This is an optimization exercise on Yosys and OpenROAD, whose aim is small area, not a production implementation.
RTL that was checked went through simulation tests only; none was proved equivalent to the original.
The series may have gaps, and a smaller design here may also do less where the tests do not look.
Only the layout flow was run in runs 2 and 7; the RTL was not checked for function there. No driver is modelled on the clock port, so clocking that relies on it looks cheaper here than on a real chip.

==> run_1/chip.png <==
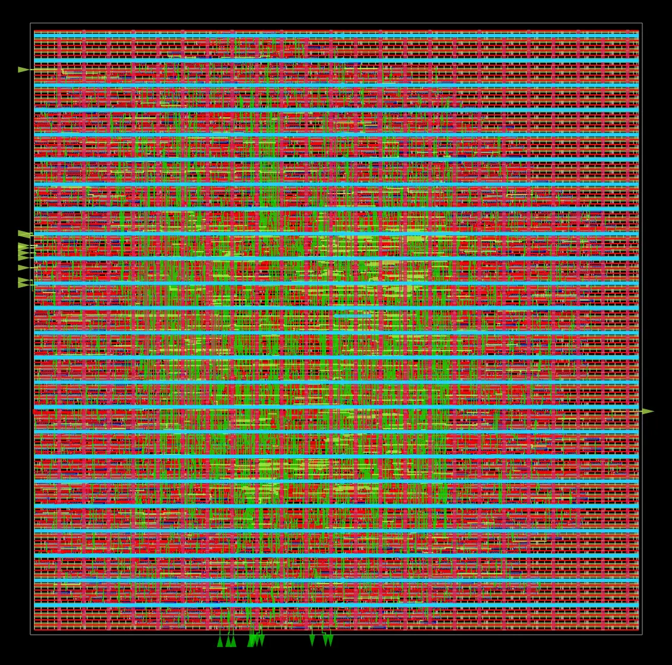
==> run_1/placement_by_type.png <==
(1 px per µm)
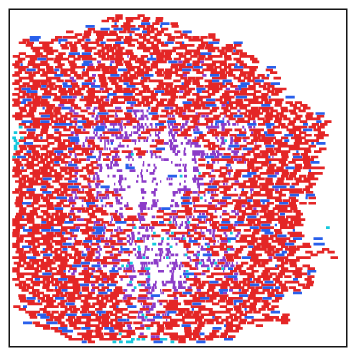
==> run_1/metal_density.png <==
(1 px per µm) 34 x 34 tiles, from dark blue (low) to red (high), scaled to the fullest tile. Values are wire area over tile area, all layers added.
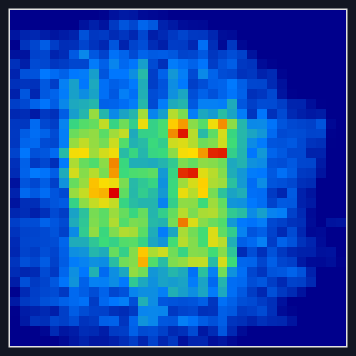
**design/flow/design.v**
```verilog
module spi_slave_gpio_regmap (
  input  logic       clk,
  input  logic       rst_n,
  input  logic       cs,        
  input  logic       sclk,
  input  logic       mosi,
  output logic       miso,
  input  logic [7:0] gpio_in,
  output logic [7:0] gpio_out
);
  localparam logic [7:0] ID_VALUE = 8'hA5;
  logic sclk_d1, sclk_d2;
  logic cs_d1,   cs_d2;
  logic mosi_d1, mosi_d2;
  always_ff @(posedge clk or negedge rst_n) begin
    if (!rst_n) begin
      sclk_d1 <= 0; sclk_d2 <= 0;
      cs_d1   <= 1; cs_d2   <= 1;
      mosi_d1 <= 0; mosi_d2 <= 0;
    end else begin
      sclk_d1 <= sclk;
      sclk_d2 <= sclk_d1;
      cs_d1   <= cs;
      cs_d2   <= cs_d1;
      mosi_d1 <= mosi;
      mosi_d2 <= mosi_d1;
    end
  end
  wire sclk_rise =  sclk_d1 & ~sclk_d2;
  wire sclk_fall = ~sclk_d1 &  sclk_d2;
  wire cs_active = ~cs_d2;
  logic [2:0] bit_cnt;
  logic [1:0] byte_cnt;
  logic [7:0] shift_in;
  logic       rw;
  logic [7:0] addr;
  logic [7:0] gpio_reg;
  logic [7:0] wbuf;
  logic       wpend;
  logic [4:0] phase;
  logic       sweep;
  logic [7:0] rbuf;       
  logic [7:0] rpend;      
  logic [3:0] nout;       
  wire rise_act  = cs_active & sclk_rise;
  wire fall_act  = cs_active & sclk_fall;
  wire byte_done = rise_act & (bit_cnt == 3'd7);
  wire [7:0] full_byte = {shift_in[6:0], mosi_d2};
  wire ld_addr = byte_done & (byte_cnt == 2'd1);
  wire rd_load = ld_addr & ~rw;
  wire wr_evt  = byte_done & (byte_cnt == 2'd2) & rw;
  wire [7:0] addr_nx = ld_addr ? full_byte : addr;
  wire [7:0] wbuf_nx = wr_evt  ? full_byte : wbuf;
  wire       wact  = wr_evt | wpend;
  wire       wslot = (addr[4:0] == phase);
  logic [255:0] ring [0:7];
  logic [7:0]   ins;
  genvar gr;
  generate
    for (gr = 0; gr < 8; gr++) begin : g_ring
      assign ins[gr] = sweep | (wact & wslot & (addr[7:5] == gr));
      always_ff @(posedge clk)
        ring[gr] <= {ins[gr] ? wbuf_nx : ring[gr][7:0], ring[gr][255:8]};
    end
  endgenerate
  wire [4:0] rpos = addr_nx[4:0] - phase;    
  wire [2:0] rsel = addr_nx[7:5];
  function automatic logic is_tap(input int j, input int p);
    case (j)
      7: is_tap = (p % 2) == 0;
      6: is_tap = (p % 4) == 0;
      5: is_tap = (p == 0) || (p == 6) || (p == 12) || (p == 18) || (p == 24) || (p == 28);
      4: is_tap = (p % 8) == 0;
      3: is_tap = (p % 8) == 0;
      2: is_tap = (p == 0) || (p == 11) || (p == 22);
      1: is_tap = (p == 0) || (p == 11) || (p == 22);
      default: is_tap = (p % 16) == 0;
    endcase
  endfunction
  logic [7:0] aligned;
  logic [7:0] tapv;
  always_comb begin
    for (int j = 0; j < 8; j++) begin
      aligned[j] = 1'b0;
      tapv[j]    = 1'b0;
      for (int p = 0; p < 32; p++) begin
        if (is_tap(j, p) && rpos == p) begin
          aligned[j] = 1'b1;
          for (int r = 0; r < 8; r++)
            if (rsel == r) tapv[j] = ring[r][8*p + j];
        end
      end
    end
  end
  wire       special = (addr_nx[7:1] == 7'd0);
  wire [7:0] spec_val = addr_nx[0] ? gpio_in : ID_VALUE;
  wire [7:0] cap = aligned & (rd_load ? {8{~special}} : rpend);
  logic [7:0] rbuf_nx;
  always_comb
    for (int j = 0; j < 8; j++)
      rbuf_nx[j] = cap[j] ? tapv[j] : (rd_load ? spec_val[j] : rbuf[j]);
  always_ff @(posedge clk or negedge rst_n) begin
    if (!rst_n) begin
      bit_cnt  <= 0;
      byte_cnt <= 0;
      shift_in <= 0;
      rw       <= 0;
      addr     <= 0;
      gpio_reg <= 0;
      wbuf     <= 0;
      wpend    <= 0;
      phase    <= 0;
      sweep    <= 1;
      rbuf     <= 0;
      rpend    <= 0;
      nout     <= 4'd8;
      miso     <= 0;
    end else begin
      phase <= phase + 5'd1;
      if (phase == 5'd31) sweep <= 1'b0;
      addr  <= addr_nx;
      wbuf  <= wbuf_nx;
      wpend <= wact & ~wslot;
      rbuf  <= rbuf_nx;
      rpend <= (rd_load ? {8{~special}} : rpend) & ~aligned;
      if (!cs_active) begin
        bit_cnt  <= 0;
        byte_cnt <= 0;
      end
      if (rise_act) begin
        shift_in <= full_byte;
        if (bit_cnt == 3'd7) begin
          if (byte_cnt == 2'd0) rw <= full_byte[0];
          byte_cnt <= byte_cnt + 1;
          bit_cnt  <= 0;
        end else begin
          bit_cnt <= bit_cnt + 1;
        end
      end
      if (wr_evt && addr == 8'h02)
        gpio_reg <= full_byte;
      if (rd_load)
        nout <= 4'd0;
      if (fall_act) begin
        if (nout[3]) begin
          miso <= 1'b0;
        end else begin
          miso <= rbuf_nx[~nout[2:0]];
          nout <= nout + 4'd1;
        end
      end
    end
  end
  assign gpio_out = gpio_reg;
endmodule
```
**design/flow/run.sh**
```bash
#!/bin/bash
# synth_recipe.tcl (not shown) runs the flow's synth.tcl, then flattens the netlist and writes it again
# the make line also repeats each setting of config.mk as NAME=value (left out here)
make -C /OpenROAD-flow-scripts/flow DESIGN_CONFIG=/design/flow/config.mk WORK_HOME=/design/flow/orfs CLKGATE_MAP_FILE= SYNTH_SCRIPT=/design/flow/synth_recipe.tcl finish
```
**design/flow/config.mk**
```make
export PLATFORM = sky130hd
export DESIGN_NAME = spi_slave_gpio_regmap
export DESIGN_NICKNAME = spi_slave_gpio_regmap
export VERILOG_FILES = /design/flow/design.v
export SDC_FILE = /design/flow/constraint.sdc
export NUM_CORES = 4
export LEC_CHECK = 0
export CAP_MARGIN = 40
export CORE_MARGIN = 2
export CORE_UTILIZATION = 45
export PLACE_DENSITY = 0.6
export SLEW_MARGIN = 40
```
**design/flow/constraint.sdc**
```tcl
create_clock -name core_clock -period 10.0 [get_ports {clk}]
set_input_delay 2.0000 -clock core_clock [delete_from_list [all_inputs] [get_ports {clk}]]
set_output_delay 2.0000 -clock core_clock [all_outputs]
set_load 0.01 [all_outputs]
```
==> results.json, run 1 <==
{
  "status": "timing/DRC/antenna clean",
  "multi_input_area_share_pct": 11.1,
  "inverters": 28,
  "syn_avg_cell_area_um2": 15.6,
  "syn_area_um2": 49600,
  "grt_util_met1_pct": 26.1,
  "yosys_warnings": 2,
  "wl_mm": 106,
  "hold_path_class": "flip-flop to flip-flop",
  "cp_max_fo": 18,
  "signal_buffers": 64,
  "drv_cap": 0,
  "placedCellCount": 4631,
  "dominant-cell-class": "flip-flops and latches",
  "cts_resized": 0,
  "use_met3_pct": 3.98,
  "taps": 1476,
  "hold_viol": 0,
  "r2r_slack_ps": 3460,
  "placed_cell_area_um2": 51700,
  "num-multi-input-gates": 944,
  "cp.required_ps": 10730,
  "syn_to_final_growth_pct": 17.0,
  "crit_end": "miso",
  "syn_inst": 3179,
  "die_w_um": 336,
  "final.min_clock_period_ps": 6540,
  "core_um2": 109000,
  "cts_made_buffers": 186,
  "clockBufferDepth": 3,
  "grt_pass1_vias": 23100,
  "die_area_um2": 113000,
  "drv_slew": 0,
  "drive_gt1_share_pct": 13.8,
  "fillerInstances": 8849,
  "clk_pin_slew_ps": 60,
  "cts-root-buf": "clkbuf_16",
  "r2r_cells": 22,
  "crit_type": "flip-flop to flip-flop",
  "place_congestion": 0.915
}
Back to the opening pictures, chip.png:
Final Non-Filler Cells: 4967
Ports: 22

Back to the opening pictures, placement_by_type.png:
clock drivers and dummy loads: in blue, cells 334. remaining buffers and delay cells: in cyan, cells 64. sequential cells: in red, cells 2119. combinational and other logic: in purple, cells 972.
finished layout cell area: 58000 µm²
# rows: 121
Core Util, Final: 53.2%
Seq area share: 73.7%

Back to the opening pictures, metal_density.png:
The densest ninth of the die: middle. 14% of the tiles are over half the peak. The mean over all tiles is 0.15.

-- run 1: cell families (layout without fill, tap and decap cells) --
kind of cell               Yosys count  in the layout  synth area share, %
other                                0              2                    0
DFF                               2119           2119                 86.2
and+or+nand+nor                    363            363                 3.61
adders and majority gates           13             13                0.343
AOI/OAI and AO/OA                  450            450                 6.22
buffers and inverters              116            426                 1.03
muxes                              106            106                 2.36
xor gates and xnor gates            12             12                0.212
-- run 1: layer usage --
metal	share of wire, %	vias up	routed length (µm)
li1	-	11100	-
met1	46	11600	48800
met2	43	828	46200
met3	6.2	248	6600
met4	4.4	2	4690
met5	0.017	-	18
-- run 1: layout by cell type (no fill, tap or decap), types with 12 or more instances in the layout --
cell type,count
a211oi_1,24
a21oi_1,86
a221oi_1,20
a22o_1,13
a22oi_1,17
a31oi_1,19
and3_1,16
buf_4,40
bufinv_16,13
clkbuf_1,40
clkbuf_16,189
clkbuf_8,42
clkdlybuf4s50_1,20
clkinv_2,28
dfrtp_1,67
dfxtp_1,2048
ha_1,12
inv_1,26
mux2_2,86
mux2i_1,20
nand2_1,133
nand3_1,33
nor2_1,66
nor2b_1,14
nor3_1,25
o211ai_1,19
o21ai_0,83
o221ai_1,13
o22ai_1,15
-- run 1: how the worst min path moves through the flow --
stage,startpoint,end,slack [ps]
finish,ring[3][249],ring[3][241],300
global route,ring[3][249],ring[3][241],290
CTS,ring[3][249],ring[3][241],290
detailed placement,ring[0][8],ring[0][0],310
global placement,ring[1][211],ring[1][203],310
floorplan,ring[0][8],ring[0][0],310
-- run 1: critical path, cell delays in order, from the launching register on --
cell and delay, ps:
dfrtp_1 370, ha_1 150, ha_1 280, nand2_2 320, nor2_2 510, nand2_1 120
nand2_1 250, inv_1 150, ha_1 230, inv_1 70, fa_1 490, nand2b_1 270
nor2_1 380, o21ai_1 390, a2111oi_0 460, o221ai_1 170, o211ai_1 220, o2111ai_1 170
a211oi_1 680, o311a_1 270, nor4b_2 60, a2111oi_0 280, or4_1 170
==> inputs of run 2 (changes only) <==
--- a/design/flow/design.v
+++ b/design/flow/design.v
@@ -15,15 +15,15 @@
   always_ff @(posedge clk or negedge rst_n) begin
     if (!rst_n) begin
-      sclk_d1 <= 0; sclk_d2 <= 0;
-      cs_d1   <= 1; cs_d2   <= 1;
-      mosi_d1 <= 0; mosi_d2 <= 0;
+      cs_d1 <= 1; cs_d2 <= 1;
     end else begin
-      sclk_d1 <= sclk;
-      sclk_d2 <= sclk_d1;
-      cs_d1   <= cs;
-      cs_d2   <= cs_d1;
-      mosi_d1 <= mosi;
-      mosi_d2 <= mosi_d1;
+      cs_d1 <= cs;
+      cs_d2 <= cs_d1;
     end
+  end
+  always_ff @(posedge clk) begin
+    sclk_d1 <= sclk;
+    sclk_d2 <= sclk_d1;
+    mosi_d1 <= mosi;
+    mosi_d2 <= mosi_d1;
   end
   wire sclk_rise =  sclk_d1 & ~sclk_d2;
@@ -41,5 +41,4 @@
   logic       sweep;
   logic [7:0] rbuf;       
-  logic [7:0] rpend;      
   logic [3:0] nout;       
   wire rise_act  = cs_active & sclk_rise;
@@ -95,5 +94,5 @@
   wire       special = (addr_nx[7:1] == 7'd0);
   wire [7:0] spec_val = addr_nx[0] ? gpio_in : ID_VALUE;
-  wire [7:0] cap = aligned & (rd_load ? {8{~special}} : rpend);
+  wire [7:0] cap = aligned & {8{~special}};
   logic [7:0] rbuf_nx;
   always_comb
@@ -102,9 +101,4 @@
   always_ff @(posedge clk or negedge rst_n) begin
     if (!rst_n) begin
-      bit_cnt  <= 0;
-      byte_cnt <= 0;
-      shift_in <= 0;
-      rw       <= 0;
-      addr     <= 0;
       gpio_reg <= 0;
       wbuf     <= 0;
@@ -112,6 +106,4 @@
       phase    <= 0;
       sweep    <= 1;
-      rbuf     <= 0;
-      rpend    <= 0;
       nout     <= 4'd8;
       miso     <= 0;
@@ -119,23 +111,6 @@
       phase <= phase + 5'd1;
       if (phase == 5'd31) sweep <= 1'b0;
-      addr  <= addr_nx;
       wbuf  <= wbuf_nx;
       wpend <= wact & ~wslot;
-      rbuf  <= rbuf_nx;
-      rpend <= (rd_load ? {8{~special}} : rpend) & ~aligned;
-      if (!cs_active) begin
-        bit_cnt  <= 0;
-        byte_cnt <= 0;
-      end
-      if (rise_act) begin
-        shift_in <= full_byte;
-        if (bit_cnt == 3'd7) begin
-          if (byte_cnt == 2'd0) rw <= full_byte[0];
-          byte_cnt <= byte_cnt + 1;
-          bit_cnt  <= 0;
-        end else begin
-          bit_cnt <= bit_cnt + 1;
-        end
-      end
       if (wr_evt && addr == 8'h02)
         gpio_reg <= full_byte;
@@ -152,4 +127,22 @@
     end
   end
+  always_ff @(posedge clk) begin
+    addr <= addr_nx;
+    rbuf <= rbuf_nx;
+    if (!cs_active) begin
+      bit_cnt  <= 0;
+      byte_cnt <= 0;
+    end
+    if (rise_act) begin
+      shift_in <= full_byte;
+      if (bit_cnt == 3'd7) begin
+        if (byte_cnt == 2'd0) rw <= full_byte[0];
+        byte_cnt <= byte_cnt + 1;
+        bit_cnt  <= 0;
+      end else begin
+        bit_cnt <= bit_cnt + 1;
+      end
+    end
+  end
   assign gpio_out = gpio_reg;
 endmodule
--- a/design/flow/config.mk
+++ b/design/flow/config.mk
@@ -9,4 +9,5 @@
 export CORE_MARGIN = 2
 export CORE_UTILIZATION = 45
+export CTS_BUF_LIST = sky130_fd_sc_hd__clkbuf_2 sky130_fd_sc_hd__clkbuf_4
 export PLACE_DENSITY = 0.6
 export SLEW_MARGIN = 40
==> run_2/layer_met3.png <==
(1.5 px per µm) Cells faint in the background.
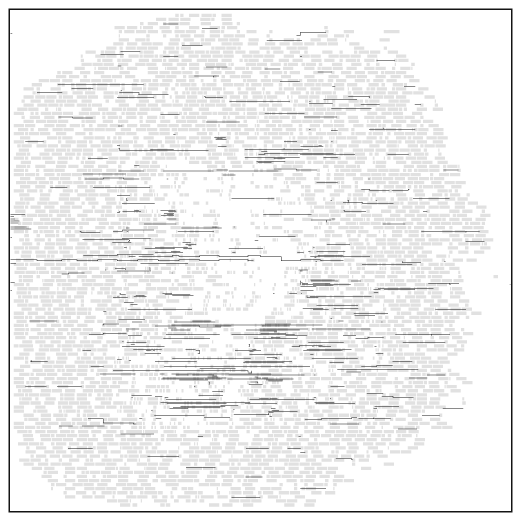
The longest straight run is 100 µm. The layer carries 5920 µm of wire. The wires run mostly horizontal. 201 nets have wire on it. The layer holds 5.6% of the routed length.
Routed WL: 105 mm
via count: 24600
met3 Usage GRT: 5.40%

==> run_2/flops_by_reg.png <==
(1.5 px per µm) Other sequential cells in the stronger gray, the rest of the logic in the fainter gray.
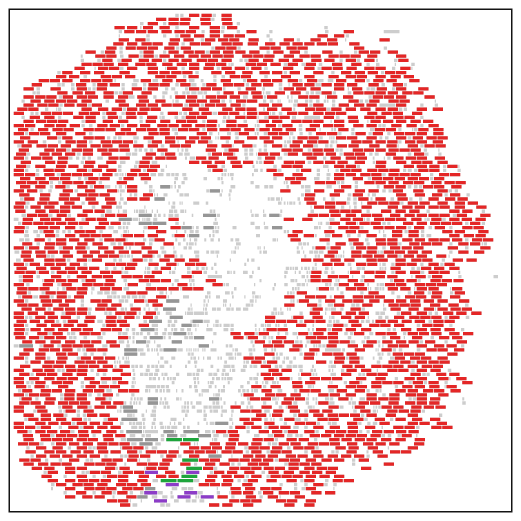
ring: in red, placed flops 2048, where all over the die. gpio_reg: in purple, placed flops 8. shift_in: in green, placed flops 7.
register area: 42500 µm²

==> run_2/placement_by_type.png <==
(1 px per µm)
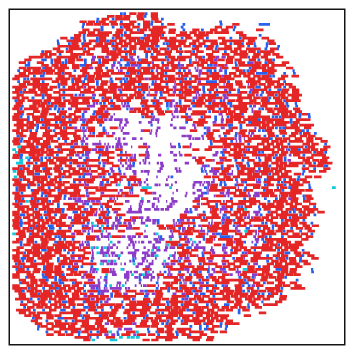
sequential cells: in red, cells 2111. remaining buffers and delay cells: in cyan, cells 64. combinational and other logic: in purple, cells 929. clock drivers and dummy loads: in blue, cells 851.
Seq area share: 74.4%
total core area: 108000 µm²
finished layout cell area: 57200 µm²
Core Util, Final: 52.8%

==> run_2/clocks.png <==
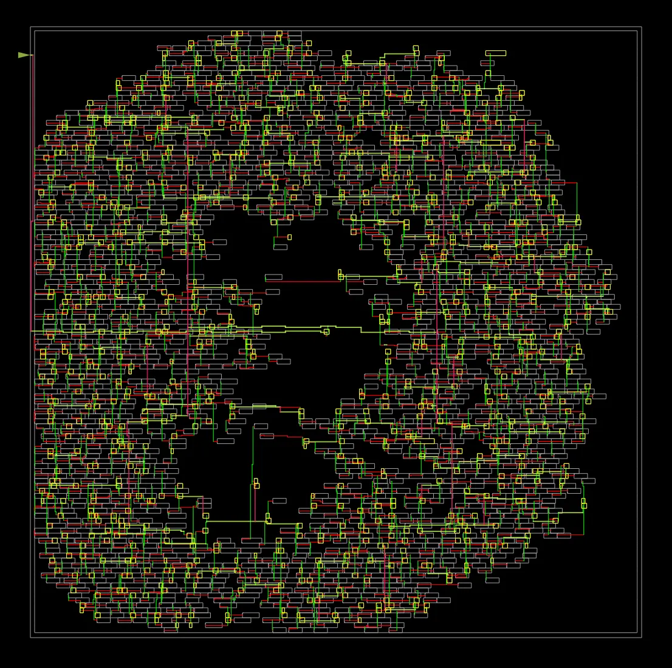
total CTS buffers: 483
FF+latch count: 2111

==> results.json, run 2 <==
{
  "end_kind": "flip-flop",
  "synth_top_area_cell": "dfxtp_1",
  "post-cts-setup-buffer-count": 0,
  "crit_path_top_delay_cell": "nor3_2",
  "regMostFlops": "ring",
  "fin_crit_sh_pct": 58.9,
  "synth_most_common_cell": "dfxtp_1",
  "ys_seq_area_share_pct": 86.7,
  "drv_slew": 0,
  "hold_path_class": "flip-flop to flip-flop",
  "placedCellCount": 4518,
  "clock_latency_ps": 1200,
  "yosys_warnings": 2,
  "critPathMostFrequentCell": "ha_1",
  "cp_cell_sequence": "ha_1 > ha_1 > nor4bb_4 > buf_4 > nand2_4 > nand2_1 > nand2_1 > inv_1 > ha_1 > inv_1 > fa_1 > a211oi_1 > nor3_1 > o211a_1 > or2_1 > nor3_2 > o31ai_2 > nor2_1 > a32oi_1 > a32o_1 > a311oi_1 > o31ai_1",
  "ys.flop_type": "dfxtp_1",
  "die_w_um": 334,
  "die_area_um2": 112000,
  "relSlewSlack_pct": 42.8,
  "skew_ps": 116,
  "placed_cell_area_um2": 51000,
  "syn_to_final_growth_pct": 16.7,
  "drc_errors": 0,
  "ys_seq_elements": 2111,
  "grt_use_total_pct": 19.1,
  "syn_area_um2": 49000,
  "io-pin-count": 22,
  "syn_inst": 3124,
  "worst_hold_slack_ps": 227,
  "grt_pass1_wl_mm": 154,
  "largest_reg_flops": 2048,
  "place_congestion": 0.888,
  "via_per_inst": 4.58,
  "hpwl_mm": 67.8,
  "drive_gt1_share_pct": 24.0,
  "cts_htree_levels": 5,
  "setup_tns_ps": 0,
  "postRouteAntennaNets": 0,
  "initial_core_util_pct": 45.2,
  "worst_setup_path_start_kind": "flip-flop",
  "final_common_cell": "dfxtp_1",
  "grt_setup_unrepaired": "false",
  "die_height_um": 334,
  "synth_top_area_share_pct": 84.5,
  "drt_iter0_markers": 1698,
  "detail_route.wl_per_cell_um": 19.6,
  "syn_nets": 3150,
  "cpLargestDelayFamily": "simple AND/OR/NAND/NOR gates",
  "synthTopCellsByArea": "dfxtp_1 (85%), mux2_2 (2.0%), dfrtp_1 (1.3%)",
  "portBuffers": 21,
  "slowest_delay_ps": 600,
  "worstMarginPinSlew_ps": 858,
  "synthTopCellsByCount": "dfxtp_1 (2070), nand2_1 (138), a21oi_1 (92), mux2_2 (89), o21ai_0 (69)",
  "cts_tree": "yes",
  "drv_cap": 0,
  "grt_pass1_vias": 24800,
  "fillerInstances": 9091,
  "synth_cell_types": 87,
  "grt_overflow": 0,
  "cts-root-buf": "clkbuf_4",
  "cp.required_ps": 11020,
  "cp_max_fo": 25,
  "cts_resized": 0,
  "clkSinkCount": 2111,
  "clk_pin_slew_ps": 80,
  "critPathBufInv": 3,
  "core.rowCount": 121,
  "dr.pass1.iters": 5,
  "final_cell_mix": "dfxtp_1 (2070), clkbuf_4 (743), nand2_1 (136)",
  "antenna_found_initial": 4,
  "setup_viol": 0,
  "fin_cells": 5373,
  "status": "timing/DRC/antenna clean",
  "clockBufferDepth": 4,
  "fin_ws_ps": 4110,
  "syn_avg_cell_area_um2": 15.7,
  "crit_type": "flip-flop to flip-flop",
  "dp_slack_ps": 4180,
  "fmax_mhz": 170,
  "hold_viol": 0,
  "final.min_clock_period_ps": 5890
}
==> run 2: layout make-up <==
cell class,instances,area (µm²),share of cell area (%)
diodes,4,10.0,0.0175
clock buffers,743,5580,9.75
clock inverters,108,573,1.00
inverters,25,93.8,0.164
multi-input cells,904,6090,10.6
flip-flops and latches,2111,42500,74.4
well taps,1414,1770,3.09
repair buffers,64,558,0.976
==> run 2: worst paths after layout <==
kind,startpoint,end,slack [ps],cells after the start
min in group asynchronous,rst_n,nout[0],840,1
setup / recovery,bit_cnt[0],miso,4110,22
setup reg to reg,bit_cnt[0],miso,4110,22
hold reg to reg,ring[6][186],ring[6][178],230,0
max in group asynchronous,rst_n,wbuf[7],8750,1
hold / removal,ring[6][186],ring[6][178],230,0
==> run 2: cell families (layout without fill, tap and decap cells) <==
family / Yosys count / after routing / share of synthesized area (%)
AOI/OAI and AO/OA: 391 / 391 / 5.41
xor gates and xnor gates: 12 / 12 / 0.214
adders and majority gates: 13 / 13 / 0.347
buffers and inverters: 109 / 940 / 1.01
DFF: 2111 / 2111 / 86.7
muxes: 109 / 109 / 2.46
other: 0 / 4 / 0
and+or+nand+nor: 379 / 379 / 3.83
==> run 2: worst register-to-register path: cells and delay by family (launching register included) <==
kind                       cells  cell delay, ps
and+or+nand+nor                8            2030
adders and majority gates      4            1030
DFF                            1             350
buffers and inverters          3             620
AOI/OAI and AO/OA              7            1710
==> run 2: per-layer routing <==
| layer | track usage (%) | up-vias | wire length, µm |
|---|---|---|---|
| met4 | 8.20 | 0 | 2740 |
| met1 | 25.9 | 12000 | 49900 |
| met2 | 28.5 | 738 | 46700 |
| met3 | 5.40 | 120 | 5920 |
| li1 | - | 11800 | - |
| met5 | 0 | - | 0 |
==> inputs of run 3 (changes only) <==
--- a/design/flow/design.v
+++ b/design/flow/design.v
@@ -84,8 +84,7 @@
       tapv[j]    = 1'b0;
       for (int p = 0; p < 32; p++) begin
-        if (is_tap(j, p) && rpos == p) begin
-          aligned[j] = 1'b1;
-          for (int r = 0; r < 8; r++)
-            if (rsel == r) tapv[j] = ring[r][8*p + j];
+        if (is_tap(j, p)) begin
+          aligned[j] = aligned[j] | (rpos == p);
+          tapv[j] = tapv[j] | ((rpos == p) & ring[rsel][8*p + j]);
         end
       end
==> design/flow/config.mk (replaced) <==
export PLATFORM = sky130hd
export DESIGN_NAME = spi_slave_gpio_regmap
export DESIGN_NICKNAME = spi_slave_gpio_regmap
export VERILOG_FILES = /design/flow/design.v
export SDC_FILE = /design/flow/constraint.sdc
export NUM_CORES = 4
export LEC_CHECK = 0
export CAP_MARGIN = 20
export CORE_MARGIN = 2
export CORE_UTILIZATION = 65
export CTS_BUF_LIST = sky130_fd_sc_hd__clkbuf_8
export CTS_CLUSTER_DIAMETER = 40
export CTS_CLUSTER_SIZE = 16
export PLACE_DENSITY = 0.75
export SLEW_MARGIN = 20
==> run_3/layer_met3.png <==
(2 px per µm) Cells faint in the background.
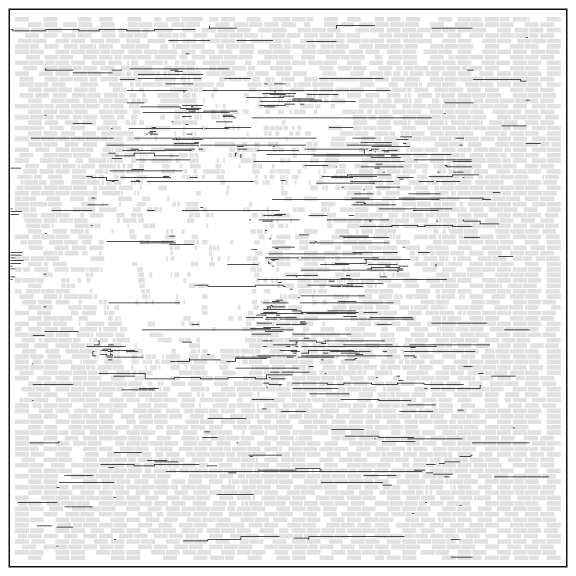
238 nets have wire on it. The layer carries 6100 µm of wire. The wires run mostly horizontal. The longest straight run is 128 µm. The layer holds 5.7% of the routed length.
Routed WL: 108 mm
via count: 22500
met3 Usage GRT: 5.28%

==> run_3/placement_by_type.png <==
(1.5 px per µm)
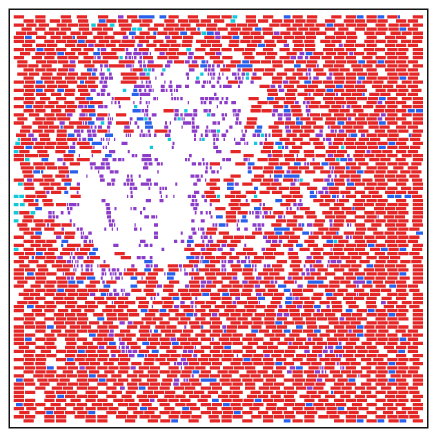
clock drivers and dummy loads: in blue, cells 233. combinational and other logic: in purple, cells 829. sequential cells: in red, cells 2111. remaining buffers and delay cells: in cyan, cells 51.
Seq area share: 79.9%
total core area: 74300 µm²

==> run_3/chip.png <==
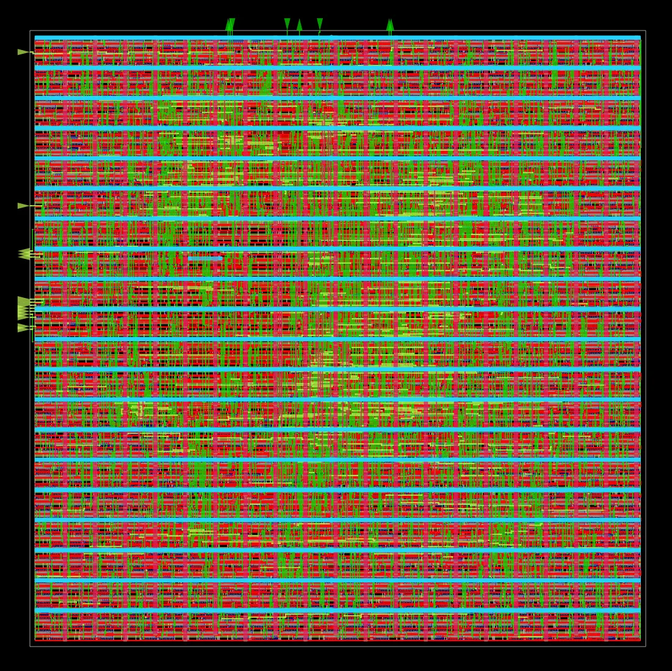
area of the die: 77300 µm²
# rows: 100

==> run_3/flops_by_reg.png <==
(1.5 px per µm) Other sequential cells in the stronger gray, the rest of the logic in the fainter gray.
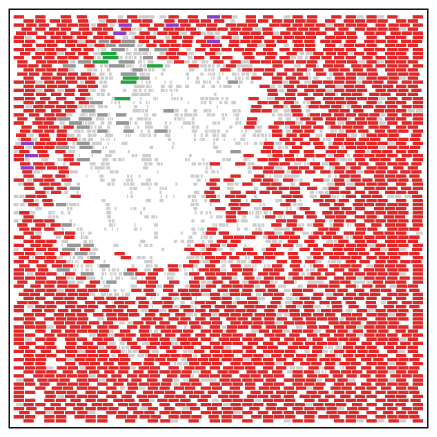
shift_in: in green, placed flops 7, where top left. gpio_reg: in purple, placed flops 8. ring: in red, placed flops 2048, where all over the die.
Another 48 sequential cells are not colored.
Core Util, Final: 71.6%

==> results.json, run 3 <==
{
  "status": "failed layout checks",
  "so_faults": "antenna rules",
  "syn_avg_cell_area_um2": 16.2,
  "syn_area_um2": 48800,
  "cp_cell_sequence": "inv_1 > ha_1 > buf_4 > inv_1 > nor2_4 > nand2_1 > nand2_1 > inv_1 > ha_1 > inv_1 > fa_1 > nor2b_1 > o21ai_0 > nor3_4 > nor2_1 > a21bo_2 > or4_1 > a32oi_1 > o31ai_1 > a211o_1",
  "end_kind": "flip-flop",
  "fin_crit_sh_pct": 62.7,
  "cp.depth": 20,
  "clock_latency_ps": 840,
  "final_common_cell": "dfxtp_1",
  "drv_cap": 0,
  "postRouteAntennaNets": 1,
  "worstSetupStartpoint": "byte_cnt[1]",
  "cts-root-buf": "clkbuf_8",
  "drc_errors": 0,
  "clockBufferDepth": 3,
  "syn_nets": 3040,
  "largest_reg_flops": 2048,
  "final_cell_mix": "dfxtp_1 (2070), clkbuf_8 (176), mux2_2 (88)",
  "drv_slew": 0,
  "grt_pass1_wl_mm": 155,
  "io-pin-count": 22,
  "synthTopCellsByArea": "dfxtp_1 (85%), mux2_2 (2.0%), dfrtp_1 (1.3%)",
  "drt_iter0_markers": 1946,
  "post-cts-setup-buffer-count": 0,
  "ys_seq_area_share_pct": 87.2,
  "relSlewSlack_pct": 22.7,
  "critPathBufInv": 5,
  "cp_max_fo": 36,
  "grt_use_total_pct": 28.1,
  "grt_overflow": 0,
  "crit_path_top_delay_cell": "nor2b_1",
  "fillerInstances": 4480,
  "clk_pin_slew_ps": 90,
  "syn_inst": 3014,
  "ys.flop_type": "dfxtp_1",
  "setup_tns_ps": 0,
  "hpwl_mm": 70.7,
  "cts_htree_levels": 4,
  "cp.required_ps": 10700,
  "final.min_clock_period_ps": 6270,
  "synth_top_area_cell": "dfxtp_1",
  "hold_path_end": "ring[0][25]",
  "hold_depth": 0,
  "ys_seq_elements": 2111,
  "clkSinkCount": 2111,
  "antenna_found_initial": 8,
  "synth_top_area_share_pct": 84.9,
  "dr.pass1.iters": 6,
  "worst_setup_path_start_kind": "flip-flop",
  "critPathMostFrequentCell": "inv_1"
}
## run 3: worst max-delay path by stage
stage	end	slack, ps
after floorplan	miso	5230
after global placement	miso	3910
after detailed placement	miso	3830
after CTS	miso	3830
after global routing	miso	3350
final	miso	3730
## run 3: cell families after synthesis
group           after synthesis  synth area share (%)
fa+ha+maj                    13                 0.349
buf+inv                     102                 0.908
compound gates              384                  5.71
mux                         109                  2.49
xor+xnor                     12                 0.215
simple gates                283                  3.16
flops                      2111                  87.2
## run 3: cell type report
| type | count | area share (%) |
|---|---|---|
| sequential | 2111 | 79.9 |
| multi-input combinational | 801 | 11.1 |
| clock buffer | 176 | 4.55 |
| tap | 969 | 2.28 |
| clock inverter | 57 | 1.20 |
| timing repair buffer | 51 | 0.808 |
| inverter | 28 | 0.197 |
| antenna | 7 | 0.0329 |
## run 3: metrics by stage
step                setup WS, ps  hold slack, ps  util [%]  instance area [µm²]
floorplan                   5230             310         -                48800
global placement            3910             310      67.5                50100
detailed placement          3830             312      67.5                50200
CTS                         3830             287      71.6                53200
global route                3350             315      71.6                53200
finish                      3730             307      71.6                53200
## run 3: layer usage
layer | global-route usage [%] | part of all wire [%] | up-vias
met2 | 43.1 | 45 | 735
met4 | 9.72 | 3.0 | 2
met5 | 0 | 0.012 | -
li1 | - | - | 10400
met3 | 5.28 | 5.6 | 187
met1 | 40.6 | 47 | 11300
==> inputs of run 4 (changes only) <==
--- a/design/flow/config.mk
+++ b/design/flow/config.mk
@@ -9,7 +9,7 @@
 export CORE_MARGIN = 2
 export CORE_UTILIZATION = 65
-export CTS_BUF_LIST = sky130_fd_sc_hd__clkbuf_8
-export CTS_CLUSTER_DIAMETER = 40
-export CTS_CLUSTER_SIZE = 16
+export CTS_BUF_LIST = sky130_fd_sc_hd__clkbuf_16
+export CTS_CLUSTER_DIAMETER = 50
+export CTS_CLUSTER_SIZE = 32
 export PLACE_DENSITY = 0.75
 export SLEW_MARGIN = 20
==> run_4/clocks.png <==
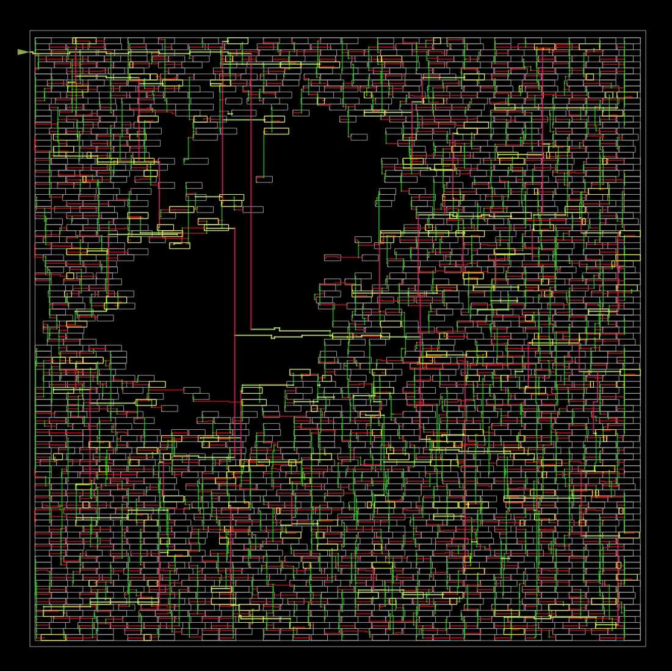
Clk Latency, worst-skew pair: 720 ps
total CTS buffers: 118

==> run_4/flops_by_reg.png <==
(1.5 px per µm) Other sequential cells in the stronger gray, the rest of the logic in the fainter gray.
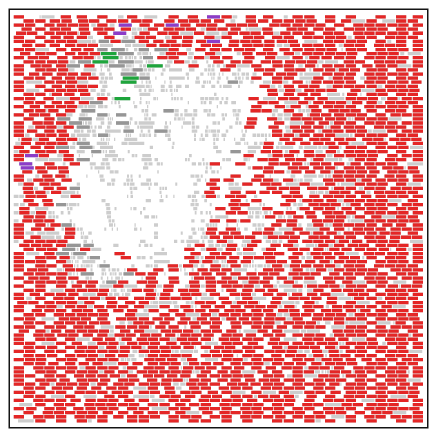
shift_in: in green, placed flops 7, where top left. ring: in red, placed flops 2048, where all over the die. gpio_reg: in purple, placed flops 8.
Another 48 sequential cells are not colored.
Core Util, Final: 73.3%
Seq area share: 78.1%

==> run_4/chip.png <==
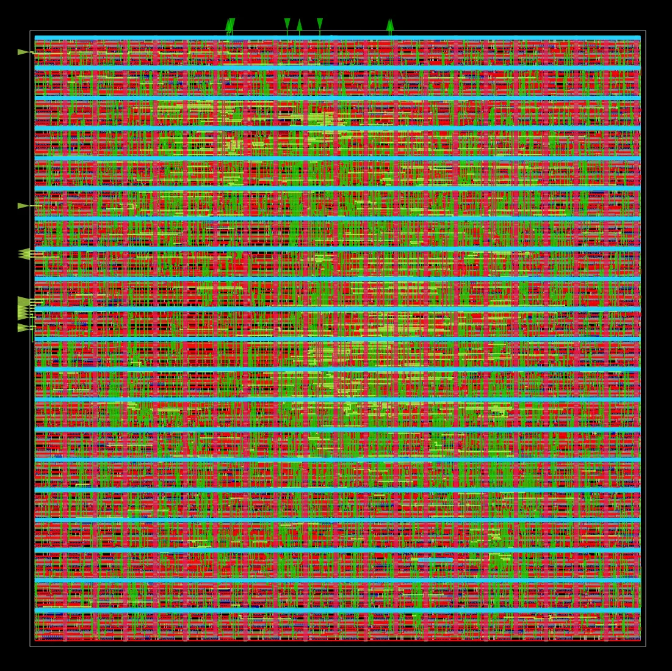
die width: 278 µm
finished layout cell area: 54500 µm²
Die Ht: 278 µm
Routed WL: 113 mm

==> run_4/layer_met3.png <==
(2 px per µm) Cells faint in the background.
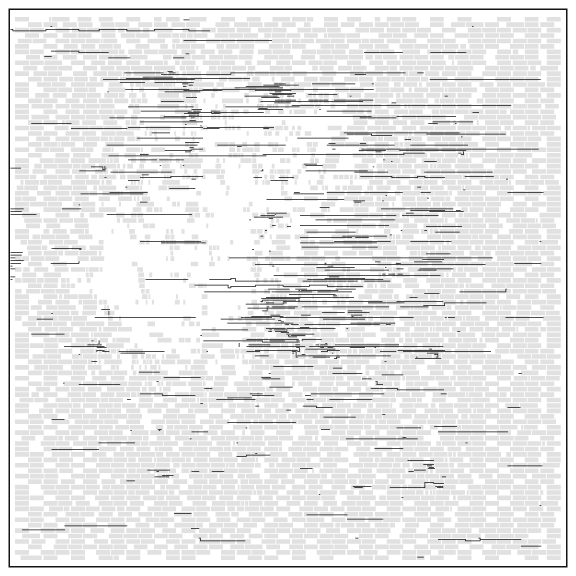
The wires run mostly horizontal. The layer holds 6.0% of the routed length. The longest straight run is 132 µm. The layer carries 6820 µm of wire.
met3 Usage GRT: 4.89%
via count: 22700

==> results.json, run 4 <==
{
  "ys_seq_elements": 2111,
  "antenna_found_initial": 4,
  "postRouteAntennaNets": 0,
  "hold_viol": 0,
  "clockBufferDepth": 3,
  "skew_ps": 69.4,
  "cts_tree": "yes",
  "fillerInstances": 4202,
  "grt_setup_unrepaired": "false",
  "worstMarginPinSlew_ps": 1160,
  "clkSinkCount": 2111,
  "ys.flop_type": "dfxtp_1",
  "place_congestion": 0.937,
  "yosys_warnings": 2,
  "synth_edf_count": 11,
  "fin_crit_sh_pct": 62.6,
  "detail_route.wl_per_cell_um": 27.1,
  "cts_htree_levels": 3,
  "worst_hold_slack_ps": 287,
  "setup_tns_ps": 0,
  "synthTopCellsByCount": "dfxtp_1 (2070), mux2_2 (88), o21ai_0 (70), nand2_1 (69), a21oi_1 (64)",
  "clk_pin_slew_ps": 100,
  "crit_type": "flip-flop to flip-flop",
  "grt_use_total_pct": 29.4,
  "final_cell_mix": "dfxtp_1 (2070), clkbuf_16 (119), mux2_2 (88)",
  "ys_seq_area_share_pct": 87.2,
  "syn_to_final_growth_pct": 11.6,
  "cts_resized": 0,
  "nNetsFinal": 3137,
  "drt_iter0_markers": 2073,
  "initial_core_util_pct": 65.6,
  "final.min_clock_period_ps": 6260,
  "syn_avg_cell_area_um2": 16.2,
  "worst_setup_path_start_kind": "flip-flop",
  "grt_pass1_vias": 23400,
  "cp.arrival_ps": 6860,
  "synth_top_area_share_pct": 84.9,
  "cp.required_ps": 10610,
  "io-pin-count": 22,
  "end_kind": "flip-flop",
  "grt_max_degree": 40,
  "post-cts-setup-buffer-count": 0,
  "drive_gt1_share_pct": 11.9,
  "status": "timing/DRC/antenna clean",
  "synth_top_area_cell": "dfxtp_1",
  "hold_buffers": 0,
  "relSlewSlack_pct": 22.2,
  "syn_area_um2": 48800,
  "drc_errors": 0,
  "synthTopCellsByArea": "dfxtp_1 (85%), mux2_2 (2.0%), dfrtp_1 (1.3%)",
  "largest_reg_flops": 2048,
  "dr.pass1.iters": 5,
  "syn_inst": 3014,
  "drv_cap": 0,
  "core.rowCount": 100,
  "synth_most_common_cell": "dfxtp_1",
  "final_common_cell": "dfxtp_1",
  "cp_max_fo": 36,
  "grt_pass1_wl_mm": 163,
  "cts-root-buf": "clkbuf_16",
  "fmax_mhz": 160,
  "syn_nets": 3040,
  "core_um2": 74300,
  "drv_slew": 0,
  "synth_cell_types": 100,
  "die_area_um2": 77300,
  "async_reset_ff_share_pct": 1.42,
  "hpwl_mm": 70.7,
  "setup_viol": 0,
  "grt_overflow": 0,
  "hold_path_class": "flip-flop to flip-flop",
  "via_per_inst": 5.43,
  "portBuffers": 21,
  "regMostFlops": "ring"
}
run 4: cell counts after synthesis:
No cell type changed its count.
run 4: stage by stage:
stage,setup WS (ps),util (%),std cells,cell area (µm²)
global placement,3910,67.5,3960,50100
floorplan,5230,-,3014,48800
detailed placement,3830,67.5,3960,50200
global route,3390,73.3,4183,54400
finish,3740,73.3,4185,54500
CTS,3860,73.3,4183,54400
run 4: logic make-up after synthesis:
| kind of cell | after synthesis | share of synthesized area (%) |
|---|---|---|
| flops | 2111 | 87.2 |
| compound gates | 384 | 5.71 |
| simple gates | 283 | 3.16 |
| mux | 109 | 2.49 |
| buf+inv | 102 | 0.908 |
| fa+ha+maj | 13 | 0.349 |
| xor+xnor | 12 | 0.215 |
run 4: cell type report:
class                   count  area [µm²]  share of cell area [%]
diodes                      2        5.00                 0.00919
flip-flops and latches   2111       42500                    78.1
multi-input cells         801        5880                    10.8
repair buffers             51         430                   0.790
inverters                  28         105                   0.193
clock inverters           104        1310                    2.41
well taps                 969        1210                    2.23
clock buffers             119        2980                    5.47
run 4: final timing paths:
kind / from / endpoint / slack (ps) / depth (start not counted)
setup / recovery: byte_cnt[1] / miso / 3740 / 20
min in group asynchronous: rst_n / nout[1] / 1400 / 1
hold / removal: ring[3][85] / ring[3][77] / 290 / 0
setup reg to reg: byte_cnt[1] / miso / 3740 / 20
max in group asynchronous: rst_n / gpio_reg[4] / 8010 / 1
hold reg to reg: ring[3][85] / ring[3][77] / 290 / 0
run 4: per-layer routing:
layer / vias to the layer above / routed length, µm / global-route usage [%]
li1: 10300 / - / -
met5: - / 13 / 0
met2: 812 / 52100 / 46.7
met4: 2 / 3750 / 9.65
met3: 215 / 6820 / 4.89
met1: 11400 / 50700 / 41.5
run 4: worst max-delay path: stages, from the launching register on:
cell,delay (ps)
dfxtp_1,330
inv_1,120
ha_1,150
buf_4,390
inv_1,480
nor2_4,560
nand2_1,110
nand2_1,110
inv_1,60
ha_1,180
inv_1,70
fa_1,490
nor2b_1,710
o21ai_0,370
nor3_4,540
nor2_1,100
a21bo_2,270
or4_1,570
a32oi_1,210
o31ai_1,90
a211o_1,270
==> inputs of run 5 (changes only) <==
==> design/flow/flow/run.sh (new file) <==
#!/bin/bash
# Standard layout, with clock tree synthesis told not to add dummy loads.
set -euo pipefail
export CTS_ARGS="-sink_clustering_enable -repair_clock_nets -buf_list sky130_fd_sc_hd__clkbuf_16 -sink_clustering_size 32 -sink_clustering_max_diameter 50 -dont_use_dummy_load"
bash standard.sh > standard_flow.log 2>&1
==> design/flow/standard.sh (new file) <==
#!/bin/bash
# synth_recipe.tcl (not shown) runs the flow's synth.tcl, then flattens the netlist and writes it again
# the make line also repeats each setting of config.mk as NAME=value (left out here)
make -C /OpenROAD-flow-scripts/flow DESIGN_CONFIG=/design/flow/config.mk WORK_HOME=/design/flow/orfs CLKGATE_MAP_FILE= SYNTH_SCRIPT=/design/flow/synth_recipe.tcl "${@:-finish}"
--- a/design/flow/config.mk
+++ b/design/flow/config.mk
@@ -9,7 +9,4 @@
 export CORE_MARGIN = 2
 export CORE_UTILIZATION = 65
-export CTS_BUF_LIST = sky130_fd_sc_hd__clkbuf_16
-export CTS_CLUSTER_DIAMETER = 50
-export CTS_CLUSTER_SIZE = 32
 export PLACE_DENSITY = 0.75
 export SLEW_MARGIN = 20
removed: design/flow/run.sh
==> run_5/chip.png <==
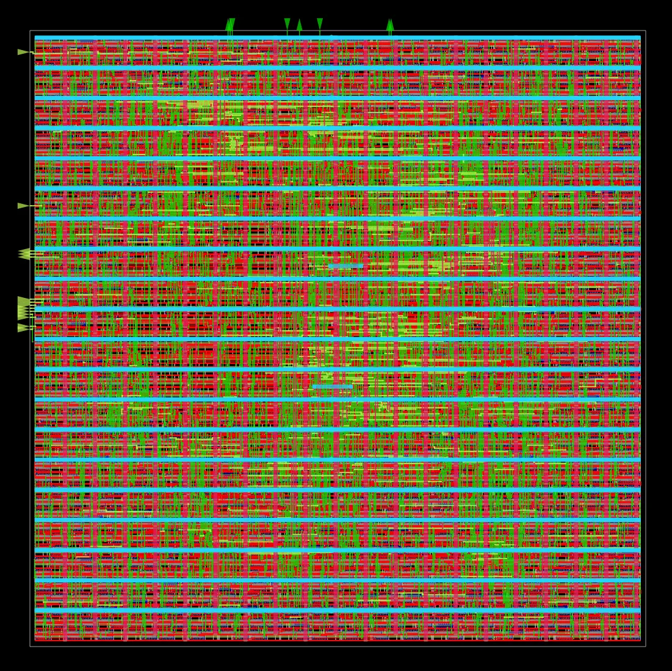
Core Util, Final: 71.5%
Routed WL: 111 mm

==> run_5/layer_met3.png <==
(2 px per µm) Cells faint in the background.
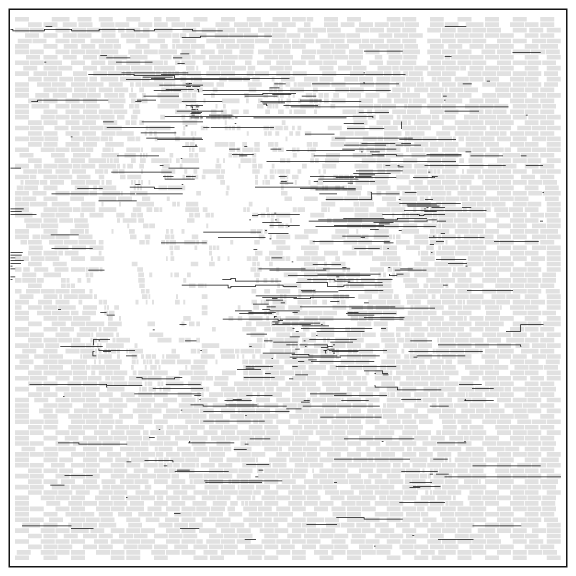
The layer carries 6290 µm of wire. The longest straight run is 122 µm. The wires run mostly horizontal. 242 nets have wire on it.
via count: 22500
met3 Usage GRT: 4.59%

==> run_5/metal_density.png <==
(1.5 px per µm) 28 x 28 tiles, from dark blue (low) to red (high), scaled to the fullest tile. Values are wire area over tile area, all layers added.
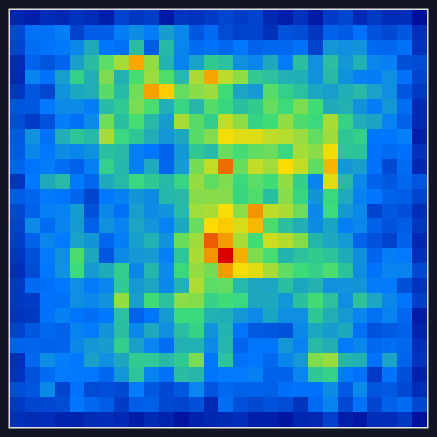
Routed WL per cell: 27.1 µm
Total GRT Usage: 28.7%

==> run_5/flops_by_reg.png <==
(1.5 px per µm) Other sequential cells in the stronger gray, the rest of the logic in the fainter gray.
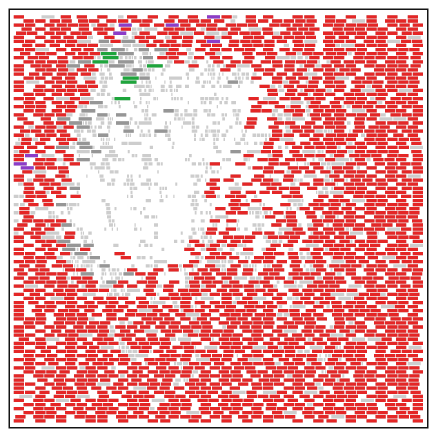
ring: in red, placed flops 2048, where all over the die. gpio_reg: in purple, placed flops 8. shift_in: in green, placed flops 7, where top left.
Another 48 sequential cells are not colored.

==> results.json, run 5 <==
{
  "setup_tns_ps": 0,
  "drc_errors": 0,
  "cts_resized": 0,
  "clockBufferDepth": 3,
  "synth_top_area_cell": "dfxtp_1",
  "drv_slew": 0,
  "final.min_clock_period_ps": 6310,
  "synthTopCellsByCount": "dfxtp_1 (2070), mux2_2 (88), o21ai_0 (70), nand2_1 (69), a21oi_1 (64)",
  "clkSinkCount": 2111,
  "worstMarginPinSlew_ps": 1100,
  "cp.arrival_ps": 6860,
  "grt_pass1_wl_mm": 159,
  "crit_path_top_delay_cell": "nor2b_1",
  "dr.pass1.iters": 6,
  "drt_iter0_markers": 2030,
  "drive_gt1_share_pct": 9.36,
  "fmax_mhz": 159,
  "clock_latency_ps": 700,
  "cp_cell_sequence": "inv_1 > ha_1 > buf_4 > inv_1 > nor2_4 > nand2_1 > nand2_1 > inv_1 > ha_1 > inv_1 > fa_1 > nor2b_1 > o21ai_0 > nor3_4 > nor2_1 > a21bo_2 > or4_1 > a32oi_1 > o31ai_1 > a211o_1",
  "grt_pass1_vias": 23200,
  "place_congestion": 0.937,
  "grt_setup_unrepaired": "false",
  "syn_avg_cell_area_um2": 16.2,
  "status": "timing/DRC/antenna clean",
  "die_area_um2": 77300,
  "core_um2": 74300,
  "cts_made_buffers": 118,
  "hold_buffers": 0,
  "syn_to_final_growth_pct": 8.87,
  "synth_top_area_share_pct": 84.9,
  "ys_seq_area_share_pct": 87.2,
  "io-pin-count": 22,
  "via_per_inst": 5.50,
  "yosys_warnings": 2,
  "syn_nets": 3040,
  "cts_htree_levels": 3,
  "skew_ps": 130,
  "regMostFlops": "ring",
  "hold_viol": 0,
  "largest_reg_flops": 2048,
  "synth_edf_count": 11,
  "setup_viol": 0,
  "hold_path_class": "flip-flop to flip-flop",
  "post-cts-setup-buffer-count": 0,
  "die_w_um": 278,
  "relSlewSlack_pct": 26.0,
  "portBuffers": 21,
  "cp_max_fo": 36,
  "worst_setup_path_start_kind": "flip-flop",
  "drv_cap": 0,
  "grt_max_degree": 40,
  "critPathMostFrequentCell": "inv_1",
  "syn_inst": 3014,
  "ys.flop_type": "dfxtp_1",
  "cts-root-buf": "clkbuf_16",
  "critPathBufInv": 5,
  "cpLargestDelayFamily": "simple AND/OR/NAND/NOR gates",
  "postRouteAntennaNets": 0,
  "slowest_delay_ps": 710,
  "die_height_um": 278,
  "postLayoutCellArea_um2": 53100,
  "r2r_slack_ps": 3690,
  "async_reset_ff_share_pct": 1.42,
  "end_kind": "flip-flop",
  "grt_overflow": 0,
  "fin_crit_sh_pct": 63.1,
  "cp.required_ps": 10550,
  "syn_area_um2": 48800,
  "cts_tree": "yes",
  "antenna_found_initial": 6,
  "crit_type": "flip-flop to flip-flop",
  "final_cell_mix": "dfxtp_1 (2070), clkbuf_16 (118), mux2_2 (88)",
  "synth_cell_types": 100,
  "core.rowCount": 100,
  "final_common_cell": "dfxtp_1",
  "placed_cell_area_um2": 50200,
  "ys_seq_elements": 2111,
  "hpwl_mm": 70.7,
  "initial_core_util_pct": 65.6,
  "synth_most_common_cell": "dfxtp_1",
  "synthTopCellsByArea": "dfxtp_1 (85%), mux2_2 (2.0%), dfrtp_1 (1.3%)",
  "nNetsFinal": 3137,
  "clk_pin_slew_ps": 80
}
-- run 5: cell counts after synthesis --
Identical to the previous run, type by type.
-- run 5: cells by family after synthesis --
group | after synthesis | share of synthesized area, %
compound gates | 384 | 5.71
xor+xnor | 12 | 0.215
flops | 2111 | 87.2
buf+inv | 102 | 0.908
mux | 109 | 2.49
fa+ha+maj | 13 | 0.349
simple gates | 283 | 3.16
-- run 5: area by class of cell --
class | instances | area (µm²)
diodes | 2 | 5.00
flip-flops and latches | 2111 | 42500
inverters | 28 | 105
fillers | 4412 | 21200
clock buffers | 118 | 2950
multi-input cells | 801 | 5880
repair buffers | 51 | 430
well taps | 969 | 1210
-- run 5: path summary, 6_finish.rpt --
check / startpoint / end / cells after the start
max: byte_cnt[1] / miso / 20
min: ring[3][85] / ring[3][77] / 0
max reg2reg: byte_cnt[1] / miso / 20
min reg2reg: ring[3][85] / ring[3][77] / 0
max in group asynchronous: rst_n / wbuf[7] / 1
min in group asynchronous: rst_n / nout[1] / 1
-- run 5: metal layers --
layer  vias to the layer above  track usage [%]  routed length [µm]
li1                      10200                -                   -
met1                     11300             40.7               49800
met2                       739             45.9               51200
met3                       177             4.59                6290
met4                         4             8.88                3280
met5                         -                0                  30
-- run 5: stage by stage --
stage	hold WS, ps	util (%)	setup WS [ps]	cells
after floorplan	310	-	5230	3014
after global placement	310	67.5	3910	3960
after detailed placement	312	67.5	3830	3960
after CTS	242	71.5	3840	4078
after global routing	248	71.5	3370	4078
final	241	71.5	3690	4080
==> inputs of run 6 (changes only) <==
==> design/flow/flow/run.sh (replaced) <==
#!/bin/bash
# Standard layout, with clock tree synthesis told not to add dummy loads.
set -euo pipefail
export CTS_ARGS="-sink_clustering_enable -repair_clock_nets -buf_list sky130_fd_sc_hd__clkbuf_8 -sink_clustering_size 16 -sink_clustering_max_diameter 40 -dont_use_dummy_load"
bash standard.sh > standard_flow.log 2>&1
==> run_6/chip.png <==
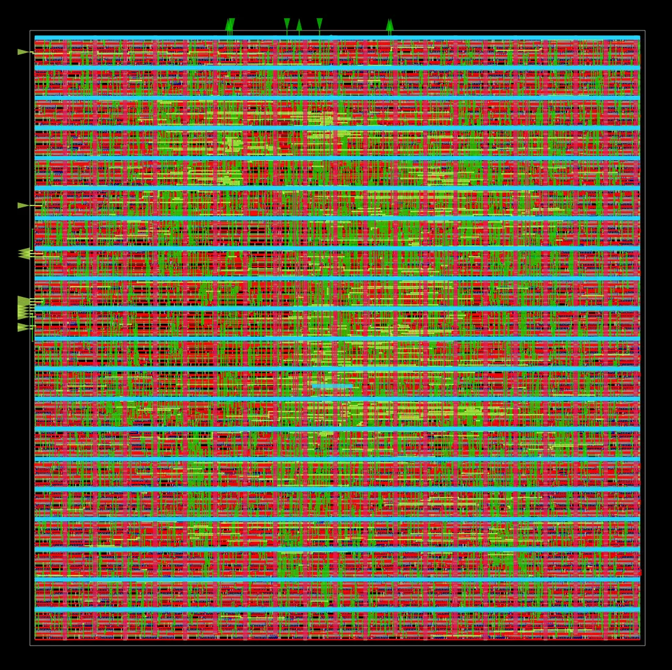
finished layout cell area: 52400 µm²
Routed WL: 107 mm
Core Util, Final: 70.5%

==> run_6/flops_by_reg.png <==
(1.5 px per µm) Other sequential cells in the stronger gray, the rest of the logic in the fainter gray.
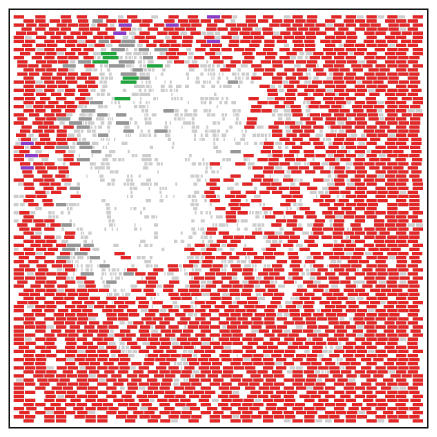
gpio_reg: in purple, placed flops 8. shift_in: in green, placed flops 7, where top left. ring: in red, placed flops 2048, where all over the die.

==> run_6/clocks.png <==
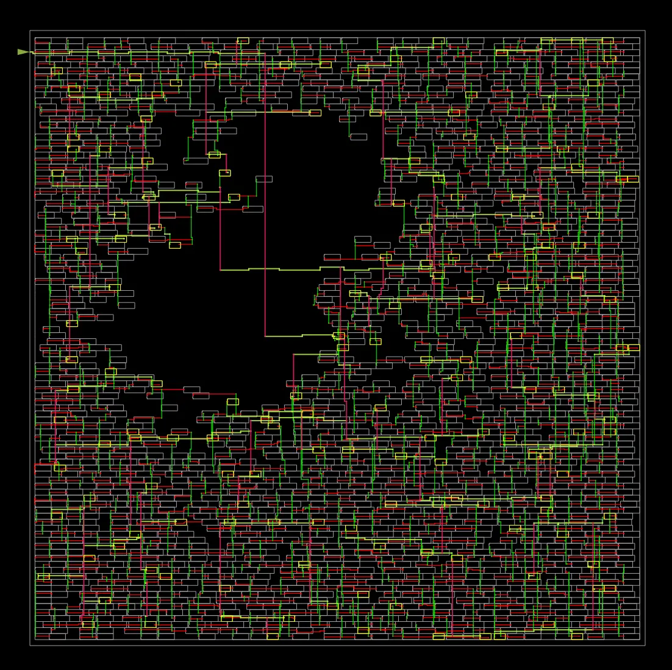
total CTS buffers: 164
skew final: 121 ps

==> run_6/placement_by_type.png <==
(1.5 px per µm)
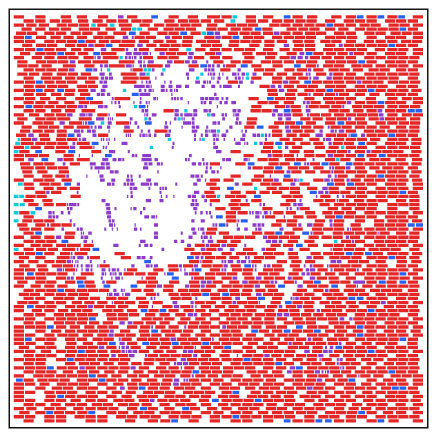
Seq area share: 81.1%

==> results.json, run 6 <==
{
  "status": "timing/DRC/antenna clean",
  "dp_slack_ps": 3830,
  "async_reset_ff_share_pct": 1.42,
  "drc_errors": 0,
  "crit_path_top_delay_cell": "nor2b_1",
  "io-pin-count": 22,
  "crit_type": "flip-flop to flip-flop",
  "grt_max_degree": 40,
  "place_congestion": 0.937,
  "cp_max_fo": 36,
  "drt_iter0_markers": 1908,
  "critPathMostFrequentCell": "inv_1",
  "regMostFlops": "ring",
  "hpwl_mm": 70.7,
  "portBuffers": 21,
  "core_um2": 74300,
  "syn_nets": 3040,
  "cts_htree_levels": 4,
  "grt_use_total_pct": 27.9,
  "grt_pass1_vias": 22800,
  "r2r_slack_ps": 3680,
  "via_per_inst": 5.43,
  "ys.flop_type": "dfxtp_1",
  "syn_to_final_growth_pct": 7.45,
  "ys_seq_area_share_pct": 87.2,
  "core.rowCount": 100,
  "synthTopCellsByCount": "dfxtp_1 (2070), mux2_2 (88), o21ai_0 (70), nand2_1 (69), a21oi_1 (64)",
  "ys_seq_elements": 2111,
  "syn_inst": 3014,
  "hold_path_class": "flip-flop to flip-flop",
  "final_common_cell": "dfxtp_1",
  "clkSinkCount": 2111,
  "relSlewSlack_pct": 25.6,
  "cts-root-buf": "clkbuf_8",
  "die_height_um": 278,
  "worst_setup_path_start_kind": "flip-flop",
  "dr_total_vias": 22400,
  "initial_core_util_pct": 65.6,
  "placed_cell_area_um2": 50200,
  "synth_cell_types": 100,
  "synth_edf_count": 11,
  "cp_cell_sequence": "inv_1 > ha_1 > buf_4 > inv_1 > nor2_4 > nand2_1 > nand2_1 > inv_1 > ha_1 > inv_1 > fa_1 > nor2b_1 > o21ai_0 > nor3_4 > nor2_1 > a21bo_2 > or4_1 > a32oi_1 > o31ai_1 > a211o_1",
  "postRouteAntennaNets": 0,
  "worstMarginPinSlew_ps": 1110,
  "fin_ws_ps": 3680,
  "yosys_warnings": 2,
  "setup_viol": 0,
  "fin_crit_sh_pct": 63.2,
  "post-cts-setup-buffer-count": 0,
  "die_area_um2": 77300,
  "antenna_found_initial": 7,
  "clock_latency_ps": 840,
  "synth_most_common_cell": "dfxtp_1",
  "synth_top_area_cell": "dfxtp_1",
  "drive_gt1_share_pct": 10.7,
  "hold_viol": 0,
  "slowest_delay_ps": 710,
  "drv_slew": 0,
  "clockBufferDepth": 3,
  "nNetsFinal": 3183,
  "die_w_um": 278,
  "detail_route.wl_per_cell_um": 26.0,
  "grt_overflow": 0,
  "cts_tree": "yes",
  "cp.arrival_ps": 6950,
  "fmax_mhz": 158,
  "dr.pass1.iters": 8,
  "final_cell_mix": "dfxtp_1 (2070), clkbuf_8 (164), mux2_2 (88)",
  "largest_reg_flops": 2048,
  "grt_pass1_wl_mm": 154,
  "syn_avg_cell_area_um2": 16.2,
  "final.min_clock_period_ps": 6320,
  "synthTopCellsByArea": "dfxtp_1 (85%), mux2_2 (2.0%), dfrtp_1 (1.3%)",
  "clk_pin_slew_ps": 90,
  "hold_buffers": 0,
  "synth_top_area_share_pct": 84.9,
  "syn_area_um2": 48800,
  "cp.required_ps": 10630,
  "cts_resized": 0,
  "setup_tns_ps": 0,
  "drv_cap": 0,
  "end_kind": "flip-flop",
  "grt_setup_unrepaired": "false"
}
[run 6: cell count changes in the layout (fill, tap and decap cells not counted), sizes merged]
cell / change
diode: +1
clkbuf: +46
[run 6: per-layer routing]
metal  track usage, %  routed length [µm]  part of all wire (%)  vias to the layer above
met2             42.7               47700                    44                      798
met1             40.2               49200                    46                    11100
met4             9.33                3240                   3.0                        2
met5                0                  16                 0.015                        -
li1                 -                   -                     -                    10300
met3             5.78                7200                   6.7                      199
[run 6: layout make-up]
cell class | instances | area, µm²
sequential | 2111 | 42500
fill | 4550 | 21900
multi-input combinational | 801 | 5880
clock buffer | 164 | 2260
tap | 969 | 1210
timing repair buffer | 51 | 430
inverter | 28 | 105
antenna | 3 | 7.51
[run 6: final timing paths]
check | depth (start not counted) | from | to
min | 0 | ring[0][33] | ring[0][25]
max in group asynchronous | 1 | rst_n | wbuf[2]
min in group asynchronous | 1 | rst_n | wbuf[6]
max reg2reg | 20 | byte_cnt[1] | miso
max | 20 | byte_cnt[1] | miso
min reg2reg | 0 | ring[0][33] | ring[0][25]
[run 6: logic make-up after synthesis]
group	share of synthesized area, %
xor gates and xnor gates	0.215
DFF	87.2
adders and majority gates	0.349
AOI/OAI and AO/OA	5.71
muxes	2.49
buffers and inverters	0.908
and+or+nand+nor	3.16
[run 6: worst max-delay path: cells and delay by family, from the launching register on]
kind	cells	cell delay, ps
and+or+nand+nor	7	2720
AOI/OAI and AO/OA	5	1190
DFF	1	320
adders and majority gates	3	830
buffers and inverters	5	1130
[run 6: through the flow]
stage          hold WS, ps  std cells
4_1_cts                239       4124
6_report               240       4127
3_5_place_dp           312       3960
3_3_place_gp           310       3960
5_1_grt                252       4125
2_1_floorplan          310       3014
==> inputs of run 7 (changes only) <==
==> design/flow/design.v (replaced) <==
module spi_slave_gpio_regmap (
  input  logic       clk,
  input  logic       rst_n,
  input  logic       cs,        
  input  logic       sclk,
  input  logic       mosi,
  output logic       miso,
  input  logic [7:0] gpio_in,
  output logic [7:0] gpio_out
);
  localparam byte ADDR_ID        = 8'h00;
  localparam byte ADDR_GPIO_IN   = 8'h01;
  localparam byte ADDR_GPIO_OUT  = 8'h02;
  localparam byte ID_VALUE       = 8'hA5;
  logic [7:0] regfile [0:255];
  assign gpio_out = regfile[ADDR_GPIO_OUT];
  logic sclk_d1, sclk_d2;
  logic cs_d1,   cs_d2;
  logic mosi_d1, mosi_d2;
  always_ff @(posedge clk or negedge rst_n) begin
    if (!rst_n) begin
      sclk_d1 <= 0; sclk_d2 <= 0;
      cs_d1   <= 1; cs_d2   <= 1;
      mosi_d1 <= 0; mosi_d2 <= 0;
    end else begin
      sclk_d1 <= sclk;
      sclk_d2 <= sclk_d1;
      cs_d1   <= cs;
      cs_d2   <= cs_d1;
      mosi_d1 <= mosi;
      mosi_d2 <= mosi_d1;
    end
  end
  wire sclk_rise =  sclk_d1 & ~sclk_d2;
  wire sclk_fall = ~sclk_d1 &  sclk_d2;
  wire cs_active = ~cs_d2;
  logic [2:0] bit_cnt;
  logic [1:0] byte_cnt;
  logic [7:0] shift_in;
  logic [7:0] shift_out;
  logic       rw;
  logic [7:0] addr;
  function automatic logic [7:0] read_reg(input logic [7:0] a);
    case (a)
      ADDR_ID       : read_reg = ID_VALUE;
      ADDR_GPIO_IN  : read_reg = gpio_in;
      default       : read_reg = regfile[a];
    endcase
  endfunction
  always_ff @(posedge clk or negedge rst_n) begin
    if (!rst_n) begin
      bit_cnt   <= 0;
      byte_cnt  <= 0;
      shift_in  <= 0;
      shift_out <= 0;
      rw        <= 0;
      addr      <= 0;
      miso      <= 0;
      for (int i = 0; i < 256; i++) begin
        regfile[i] <= 8'h00;
      end
    end
    else begin
      if (!cs_active) begin
        bit_cnt  <= 0;
        byte_cnt <= 0;
      end
      if (cs_active && sclk_rise) begin
        shift_in <= {shift_in[6:0], mosi_d2};
        if (bit_cnt == 3'd7) begin
          logic [7:0] full_byte;
          full_byte = {shift_in[6:0], mosi_d2};
          case (byte_cnt)
            2'd0: begin
              rw <= full_byte[0];
            end
            2'd1: begin
              addr <= full_byte;
              if (!rw)
                shift_out <= read_reg(full_byte);
            end
            2'd2: begin
              if (rw) begin
                if (addr != ADDR_ID && addr != ADDR_GPIO_IN)
                  regfile[addr] <= full_byte;
              end
            end
          endcase
          byte_cnt <= byte_cnt + 1;
          bit_cnt  <= 0;
        end
        else begin
          bit_cnt <= bit_cnt + 1;
        end
      end
      if (cs_active && sclk_fall) begin
        miso      <= shift_out[7];
        shift_out <= {shift_out[6:0], 1'b0};
      end
    end
  end
endmodule
==> design/flow/run.sh (new file) <==
#!/bin/bash
# synth_recipe.tcl (not shown) runs the flow's synth.tcl, then flattens the netlist and writes it again
# the make line also repeats each setting of config.mk as NAME=value (left out here)
make -C /OpenROAD-flow-scripts/flow DESIGN_CONFIG=/design/flow/config.mk WORK_HOME=/design/flow/orfs CLKGATE_MAP_FILE= SYNTH_SCRIPT=/design/flow/synth_recipe.tcl finish
--- a/design/flow/config.mk
+++ b/design/flow/config.mk
@@ -6,7 +6,7 @@
 export NUM_CORES = 4
 export LEC_CHECK = 0
-export CAP_MARGIN = 20
+export CAP_MARGIN = 40
 export CORE_MARGIN = 2
-export CORE_UTILIZATION = 65
-export PLACE_DENSITY = 0.75
-export SLEW_MARGIN = 20
+export CORE_UTILIZATION = 45
+export PLACE_DENSITY = 0.6
+export SLEW_MARGIN = 40
removed: design/flow/flow/run.sh
removed: design/flow/standard.sh
==> run_7/layer_met3.png <==
(1 px per µm) Cells faint in the background.
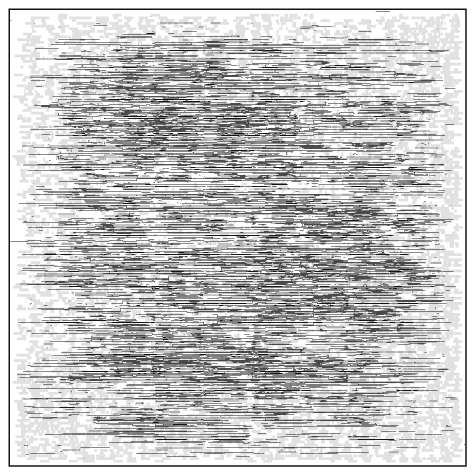
met3 Usage GRT: 29.3%
Routed WL: 571 mm
via count: 76800

==> run_7/chip.png <==
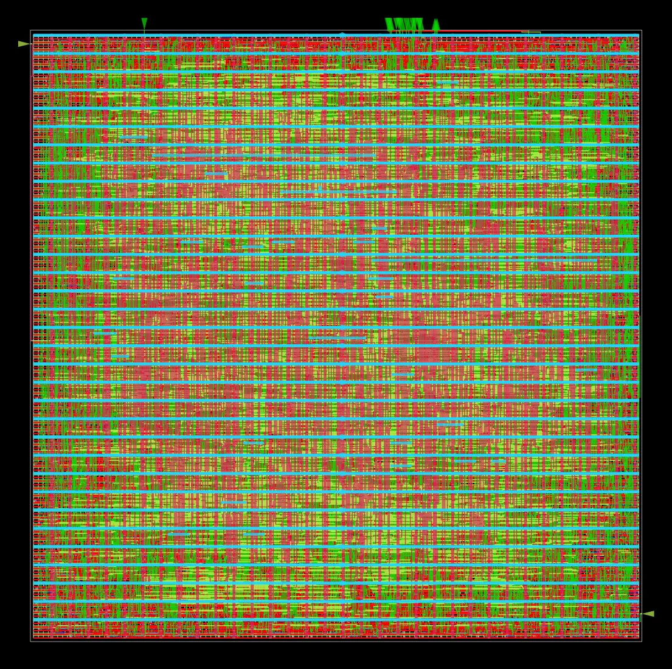
die width: 455 µm
area of the die: 207000 µm²

==> run_7/clocks.png <==
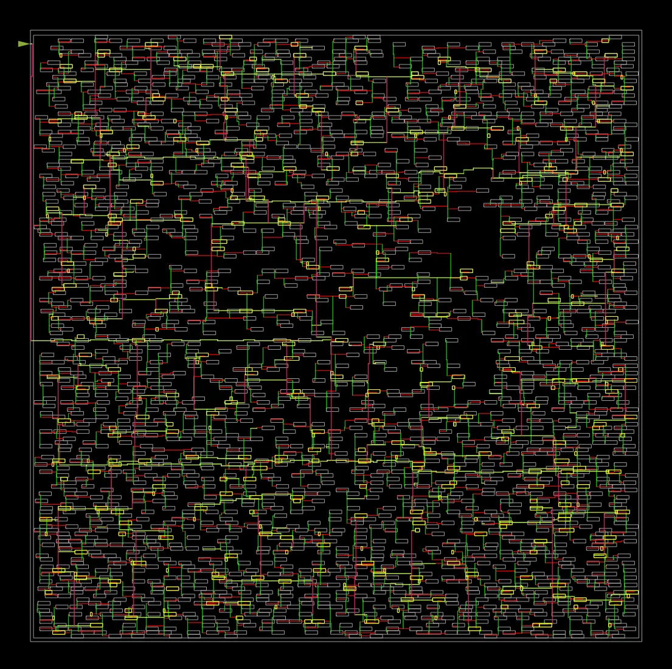
skew final: 34.6 ps
number of clock sinks: 2068

==> run_7/placement_by_type.png <==
(1 px per µm)
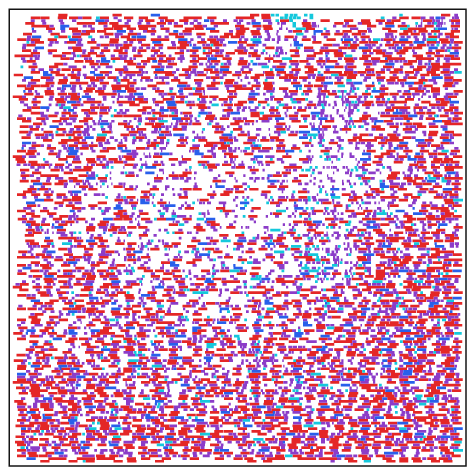
clock drivers and dummy loads: in blue, cells 412. remaining buffers and delay cells: in cyan, cells 492. sequential cells: in red, cells 2068. combinational and other logic: in purple, cells 4210.
total core area: 202000 µm²
# rows: 165

==> results.json, run 7 <==
{
  "status": "timing/DRC/antenna clean",
  "fin_cells": 9910,
  "fin_crit_sh_pct": 63.4,
  "synthTopCellsByCount": "dfrtp_1 (2066), mux2_2 (2020), a22oi_1 (520), clkbuf_1 (397), nor2_1 (241)",
  "worstMarginPinSlew_ps": 1100,
  "ys_seq_elements": 2068,
  "hpwl_mm": 394,
  "syn_inst": 6828,
  "synth_compound_area_share_pct": 10.5,
  "cts_tree": "yes",
  "grt_overflow": 0,
  "drv_cap": 0,
  "hold_viol": 0,
  "placedCellCount": 9413,
  "syn_to_final_growth_pct": 16.8,
  "cts_htree_levels": 4,
  "syn_avg_cell_area_um2": 13.4,
  "clock_latency_ps": 910,
  "drt_iter0_markers": 14500,
  "drv_slew": 0,
  "yosys.area_share.simple_pct": 5.35,
  "muxShareOfSynthArea_pct": 25.2,
  "cts-root-buf": "clkbuf_16",
  "place_congestion": 1.12,
  "hold_path_class": "flip-flop to flip-flop",
  "clk_pin_slew_ps": 60,
  "drive_gt1_share_pct": 45.0,
  "hold_buffers": 0,
  "portBuffers": 21,
  "grt_max_degree": 142,
  "synth_most_common_cell": "dfrtp_1",
  "postRouteAntennaNets": 0,
  "crit_type": "flip-flop to flip-flop",
  "grt_setup_unrepaired": "false",
  "drc_errors": 0,
  "relSlewSlack_pct": 27.0,
  "cts_resized": 0,
  "dr.pass1.iters": 10,
  "nNetsFinal": 7015,
  "yosys.area_share.xor_xnor_pct": 0.00956,
  "regMostFlops": "regfile",
  "ys.flop_type": "dfrtp_1",
  "synth_cell_types": 62,
  "clockBufferDepth": 3,
  "antenna_found_initial": 98,
  "cp_max_fo": 107,
  "via_per_inst": 7.75,
  "end_kind": "flip-flop",
  "synth_top_family_by_area": "multiplexers",
  "setup_viol": 0,
  "worst_setup_path_start_kind": "flip-flop",
  "syn_nets": 6846,
  "io-pin-count": 22,
  "grt_pass1_vias": 71000,
  "synth_top_area_share_pct": 56.4,
  "ys_seq_area_share_pct": 56.5,
  "synthTopCellsByArea": "dfrtp_1 (56%), mux2_2 (25%), a22oi_1 (4.3%)",
  "final_cell_mix": "dfrtp_1 (2057), mux2_2 (2020), a22oi_1 (513)",
  "cts_made_buffers": 225,
  "fmax_mhz": 158,
  "initial_core_util_pct": 45.3
}
run 7: kinds of logic (layout without fill, tap and decap cells):
group / count (synthesis) / count (layout)
AO/OA/AOI/OAI: 1250 / 1250
XOR/XNOR: 1 / 1
adder cells (fa/ha/maj): 5 / 5
buffers and inverters: 553 / 907
flip-flops: 2068 / 2068
multiplexers: 2050 / 2050
other: 0 / 56
AND/OR/NAND/NOR: 901 / 901
run 7: worst paths after layout:
path                                   from              end  slack, ps  depth (start not counted)
worst max register to register  shift_in[0]     shift_out[1]       3660                         11
worst min register to register        cs_d1            cs_d2        360                          0
worst min-delay path                  cs_d1            cs_d2        360                          0
min in group asynchronous             rst_n  regfile[181][2]       1050                          1
worst max-delay path            shift_in[0]     shift_out[1]       3660                         11
max in group asynchronous             rst_n  regfile[144][5]       6550                          5
run 7: through the flow:
stage / instance area [µm²] / hold slack (ps) / utilization, % / worst slack (ps)
3_5_place_dp: 98800 / 353 / 48.9 / 4030
6_report: 107000 / 359 / 52.9 / 3660
5_1_grt: 107000 / 365 / 52.9 / 4150
3_3_place_gp: 97000 / 347 / 48.0 / 2990
4_1_cts: 106000 / 361 / 52.5 / 4000
2_1_floorplan: 91700 / 331 / - / 7140
run 7: layout make-up:
type                            count  area [µm²]
Timing Repair Buffer              492        5000
Antenna cell                       56         140
Tap cell                         2672        3340
Multi-Input combinational cell   4207       39400
Sequential cell                  2068       51800
Clock buffer                      353        6730
Fill cell                       17300       95200
Clock inverter                     59         726
Inverter                            3        11.3
run 7: critical path, cell delays in order, from the launching register on:
cell,delay (ps)
dfrtp_4,660
buf_4,330
buf_12,230
and4b_4,580
buf_4,370
buf_4,380
a22oi_1,450
o22ai_1,150
nor4_1,890
nand4_1,780
nor4_1,860
o22ai_1,140
run 7: per-layer routing:
| layer | up-vias | GRT usage, % | wire (µm) |
|---|---|---|---|
| met2 | 7459 | 71.8 | 220000 |
| met3 | 2413 | 29.3 | 86200 |
| met4 | 59 | 44.9 | 61700 |
| met5 | - | 0.643 | 804 |
| li1 | 26500 | - | - |
| met1 | 40400 | 64.9 | 202000 |
--- run 8: outline of the changes from run 7 ---
design/flow/design.v: 102 -> 730 lines; modules unchanged: 0
  spi_slave_gpio_regmap: edited, 102 -> 703 lines
  sgr_inv: new, 3 lines
  sgr_nand2: new, 3 lines
  sgr_nand3: new, 3 lines
  sgr_nand4: new, 3 lines
  sgr_nor2: new, 3 lines
  sgr_nor3: new, 3 lines
  sgr_nor4: new, 3 lines
  sgr_aoi22: new, 3 lines
  sgr_aoi32: new, 3 lines
==> module sgr_nor3 as of run 8 <==
module sgr_nor3 (input logic [2:0] a, output logic y);
  assign y = ~|a;
endmodule
==> module sgr_aoi32 as of run 8 <==
module sgr_aoi32 (input logic [2:0] a, input logic [2:0] b, output logic y);
  assign y = ~|(a & b);
endmodule
==> module sgr_nor4 as of run 8 <==
module sgr_nor4 (input logic [3:0] a, output logic y);
  assign y = ~|a;
endmodule
==> module sgr_inv as of run 8 <==
module sgr_inv (input logic a, output logic y);
  assign y = ~a;
endmodule
==> module sgr_nor2 as of run 8 <==
module sgr_nor2 (input logic [1:0] a, output logic y);
  assign y = ~|a;
endmodule
==> module sgr_nand4 as of run 8 <==
module sgr_nand4 (input logic [3:0] a, output logic y);
  assign y = ~&a;
endmodule
==> module sgr_nand2 as of run 8 <==
module sgr_nand2 (input logic [1:0] a, output logic y);
  assign y = ~&a;
endmodule
==> module sgr_aoi22 as of run 8 <==
module sgr_aoi22 (input logic [1:0] a, input logic [1:0] b, output logic y);
  assign y = ~|(a & b);
endmodule
==> module sgr_nand3 as of run 8 <==
module sgr_nand3 (input logic [2:0] a, output logic y);
  assign y = ~&a;
endmodule
==> design/flow/flow/run.sh (new file) <==
#!/bin/bash
# Standard layout, with clock tree synthesis told not to add dummy loads and
# the port buffers made with the smallest buffer.
set -euo pipefail
export CTS_ARGS="-sink_clustering_enable -repair_clock_nets -buf_list sky130_fd_sc_hd__clkbuf_8 -sink_clustering_size 16 -sink_clustering_max_diameter 40 -dont_use_dummy_load"
export BUFFER_PORTS_ARGS="-buffer_cell sky130_fd_sc_hd__buf_1"
bash standard.sh > standard_flow.log 2>&1
==> design/flow/standard.sh (new file) <==
#!/bin/bash
# synth_recipe.tcl (not shown) runs the flow's synth.tcl, then flattens the netlist and writes it again
# the make line also repeats each setting of config.mk as NAME=value (left out here)
make -C /OpenROAD-flow-scripts/flow DESIGN_CONFIG=/design/flow/config.mk WORK_HOME=/design/flow/orfs CLKGATE_MAP_FILE= SYNTH_SCRIPT=/design/flow/synth_recipe.tcl "${@:-finish}"
--- a/design/flow/config.mk
+++ b/design/flow/config.mk
@@ -6,7 +6,8 @@
 export NUM_CORES = 4
 export LEC_CHECK = 0
-export CAP_MARGIN = 40
+export CAP_MARGIN = 0
 export CORE_MARGIN = 2
-export CORE_UTILIZATION = 45
-export PLACE_DENSITY = 0.6
-export SLEW_MARGIN = 40
+export CORE_UTILIZATION = 75
+export PLACE_DENSITY = 0.85
+export SLEW_MARGIN = 0
+export SYNTH_HIERARCHICAL = 1
removed: design/flow/run.sh
==> run_8/placement_by_type.png <==
(1.5 px per µm)
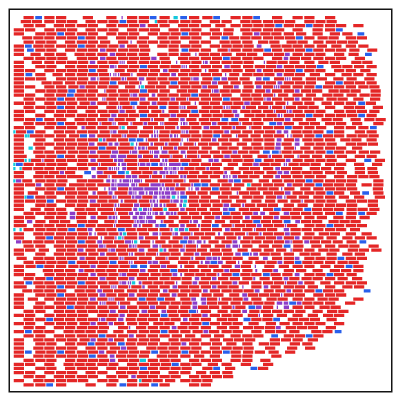
finished layout cell area: 50300 µm²
# rows: 91

==> run_8/chip.png <==
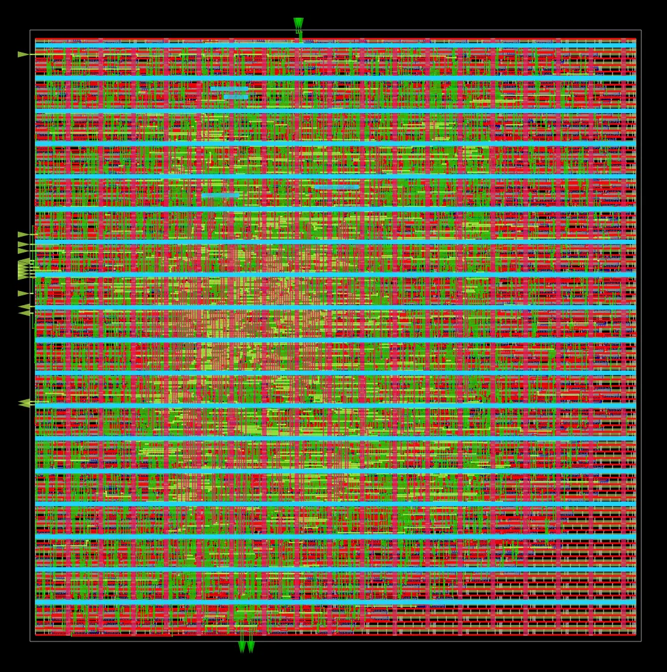
Die Ht: 254 µm
area of the die: 64500 µm²
die width: 254 µm
Routed WL: 103 mm
Final Non-Filler Cells: 3735

==> run_8/layer_met3.png <==
(2 px per µm) Cells faint in the background.
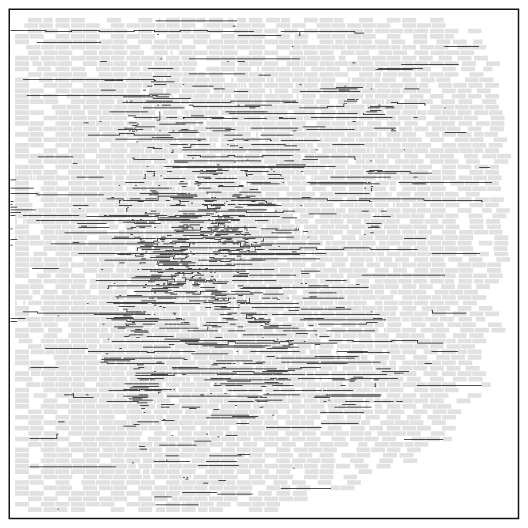
met3 Usage GRT: 8.54%
via count: 21800

==> run_8/clocks.png <==
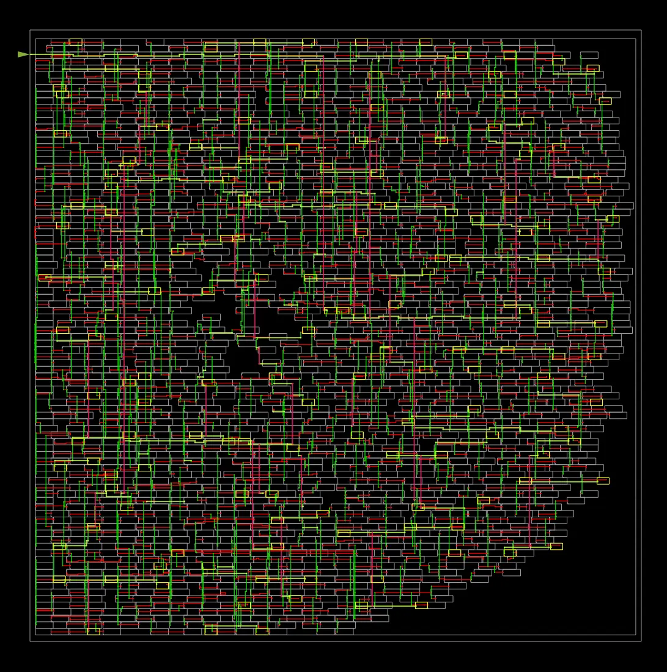
clock buf count: 158
skew final: 94.8 ps
number of clock sinks: 2111
Clk Latency, worst-skew pair: 830 ps
total CTS buffers: 158

==> results.json, run 8 <==
{
  "yosys.area_share.xor_xnor_pct": 0.363,
  "clk_pin_slew_ps": 110,
  "initial_core_util_pct": 75.9,
  "worstMarginPinSlew_ps": 1410,
  "crit_path_top_delay_cell": "nor2_2",
  "status": "timing/DRC/antenna clean",
  "antenna_found_initial": 8,
  "cp_max_fo": 57,
  "r2r_start": "bit_cnt[0]",
  "relSlewSlack_pct": 5.39,
  "synth_compound_area_share_pct": 3.22,
  "ys_seq_elements": 2111,
  "synth_cell_types": 59,
  "drv_cap": 0,
  "drive_gt1_share_pct": 8.39,
  "place_congestion": 0.869,
  "fin_crit_sh_pct": 80.2,
  "hold_buffers": 0,
  "crit_type": "flip-flop to flip-flop",
  "drv_slew": 0,
  "critPathMostFrequentCell": "ha_1",
  "synth_most_common_cell": "dfxtp_1",
  "cts_tree": "yes",
  "nNetsFinal": 2923,
  "cts-root-buf": "clkbuf_8",
  "muxShareOfSynthArea_pct": 2.25,
  "syn_to_final_growth_pct": 7.40,
  "final_cell_mix": "dfxtp_1 (2070), clkbuf_8 (158), nand2_1 (131)",
  "synthTopCellsByCount": "dfxtp_1 (2070), nand2_1 (131), a222oi_1 (119), mux2_1 (58), nor2_1 (50)",
  "hold_path_class": "flip-flop to flip-flop",
  "core_um2": 61700,
  "cts_resized": 0,
  "hold_viol": 0,
  "synth_top_family_by_area": "compound AO/OA/AOI/OAI gates",
  "postRouteAntennaNets": 0,
  "dp_slack_ps": 3000,
  "end_kind": "flip-flop",
  "syn_inst": 2708,
  "syn_avg_cell_area_um2": 17.3,
  "fmax_mhz": 125,
  "grt_setup_unrepaired": "false",
  "synth_top_area_share_pct": 88.5,
  "drt_iter0_markers": 2631,
  "via_per_inst": 5.83,
  "hpwl_mm": 54.9,
  "cts_htree_levels": 4,
  "slowest_delay_ps": 640,
  "ys_seq_area_share_pct": 90.8,
  "setup_viol": 0
}
run 8: cells by family (layout without fill, tap and decap cells):
logic type               count (synthesis)  count (layout)
XOR/XNOR                                17              17
other                                    0               3
adder cells (fa/ha/maj)                 13              13
AO/OA/AOI/OAI                          161             161
multiplexers                            93              93
flip-flops                            2111            2111
buffers and inverters                   44             231
AND/OR/NAND/NOR                        269             269
run 8: critical path, delay by kind of cell, from the launching register on:
family                   cells  cell delay, ps
AO/OA/AOI/OAI                5            1660
XOR/XNOR                     2             540
adder cells (fa/ha/maj)      4            1400
buffers and inverters        2             580
flip-flops                   1             450
multiplexers                 2             680
AND/OR/NAND/NOR              9            2570
run 8: final cells by class:
class,instances,area share (%)
diodes,3,0.0149
repair buffers,39,0.428
inverters,34,0.254
well taps,837,2.08
multi-input cells,553,8.38
flip-flops and latches,2111,84.5
clock buffers,158,4.32
run 8: worst paths after layout:
kind                           endpoint  cells after the start
setup / recovery                   miso                     24
hold / removal             ring[4][141]                      0
setup reg to reg                   miso                     24
hold reg to reg            ring[4][141]                      0
max in group asynchronous       nout[2]                      1
min in group asynchronous   gpio_reg[6]                      1
run 8: Yosys stat by module, one instance, submodules excluded:
module / flip-flops and latches / cell area (µm²) / times used / cells inside
spi_slave_gpio_regmap: 2111 / 45000 / 1 / 2435
sgr_nor4: 0 / 12.5 / 4 / 1
sgr_aoi32: 0 / 10.0 / 119 / 1
sgr_nand4: 0 / 6.26 / 13 / 1
sgr_nand3: 0 / 5.00 / 18 / 1
sgr_inv: 0 / 3.75 / 1 / 1
sgr_nand2: 0 / 3.75 / 101 / 1
sgr_nor2: 0 / 3.75 / 17 / 1
run 8: metal layers:
metal	up-vias	global-route usage, %	wire length (µm)
li1	9262	-	-
met1	10600	38.2	37700
met2	1416	49.8	48600
met3	525	8.54	9310
met4	8	20.4	7410
met5	-	0	52
run 8: metrics by stage:
stage | cell area [µm²] | std cells
floorplan | 46800 | 2708
global placement | 48100 | 3574
detailed placement | 48100 | 3574
CTS | 50300 | 3732
global route | 50300 | 3733
finish | 50300 | 3735
==> inputs of run 9 (changes only) <==
==> design/flow/flow/run.sh (replaced) <==
#!/bin/bash
# Standard layout, with clock tree synthesis told not to add dummy loads.
set -euo pipefail
export CTS_ARGS="-sink_clustering_enable -repair_clock_nets -buf_list sky130_fd_sc_hd__clkbuf_8 -sink_clustering_size 16 -sink_clustering_max_diameter 40 -dont_use_dummy_load"
bash standard.sh > standard_flow.log 2>&1
--- a/design/flow/config.mk
+++ b/design/flow/config.mk
@@ -6,8 +6,8 @@
 export NUM_CORES = 4
 export LEC_CHECK = 0
-export CAP_MARGIN = 0
+export CAP_MARGIN = 20
 export CORE_MARGIN = 2
-export CORE_UTILIZATION = 75
-export PLACE_DENSITY = 0.85
-export SLEW_MARGIN = 0
+export CORE_UTILIZATION = 65
+export PLACE_DENSITY = 0.75
+export SLEW_MARGIN = 20
 export SYNTH_HIERARCHICAL = 1
==> run_9/flops_by_reg.png <==
(1.5 px per µm) Other sequential cells in the stronger gray, the rest of the logic in the fainter gray.
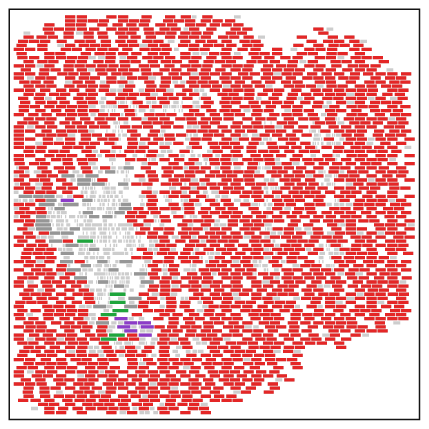
shift_in: in green, placed flops 7, where bottom left. gpio_reg: in purple, placed flops 8. ring: in red, placed flops 2048, where all over the die.
Core Util, Final: 71.0%
Seq area share: 83.9%

==> run_9/clocks.png <==
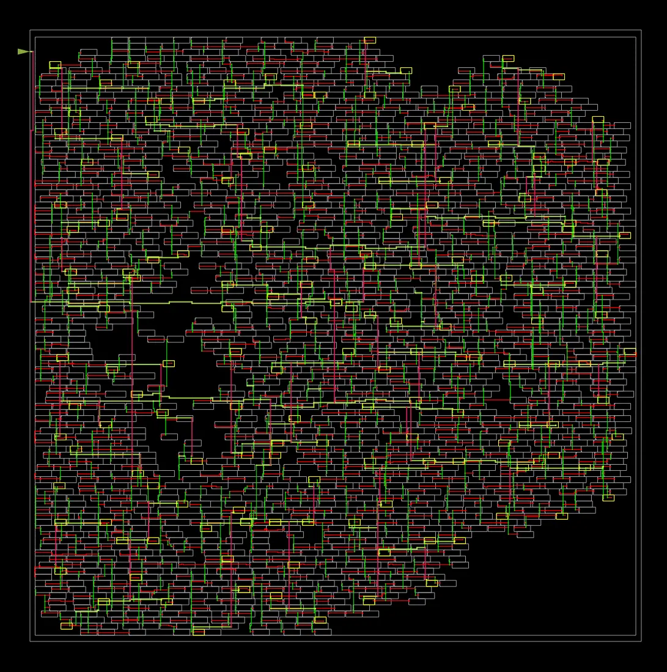
skew final: 90.6 ps
Clk Latency, worst-skew pair: 840 ps
total CTS buffers: 165

==> run_9/placement_by_type.png <==
(1.5 px per µm)
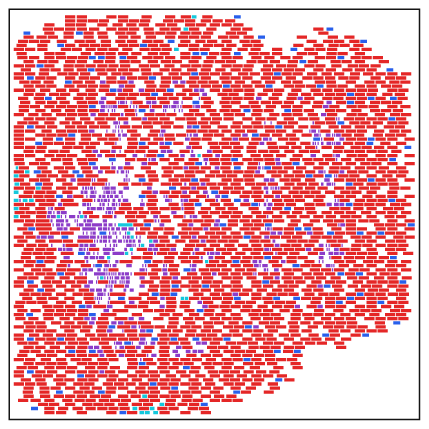
clock drivers: in blue, cells 165. sequential cells: in red, cells 2111. remaining buffers and delay cells: in cyan, cells 36. combinational and other logic: in purple, cells 587.

==> run_9/chip.png <==
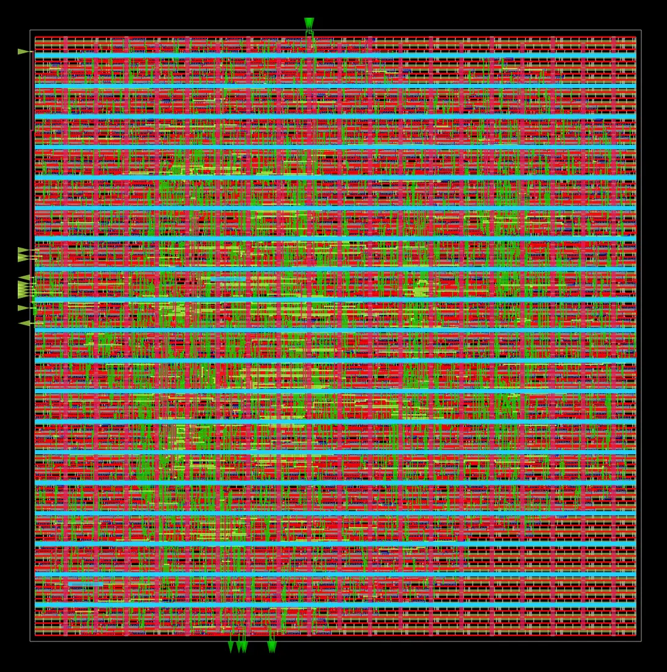
Die Ht: 272 µm
die width: 272 µm
area of the die: 74200 µm²
finished layout cell area: 50700 µm²

==> results.json, run 9 <==
{
  "status": "timing/DRC/antenna clean",
  "critPathMostFrequentCell": "ha_1",
  "grt_overflow": 0,
  "clkSinkCount": 2111,
  "drive_gt1_share_pct": 8.52,
  "fmax_mhz": 147,
  "hpwl_mm": 45.5,
  "drt_iter0_markers": 1669,
  "yosys_warnings": 8,
  "syn_area_um2": 46800,
  "hold_path_class": "flip-flop to flip-flop",
  "wl_mm": 74.1,
  "synth_top_area_cell": "dfxtp_1",
  "setup_viol": 0,
  "cts-root-buf": "clkbuf_8",
  "syn_inst": 2708,
  "ys_seq_area_share_pct": 90.8,
  "synth_top_area_share_pct": 88.5,
  "final.min_clock_period_ps": 6800,
  "place_congestion": 0.850,
  "via_per_inst": 5.05,
  "core_um2": 71400,
  "synthTopCellsByCount": "dfxtp_1 (2070), nand2_1 (131), a222oi_1 (119), mux2_1 (58), nor2_1 (50)",
  "critPathBufInv": 2,
  "final_common_cell": "dfxtp_1",
  "core.rowCount": 98,
  "cts_tree": "yes",
  "cts_htree_levels": 4,
  "grt_setup_unrepaired": "false",
  "drv_slew": 0,
  "clk_pin_slew_ps": 90,
  "drv_cap": 0,
  "clockBufferDepth": 3,
  "synth_cell_types": 59,
  "grt_max_degree": 41,
  "slowest_delay_ps": 530,
  "fin_crit_sh_pct": 68.0,
  "crit_type": "flip-flop to flip-flop",
  "dr_total_vias": 19400,
  "hold_buffers": 0,
  "ys_seq_elements": 2111,
  "grt_pass1_wl_mm": 114,
  "nNetsFinal": 2927,
  "dr.pass1.iters": 6,
  "worstMarginPinSlew_ps": 1140,
  "syn_avg_cell_area_um2": 17.3,
  "postRouteAntennaNets": 0,
  "end_kind": "flip-flop",
  "io-pin-count": 22,
  "cts_resized": 0,
  "syn_to_final_growth_pct": 8.15,
  "crit_path_top_delay_cell": "nor2_2",
  "hold_viol": 0,
  "cp_cell_sequence": "ha_1 > ha_1 > nand4bb_2 > nor2_2 > mux2i_1 > ha_1 > fa_1 > nand2b_1 > a21oi_2 > xor2_2 > xnor2_1 > nand2_1 > nor2_4 > buf_16 > buf_4 > a222oi_1 > nand2_1 > a222oi_1 > nand4_1 > mux2_2 > o211a_1 > a32oi_1 > o211ai_1",
  "final_cell_mix": "dfxtp_1 (2070), clkbuf_8 (165), nand2_1 (131)",
  "cpLargestDelayFamily": "simple AND/OR/NAND/NOR gates",
  "initial_core_util_pct": 65.6,
  "antenna_found_initial": 4,
  "synth_most_common_cell": "dfxtp_1",
  "relSlewSlack_pct": 23.9,
  "dp_slack_ps": 3400,
  "cp_max_fo": 25
}
==> run 9: per-layer routing <==
metal	routed length, µm	share of wire (%)	vias to the layer above	GRT usage, %
li1	-	-	9291	-
met2	32600	44	617	30.7
met4	2900	3.9	4	9.92
met1	34100	46	9325	28.3
met5	27	0.036	-	0
met3	4400	5.9	200	4.51
==> run 9: worst paths after layout <==
check	start	endpoint	slack, ps	cells past startpoint
max	bit_cnt[0]	miso	3200	23
min	ring[6][165]	ring[6][157]	270	0
max reg2reg	bit_cnt[0]	miso	3200	23
min reg2reg	ring[6][165]	ring[6][157]	270	0
max in group asynchronous	rst_n	wbuf[3]	8180	1
min in group asynchronous	rst_n	wbuf[2]	1260	1
==> run 9: metrics by stage <==
stage	cell area, µm²	std cells	hold WS (ps)
global route	50700	3850	264
floorplan	46800	2708	310
global placement	48400	3683	310
finish	50700	3850	266
CTS	50600	3848	268
detailed placement	48400	3683	312
==> run 9: final cells by class <==
class	count	area (µm²)
Timing Repair Buffer	36	338
Inverter	34	128
Multi-Input combinational cell	553	4210
Fill cell	4345	20700
Tap cell	950	1190
Clock buffer	165	2270
Antenna cell	1	2.50
Sequential cell	2111	42500
==> run 9: kinds of logic (layout without fill, tap and decap cells) <==
kind of cell / count (synthesis) / count (layout) / synth area share [%]
flip-flops: 2111 / 2111 / 90.8
AND/OR/NAND/NOR: 269 / 269 / 2.67
AO/OA/AOI/OAI: 161 / 161 / 3.22
multiplexers: 93 / 93 / 2.25
buffers and inverters: 44 / 235 / 0.358
XOR/XNOR: 17 / 17 / 0.363
adder cells (fa/ha/maj): 13 / 13 / 0.363
other: 0 / 1 / 0
==> run 9: Yosys stat by module, one instance, submodules excluded, a selection <==
module                 flip-flops and latches  cells inside  cell area [µm²]  copies in the design
sgr_aoi32                                   0             1             10.0                   119
sgr_inv                                     0             1             3.75                     1
sgr_nand2                                   0             1             3.75                   101
sgr_nand3                                   0             1             5.00                    18
sgr_nor2                                    0             1             3.75                    17
sgr_nor4                                    0             1             12.5                     4
spi_slave_gpio_regmap                    2111          2435            45000                     1
==> inputs of run 10 (changes only) <==
--- a/design/flow/design.v
+++ b/design/flow/design.v
@@ -58,7 +58,11 @@
   generate
     for (gr = 0; gr < 8; gr++) begin : g_ring
+      logic [7:0] slot_in;
       assign ins[gr] = sweep | (wact & wslot & (addr[7:5] == gr));
+      for (genvar j = 0; j < 8; j++) begin : g_bit
+        sgr_ao22 u_in (.a({ins[gr], ~ins[gr]}), .b({wbuf_nx[j], ring[gr][j]}), .y(slot_in[j]));
+      end
       always_ff @(posedge clk)
-        ring[gr] <= {ins[gr] ? wbuf_nx : ring[gr][7:0], ring[gr][255:8]};
+        ring[gr] <= {slot_in, ring[gr][255:8]};
     end
   endgenerate
@@ -729,2 +733,5 @@
   assign y = ~|(a & b);
 endmodule
+module sgr_ao22 (input logic [1:0] a, input logic [1:0] b, output logic y);
+  assign y = |(a & b);
+endmodule
==> design/flow/flow/run.sh (replaced) <==
#!/bin/bash
# Standard layout, with clock tree synthesis told not to add dummy loads and
# the port buffers made with the smallest buffer.
set -euo pipefail
export CTS_ARGS="-sink_clustering_enable -repair_clock_nets -buf_list sky130_fd_sc_hd__clkbuf_4 -sink_clustering_buffer sky130_fd_sc_hd__clkbuf_16 -sink_clustering_size 36 -sink_clustering_max_diameter 70 -dont_use_dummy_load"
export BUFFER_PORTS_ARGS="-buffer_cell sky130_fd_sc_hd__buf_1"
bash standard.sh > standard_flow.log 2>&1
==> run_10/chip.png <==
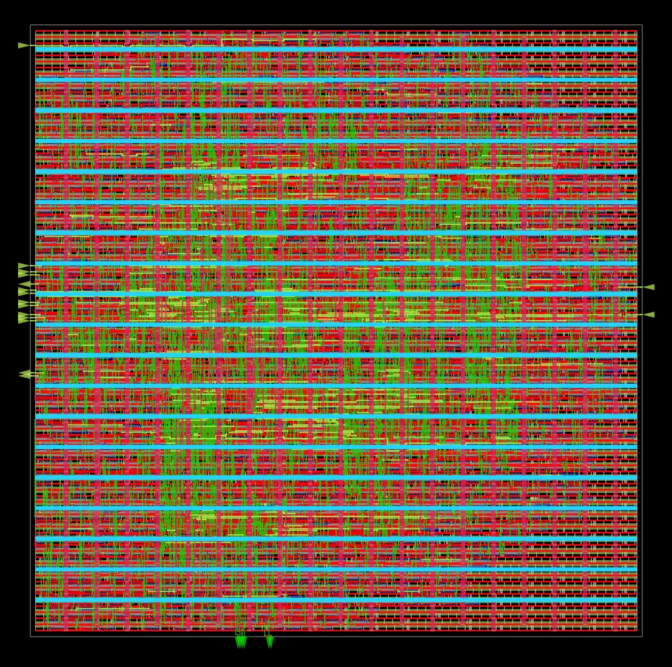
# rows: 98
Die Ht: 272 µm
Routed WL: 79.6 mm
area of the die: 74000 µm²

==> run_10/flops_by_reg.png <==
(1.5 px per µm) Other sequential cells in the stronger gray, the rest of the logic in the fainter gray.
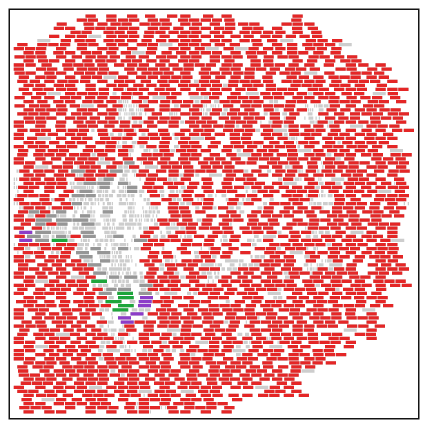
shift_in: in green, placed flops 7. gpio_reg: in purple, placed flops 8. ring: in red, placed flops 2048, where all over the die.
Core Util, Final: 69.6%

==> run_10/layer_met3.png <==
(2 px per µm) Cells faint in the background.
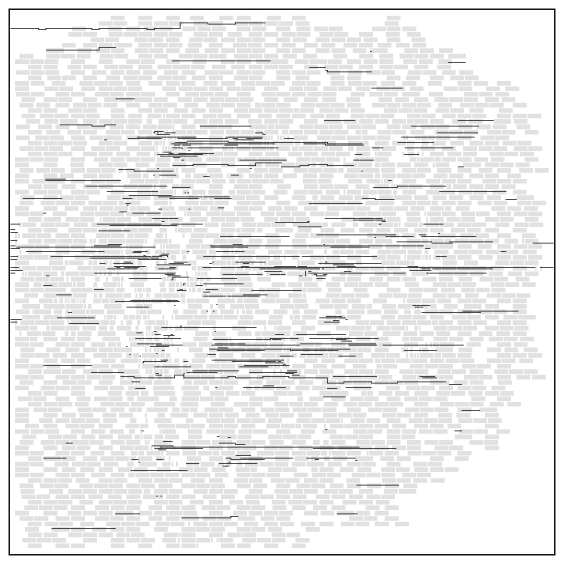
The wires run mostly horizontal. The longest straight run is 166 µm.
via count: 19400
met3 Usage GRT: 3.83%

==> run_10/placement_by_type.png <==
(1.5 px per µm)
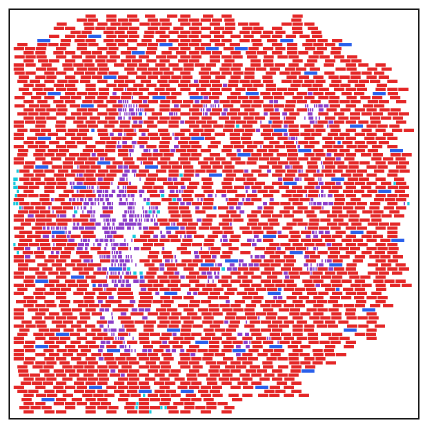
combinational and other logic: in purple, cells 589. remaining buffers and delay cells: in cyan, cells 34. clock drivers: in blue, cells 69. sequential cells: in red, cells 2111.
total core area: 71200 µm²
Seq area share: 85.7%

==> results.json, run 10 <==
{
  "grt_pass1_vias": 19600,
  "crit_path_top_delay_cell": "a222oi_1",
  "final.min_clock_period_ps": 6590,
  "syn_nets": 2735,
  "initial_core_util_pct": 65.5,
  "ys_seq_elements": 2111,
  "syn_avg_cell_area_um2": 17.2,
  "fin_cells": 3756,
  "hold_depth": 0,
  "largest_reg_flops": 2048,
  "ys.flop_type": "dfxtp_1",
  "relSlewSlack_pct": 24.5,
  "clock_latency_ps": 1040,
  "cp_max_fo": 48,
  "synth_top_area_share_pct": 88.8,
  "die_w_um": 272,
  "cp.required_ps": 10870,
  "yosys_warnings": 8,
  "detail_route.wl_per_cell_um": 21.2,
  "post-cts-setup-buffer-count": 0,
  "cpLargestDelayFamily": "compound AO/OA/AOI/OAI gates",
  "synth_edf_count": 11,
  "cts_made_buffers": 69,
  "hold_path_end": "ring[4][91]",
  "placed_cell_area_um2": 48000,
  "r2r_start": "bit_cnt[0]",
  "async_reset_ff_share_pct": 1.42,
  "r2r_cells": 23,
  "hold_path_class": "flip-flop to flip-flop",
  "placedCellCount": 3684,
  "grt_use_total_pct": 21.6,
  "r2r_slack_ps": 3410,
  "cts-root-buf": "clkbuf_4",
  "dr.pass1.iters": 10,
  "postRouteAntennaNets": 0,
  "crit_type": "flip-flop to flip-flop",
  "synth_most_common_cell": "dfxtp_1",
  "fmax_mhz": 152,
  "drv_cap": 0,
  "worst_hold_slack_ps": 238,
  "syn_area_um2": 46700,
  "cp.arrival_ps": 7460,
  "reg2reg_to": "miso",
  "io-pin-count": 22,
  "drv_slew": 0,
  "clkSinkCount": 2111,
  "postLayoutCellArea_um2": 49600,
  "drc_errors": 0,
  "end_kind": "flip-flop",
  "hold_buffers": 0,
  "grt_pass1_wl_mm": 120,
  "grt_setup_unrepaired": "false",
  "fillerInstances": 4495,
  "ys_seq_area_share_pct": 91.1,
  "hpwl_mm": 48.4,
  "grt_overflow": 0,
  "antenna_found_initial": 3,
  "final_common_cell": "dfxtp_1",
  "cp_cell_sequence": "ha_1 > ha_1 > nand3b_1 > nor2_4 > mux2_2 > inv_1 > ha_1 > fa_1 > nand2b_1 > a21oi_1 > xor2_1 > xnor2_1 > nand2_1 > nor2_4 > buf_4 > a222oi_1 > nand2_1 > a222oi_1 > nand4_1 > mux2_2 > o211a_1 > a21boi_1 > o211ai_1",
  "status": "timing/DRC/antenna clean",
  "drt_iter0_markers": 2218,
  "regMostFlops": "ring",
  "portBuffers": 21,
  "clk_pin_slew_ps": 120,
  "nNetsFinal": 2831,
  "place_congestion": 0.897,
  "cts_tree": "yes",
  "critPathMostFrequentCell": "ha_1",
  "synth_top_area_cell": "dfxtp_1",
  "fin_crit_sh_pct": 65.9,
  "grt_max_degree": 49,
  "synth_cell_types": 59,
  "worst_setup_path_start_kind": "flip-flop",
  "setup_tns_ps": 0,
  "clockBufferDepth": 3,
  "worstMarginPinSlew_ps": 1130,
  "cts_htree_levels": 3,
  "holdCritStartpoint": "ring[4][99]",
  "critPathBufInv": 2,
  "cts_resized": 0,
  "hold_viol": 0,
  "skew_ps": 127,
  "setup_viol": 0,
  "final_cell_mix": "dfxtp_1 (2070), nand2_1 (128), a222oi_1 (119)",
  "drive_gt1_share_pct": 4.82,
  "syn_to_final_growth_pct": 6.29,
  "synthTopCellsByCount": "dfxtp_1 (2070), nand2_1 (128), a222oi_1 (119), a22o_1 (64), nor2_1 (54)",
  "via_per_inst": 5.16,
  "slowest_delay_ps": 650,
  "syn_inst": 2709,
  "synthTopCellsByArea": "dfxtp_1 (89%), a222oi_1 (2.6%), dfrtp_1 (1.4%)",
  "cp.depth": 23
}
-- run 10: layout make-up --
cell class | count | area, µm² | area share [%]
clock buffers | 69 | 1570 | 3.16
multi-input cells | 553 | 4000 | 8.06
well taps | 950 | 1190 | 2.40
flip-flops and latches | 2111 | 42500 | 85.7
diodes | 3 | 7.51 | 0.0151
inverters | 36 | 135 | 0.272
repair buffers | 34 | 178 | 0.358
-- run 10: cell families (layout without fill, tap and decap cells) --
family,Yosys count,in the layout,synth area share [%]
AO/OA/AOI/OAI,222,222,4.42
XOR/XNOR,16,16,0.330
adder cells (fa/ha/maj),13,13,0.365
buffers and inverters,45,139,0.389
flip-flops,2111,2111,91.1
multiplexers,28,28,0.676
other,0,3,0
AND/OR/NAND/NOR,274,274,2.70
-- run 10: metrics by stage --
step	setup slack (ps)	util, %
floorplan	3540	-
global placement	3870	67.4
detailed placement	3660	67.4
CTS	3560	69.6
global route	3010	69.6
finish	3410	69.6
-- run 10: how the worst max path moves through the flow --
stage / startpoint / endpoint / slack (ps)
after global placement: bit_cnt[0] / miso / 3870
after detailed placement: bit_cnt[0] / miso / 3660
final: bit_cnt[0] / miso / 3410
after floorplan: bit_cnt[0] / miso / 3540
after CTS: bit_cnt[0] / miso / 3560
after global routing: bit_cnt[0] / miso / 3010
-- run 10: layer usage --
metal / vias to the layer above / track usage (%) / share of wire [%]
met2: 612 / 33.0 / 44
met3: 145 / 3.83 / 6.3
met4: 0 / 6.25 / 2.8
met5: - / 0 / 0
li1: 9154 / - / -
met1: 9455 / 32.1 / 47
-- run 10: Yosys stat by module (local to each module, per instance) --
module / area [µm²] / flops+latches
sgr_nand2: 3.75 / 0
sgr_nand4: 6.26 / 0
sgr_inv: 3.75 / 0
spi_slave_gpio_regmap: 44200 / 2111
sgr_nand3: 5.00 / 0
sgr_ao22: 8.76 / 0
sgr_aoi32: 10.0 / 0
sgr_nor2: 3.75 / 0
sgr_nor4: 12.5 / 0
==> inputs of run 11 (changes only) <==
==> design/flow/flow/run.sh (replaced) <==
#!/bin/bash
# Standard layout, with clock tree synthesis told not to add dummy loads and
# the port buffers made with the smallest buffer.
set -euo pipefail
export CTS_ARGS="-sink_clustering_enable -repair_clock_nets -buf_list sky130_fd_sc_hd__clkbuf_8 -sink_clustering_size 18 -sink_clustering_max_diameter 60 -dont_use_dummy_load"
export BUFFER_PORTS_ARGS="-buffer_cell sky130_fd_sc_hd__buf_1"
bash standard.sh > standard_flow.log 2>&1
==> run_11/layer_met3.png <==
(2 px per µm) Cells faint in the background.
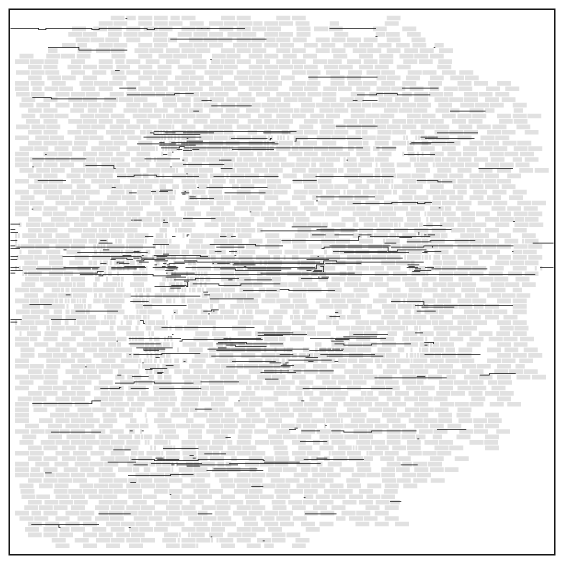
met3 Usage GRT: 5.53%
via count: 19700

==> run_11/placement_by_type.png <==
(1.5 px per µm)
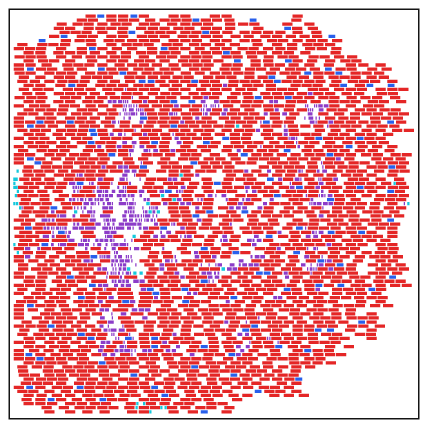
clock drivers: in blue, cells 135. sequential cells: in red, cells 2111. remaining buffers and delay cells: in cyan, cells 34. combinational and other logic: in purple, cells 589.

==> run_11/flops_by_reg.png <==
(1.5 px per µm) Other sequential cells in the stronger gray, the rest of the logic in the fainter gray.
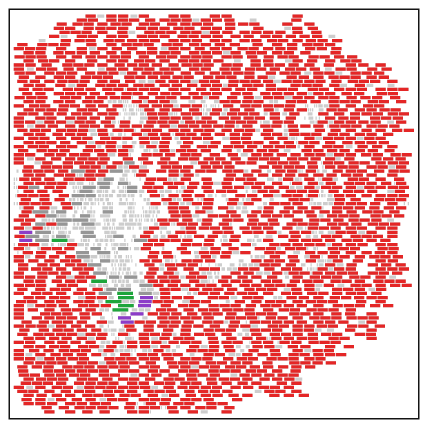
ring: in red, placed flops 2048, where all over the die. shift_in: in green, placed flops 7. gpio_reg: in purple, placed flops 8.
Another 48 sequential cells are not colored.
Seq area share: 85.2%
Core Util, Final: 70.0%

==> run_11/chip.png <==
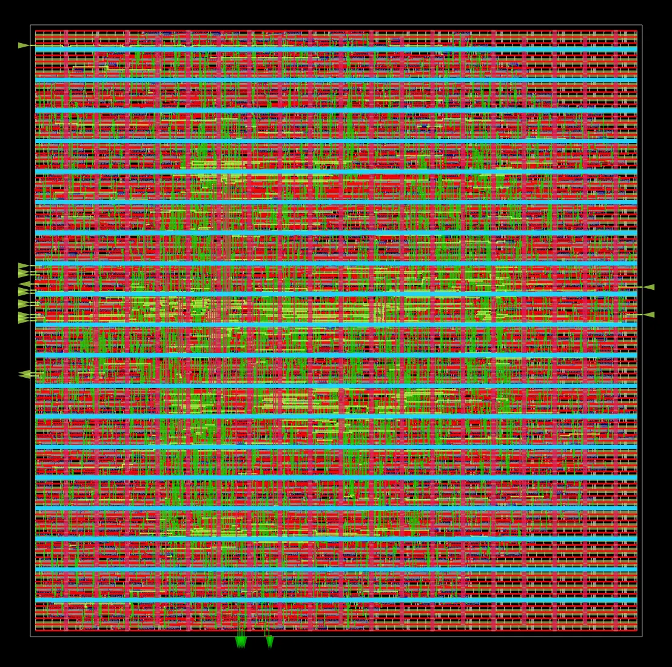
finished layout cell area: 49900 µm²
die width: 272 µm
Final Non-Filler Cells: 3821
Routed WL: 78.7 mm

==> results.json, run 11 <==
{
  "fillerInstances": 4439,
  "placed_cell_area_um2": 48000,
  "cts-root-buf": "clkbuf_8",
  "hold_buffers": 0,
  "critPathBufInv": 2,
  "slowest_delay_ps": 670,
  "synthTopCellsByArea": "dfxtp_1 (89%), a222oi_1 (2.6%), dfrtp_1 (1.4%)",
  "clk_pin_slew_ps": 110,
  "ys_seq_elements": 2111,
  "hold_viol": 0,
  "grt_use_total_pct": 21.6,
  "syn_avg_cell_area_um2": 17.2,
  "worst_setup_path_start_kind": "flip-flop",
  "cp_cell_sequence": "ha_1 > ha_1 > nand3b_1 > nor2_4 > mux2_2 > inv_1 > ha_1 > fa_1 > nand2b_1 > a21oi_1 > xor2_1 > xnor2_1 > nand2_1 > nor2_4 > buf_4 > a222oi_1 > nand2_1 > a222oi_1 > nand4_1 > mux2_2 > nor2_1 > or4b_1 > o211ai_1",
  "synth_top_area_cell": "dfxtp_1",
  "nNetsFinal": 2897,
  "placedCellCount": 3684,
  "cts_made_buffers": 135,
  "reg2reg_to": "miso",
  "grt_setup_unrepaired": "false",
  "ys_seq_area_share_pct": 91.1,
  "setup_viol": 0,
  "final.min_clock_period_ps": 6410,
  "hold_depth": 0,
  "cp_max_fo": 48,
  "drv_slew": 0,
  "synth_top_area_share_pct": 88.8,
  "synth_cell_types": 59,
  "hold_path_class": "flip-flop to flip-flop",
  "cp.arrival_ps": 7130,
  "via_per_inst": 5.14,
  "hpwl_mm": 48.4,
  "grt_overflow": 0,
  "worstMarginPinSlew_ps": 1070,
  "status": "timing/DRC/antenna clean",
  "cts_resized": 0,
  "yosys_warnings": 8,
  "final_common_cell": "dfxtp_1",
  "fin_crit_sh_pct": 64.1,
  "grt_max_degree": 49,
  "clkSinkCount": 2111,
  "r2r_cells": 23,
  "die_area_um2": 74000,
  "relSlewSlack_pct": 28.5,
  "initial_core_util_pct": 65.5,
  "postRouteAntennaNets": 0,
  "core.rowCount": 98,
  "end_kind": "flip-flop",
  "holdCritStartpoint": "ring[3][34]",
  "critPathMostFrequentCell": "ha_1",
  "syn_inst": 2709,
  "ys.flop_type": "dfxtp_1",
  "detail_route.wl_per_cell_um": 20.6,
  "regMostFlops": "ring",
  "dr.pass1.iters": 9,
  "drc_errors": 0,
  "r2r_start": "bit_cnt[0]",
  "post-cts-setup-buffer-count": 0,
  "io-pin-count": 22,
  "final_cell_mix": "dfxtp_1 (2070), clkbuf_8 (135), nand2_1 (128)",
  "cpLargestDelayFamily": "simple AND/OR/NAND/NOR gates",
  "r2r_slack_ps": 3590,
  "portBuffers": 21,
  "crit_type": "flip-flop to flip-flop",
  "core_um2": 71200,
  "clockBufferDepth": 3,
  "synth_edf_count": 11,
  "fmax_mhz": 156,
  "hold_path_end": "ring[3][26]",
  "skew_ps": 71.4,
  "place_congestion": 0.897,
  "grt_pass1_vias": 20000,
  "drive_gt1_share_pct": 7.01,
  "synthTopCellsByCount": "dfxtp_1 (2070), nand2_1 (128), a222oi_1 (119), a22o_1 (64), nor2_1 (54)",
  "syn_nets": 2735,
  "largest_reg_flops": 2048,
  "synth_most_common_cell": "dfxtp_1",
  "cp.required_ps": 10720,
  "setup_tns_ps": 0,
  "async_reset_ff_share_pct": 1.42,
  "antenna_found_initial": 2,
  "cts_tree": "yes",
  "clock_latency_ps": 810
}
run 11: cell types whose count changed in the layout (fill, tap and decap cells not counted):
cell,before,now
clkbuf_8,0,135
clkbuf_4,9,0
clkbuf_16,60,0
diode_2,3,2
run 11: final cells by class:
class / instances / area, µm² / share of cell area (%)
clock buffer: 135 / 1860 / 3.72
sequential: 2111 / 42500 / 85.2
inverter: 36 / 135 / 0.271
multi-input combinational: 553 / 4000 / 8.02
tap: 950 / 1190 / 2.38
timing repair buffer: 34 / 178 / 0.356
antenna: 2 / 5.00 / 0.0100
run 11: kinds of logic after synthesis:
family	share of synthesized area, %
adder cells (fa/ha/maj)	0.365
multiplexers	0.676
AO/OA/AOI/OAI	4.42
buffers and inverters	0.389
AND/OR/NAND/NOR	2.70
XOR/XNOR	0.330
flip-flops	91.1
run 11: metal layers:
metal	global-route usage, %	wire [µm]	vias to the layer above
met1	31.0	36700	9536
met5	0	0	-
met3	5.53	5670	174
met2	31.7	33700	676
met4	8.59	2640	0
li1	-	-	9273
run 11: modules after synthesis, one instance, submodules excluded:
module                 copies in the design  cells  cell area (µm²)
sgr_nor4                                  4      1             12.5
sgr_nand4                                13      1             6.26
sgr_nand3                                18      1             5.00
spi_slave_gpio_regmap                     1   2372            44200
sgr_aoi32                               119      1             10.0
sgr_ao22                                 64      1             8.76
sgr_nand2                               101      1             3.75
sgr_inv                                   1      1             3.75
sgr_nor2                                 17      1             3.75
run 11: through the flow:
| stage | setup WS, ps | util [%] | hold WS, ps |
|---|---|---|---|
| 6_report | 3590 | 70.0 | 287 |
| 5_1_grt | 3110 | 70.0 | 294 |
| 4_1_cts | 3650 | 70.0 | 278 |
| 3_5_place_dp | 3660 | 67.4 | 312 |
| 3_3_place_gp | 3870 | 67.4 | 310 |
| 2_1_floorplan | 3540 | - | 310 |
run 11: worst max path at each step:
stage | from | end | slack [ps] | cells after the start
floorplan | bit_cnt[0] | miso | 3540 | 23
global placement | bit_cnt[0] | miso | 3870 | 23
detailed placement | bit_cnt[0] | miso | 3660 | 23
CTS | bit_cnt[0] | miso | 3650 | 23
global route | bit_cnt[0] | miso | 3110 | 23
finish | bit_cnt[0] | miso | 3590 | 23

==> gallery <==
Sequential cells grouped by signal name.
shot_01.png
(1 px per µm) Other sequential cells in the stronger gray, the rest of the logic in the fainter gray.
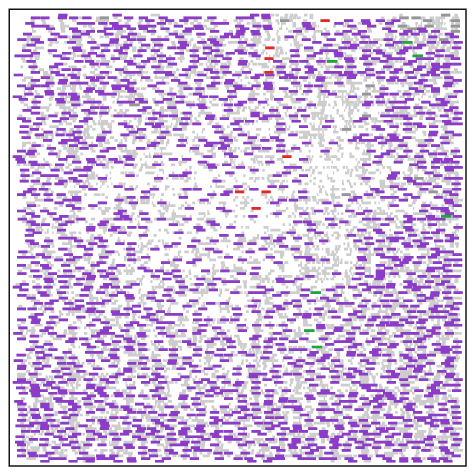
shot_02.png
(1.5 px per µm) Other sequential cells in the stronger gray, the rest of the logic in the fainter gray.
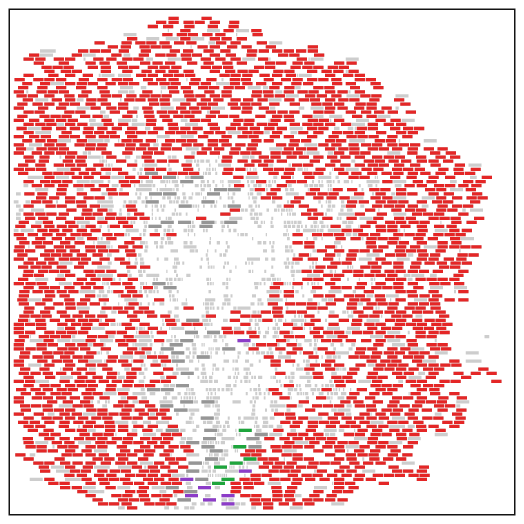
shot_03.png
(2 px per µm) Other sequential cells in the stronger gray, the rest of the logic in the fainter gray.
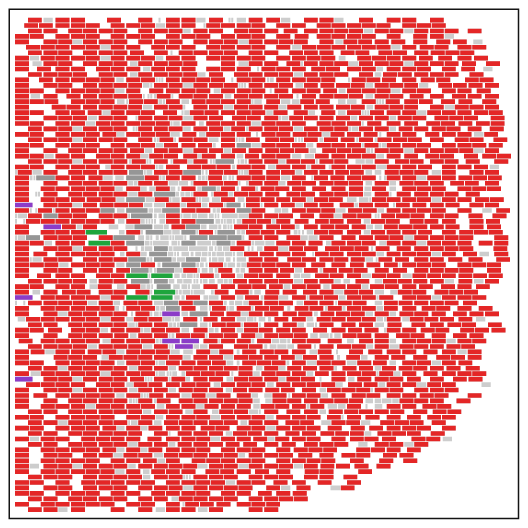
shot_03.png comes from run 8.
shot_01.png comes from run 7.
shot_02.png comes from run 1.
- most cells: shot_01.png
- fewest cells: shot_03.png


==> notes/layouts.md <==
Pictures saved along the way, in no particular order.

Metal 3.
picture 1
(2 px per µm) Cells faint in the background.
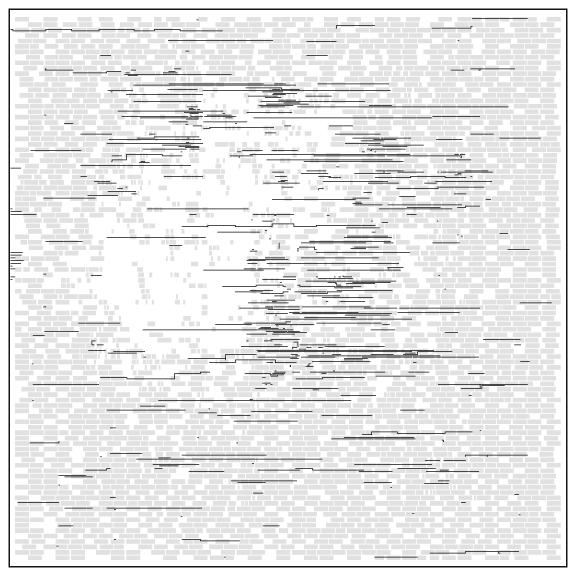
picture 2
(1.5 px per µm) Cells faint in the background.
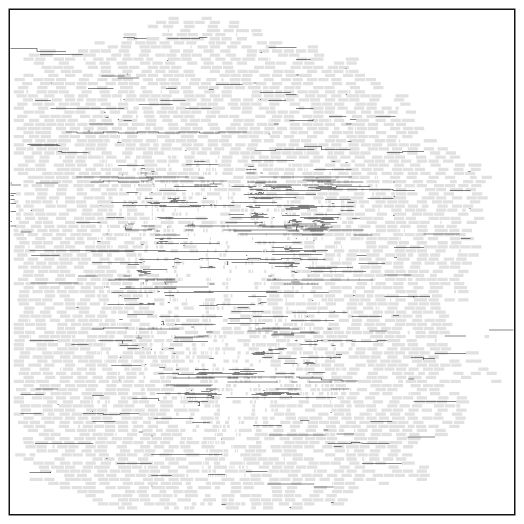
picture 3
(2 px per µm) Cells faint in the background.
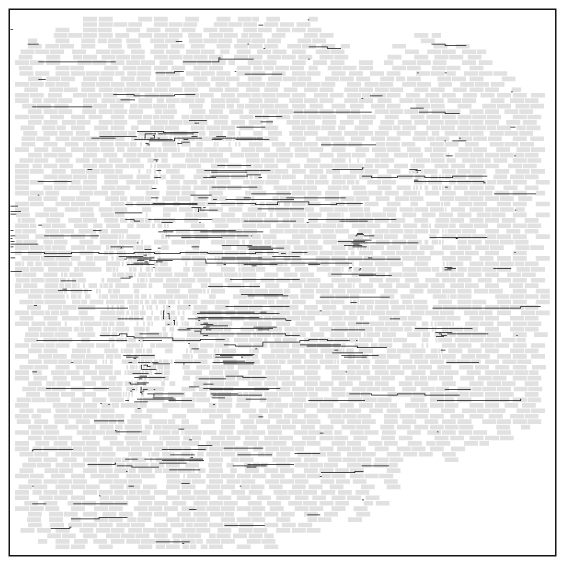
picture 1: run 6
picture 3: run 9
picture 2: run 1
- largest die: picture 2

Key to picture 1:
The wires run mostly horizontal. The layer holds 6.7% of the routed length. The longest straight run is 105 µm. The layer carries 7200 µm of wire. 229 nets have wire on it.

what the ideal ports hide:
Ports are ideal in the flow. The routed layouts listed here were re-timed in OpenROAD.
Step 1 assumes that a clkbuf_16 drives the clock port and a buf_2 every other input.
Step 2 moves the port delays by t, midway between the first and last clock arrival at a register: inputs arrive t later, outputs are due t later. That takes back most of the time a late clock gives input paths.
Three values: ideal, step 1, step 2; two values: the first two.
run	shift t [ns]	setup slack, ns	latest minus earliest clock arrival (ns)	worst data-port slew with drivers (ns)
run 1	0.844	3.461 / 3.461 / 3.461	0.045 / 0.046	0.03
run 2	1.212	4.110 / 4.110 / 4.110	0.146 / 0.146	0.05
run 3	0.889	3.726 / 3.726 / 3.726	0.044 / 0.045	0.07
run 4	0.758	3.743 / 3.743 / 3.743	0.086 / 0.086	0.07
run 5	0.708	3.693 / 3.693 / 3.693	0.140 / 0.140	0.07
run 6	0.848	3.682 / 3.682 / 3.682	0.128 / 0.127	0.07
run 7	0.991	3.662 / 3.662 / 3.662	0.039 / 0.038	0.11
run 8	0.851	1.984 / 1.984 / 1.984	0.106 / 0.106	0.04
run 9	0.848	3.203 / 3.203 / 3.203	0.110 / 0.110	0.06
run 10	1.029	3.415 / 3.415 / 3.415	0.150 / 0.150	0.03
run 11	0.831	3.586 / 3.586 / 3.586	0.078 / 0.077	0.03
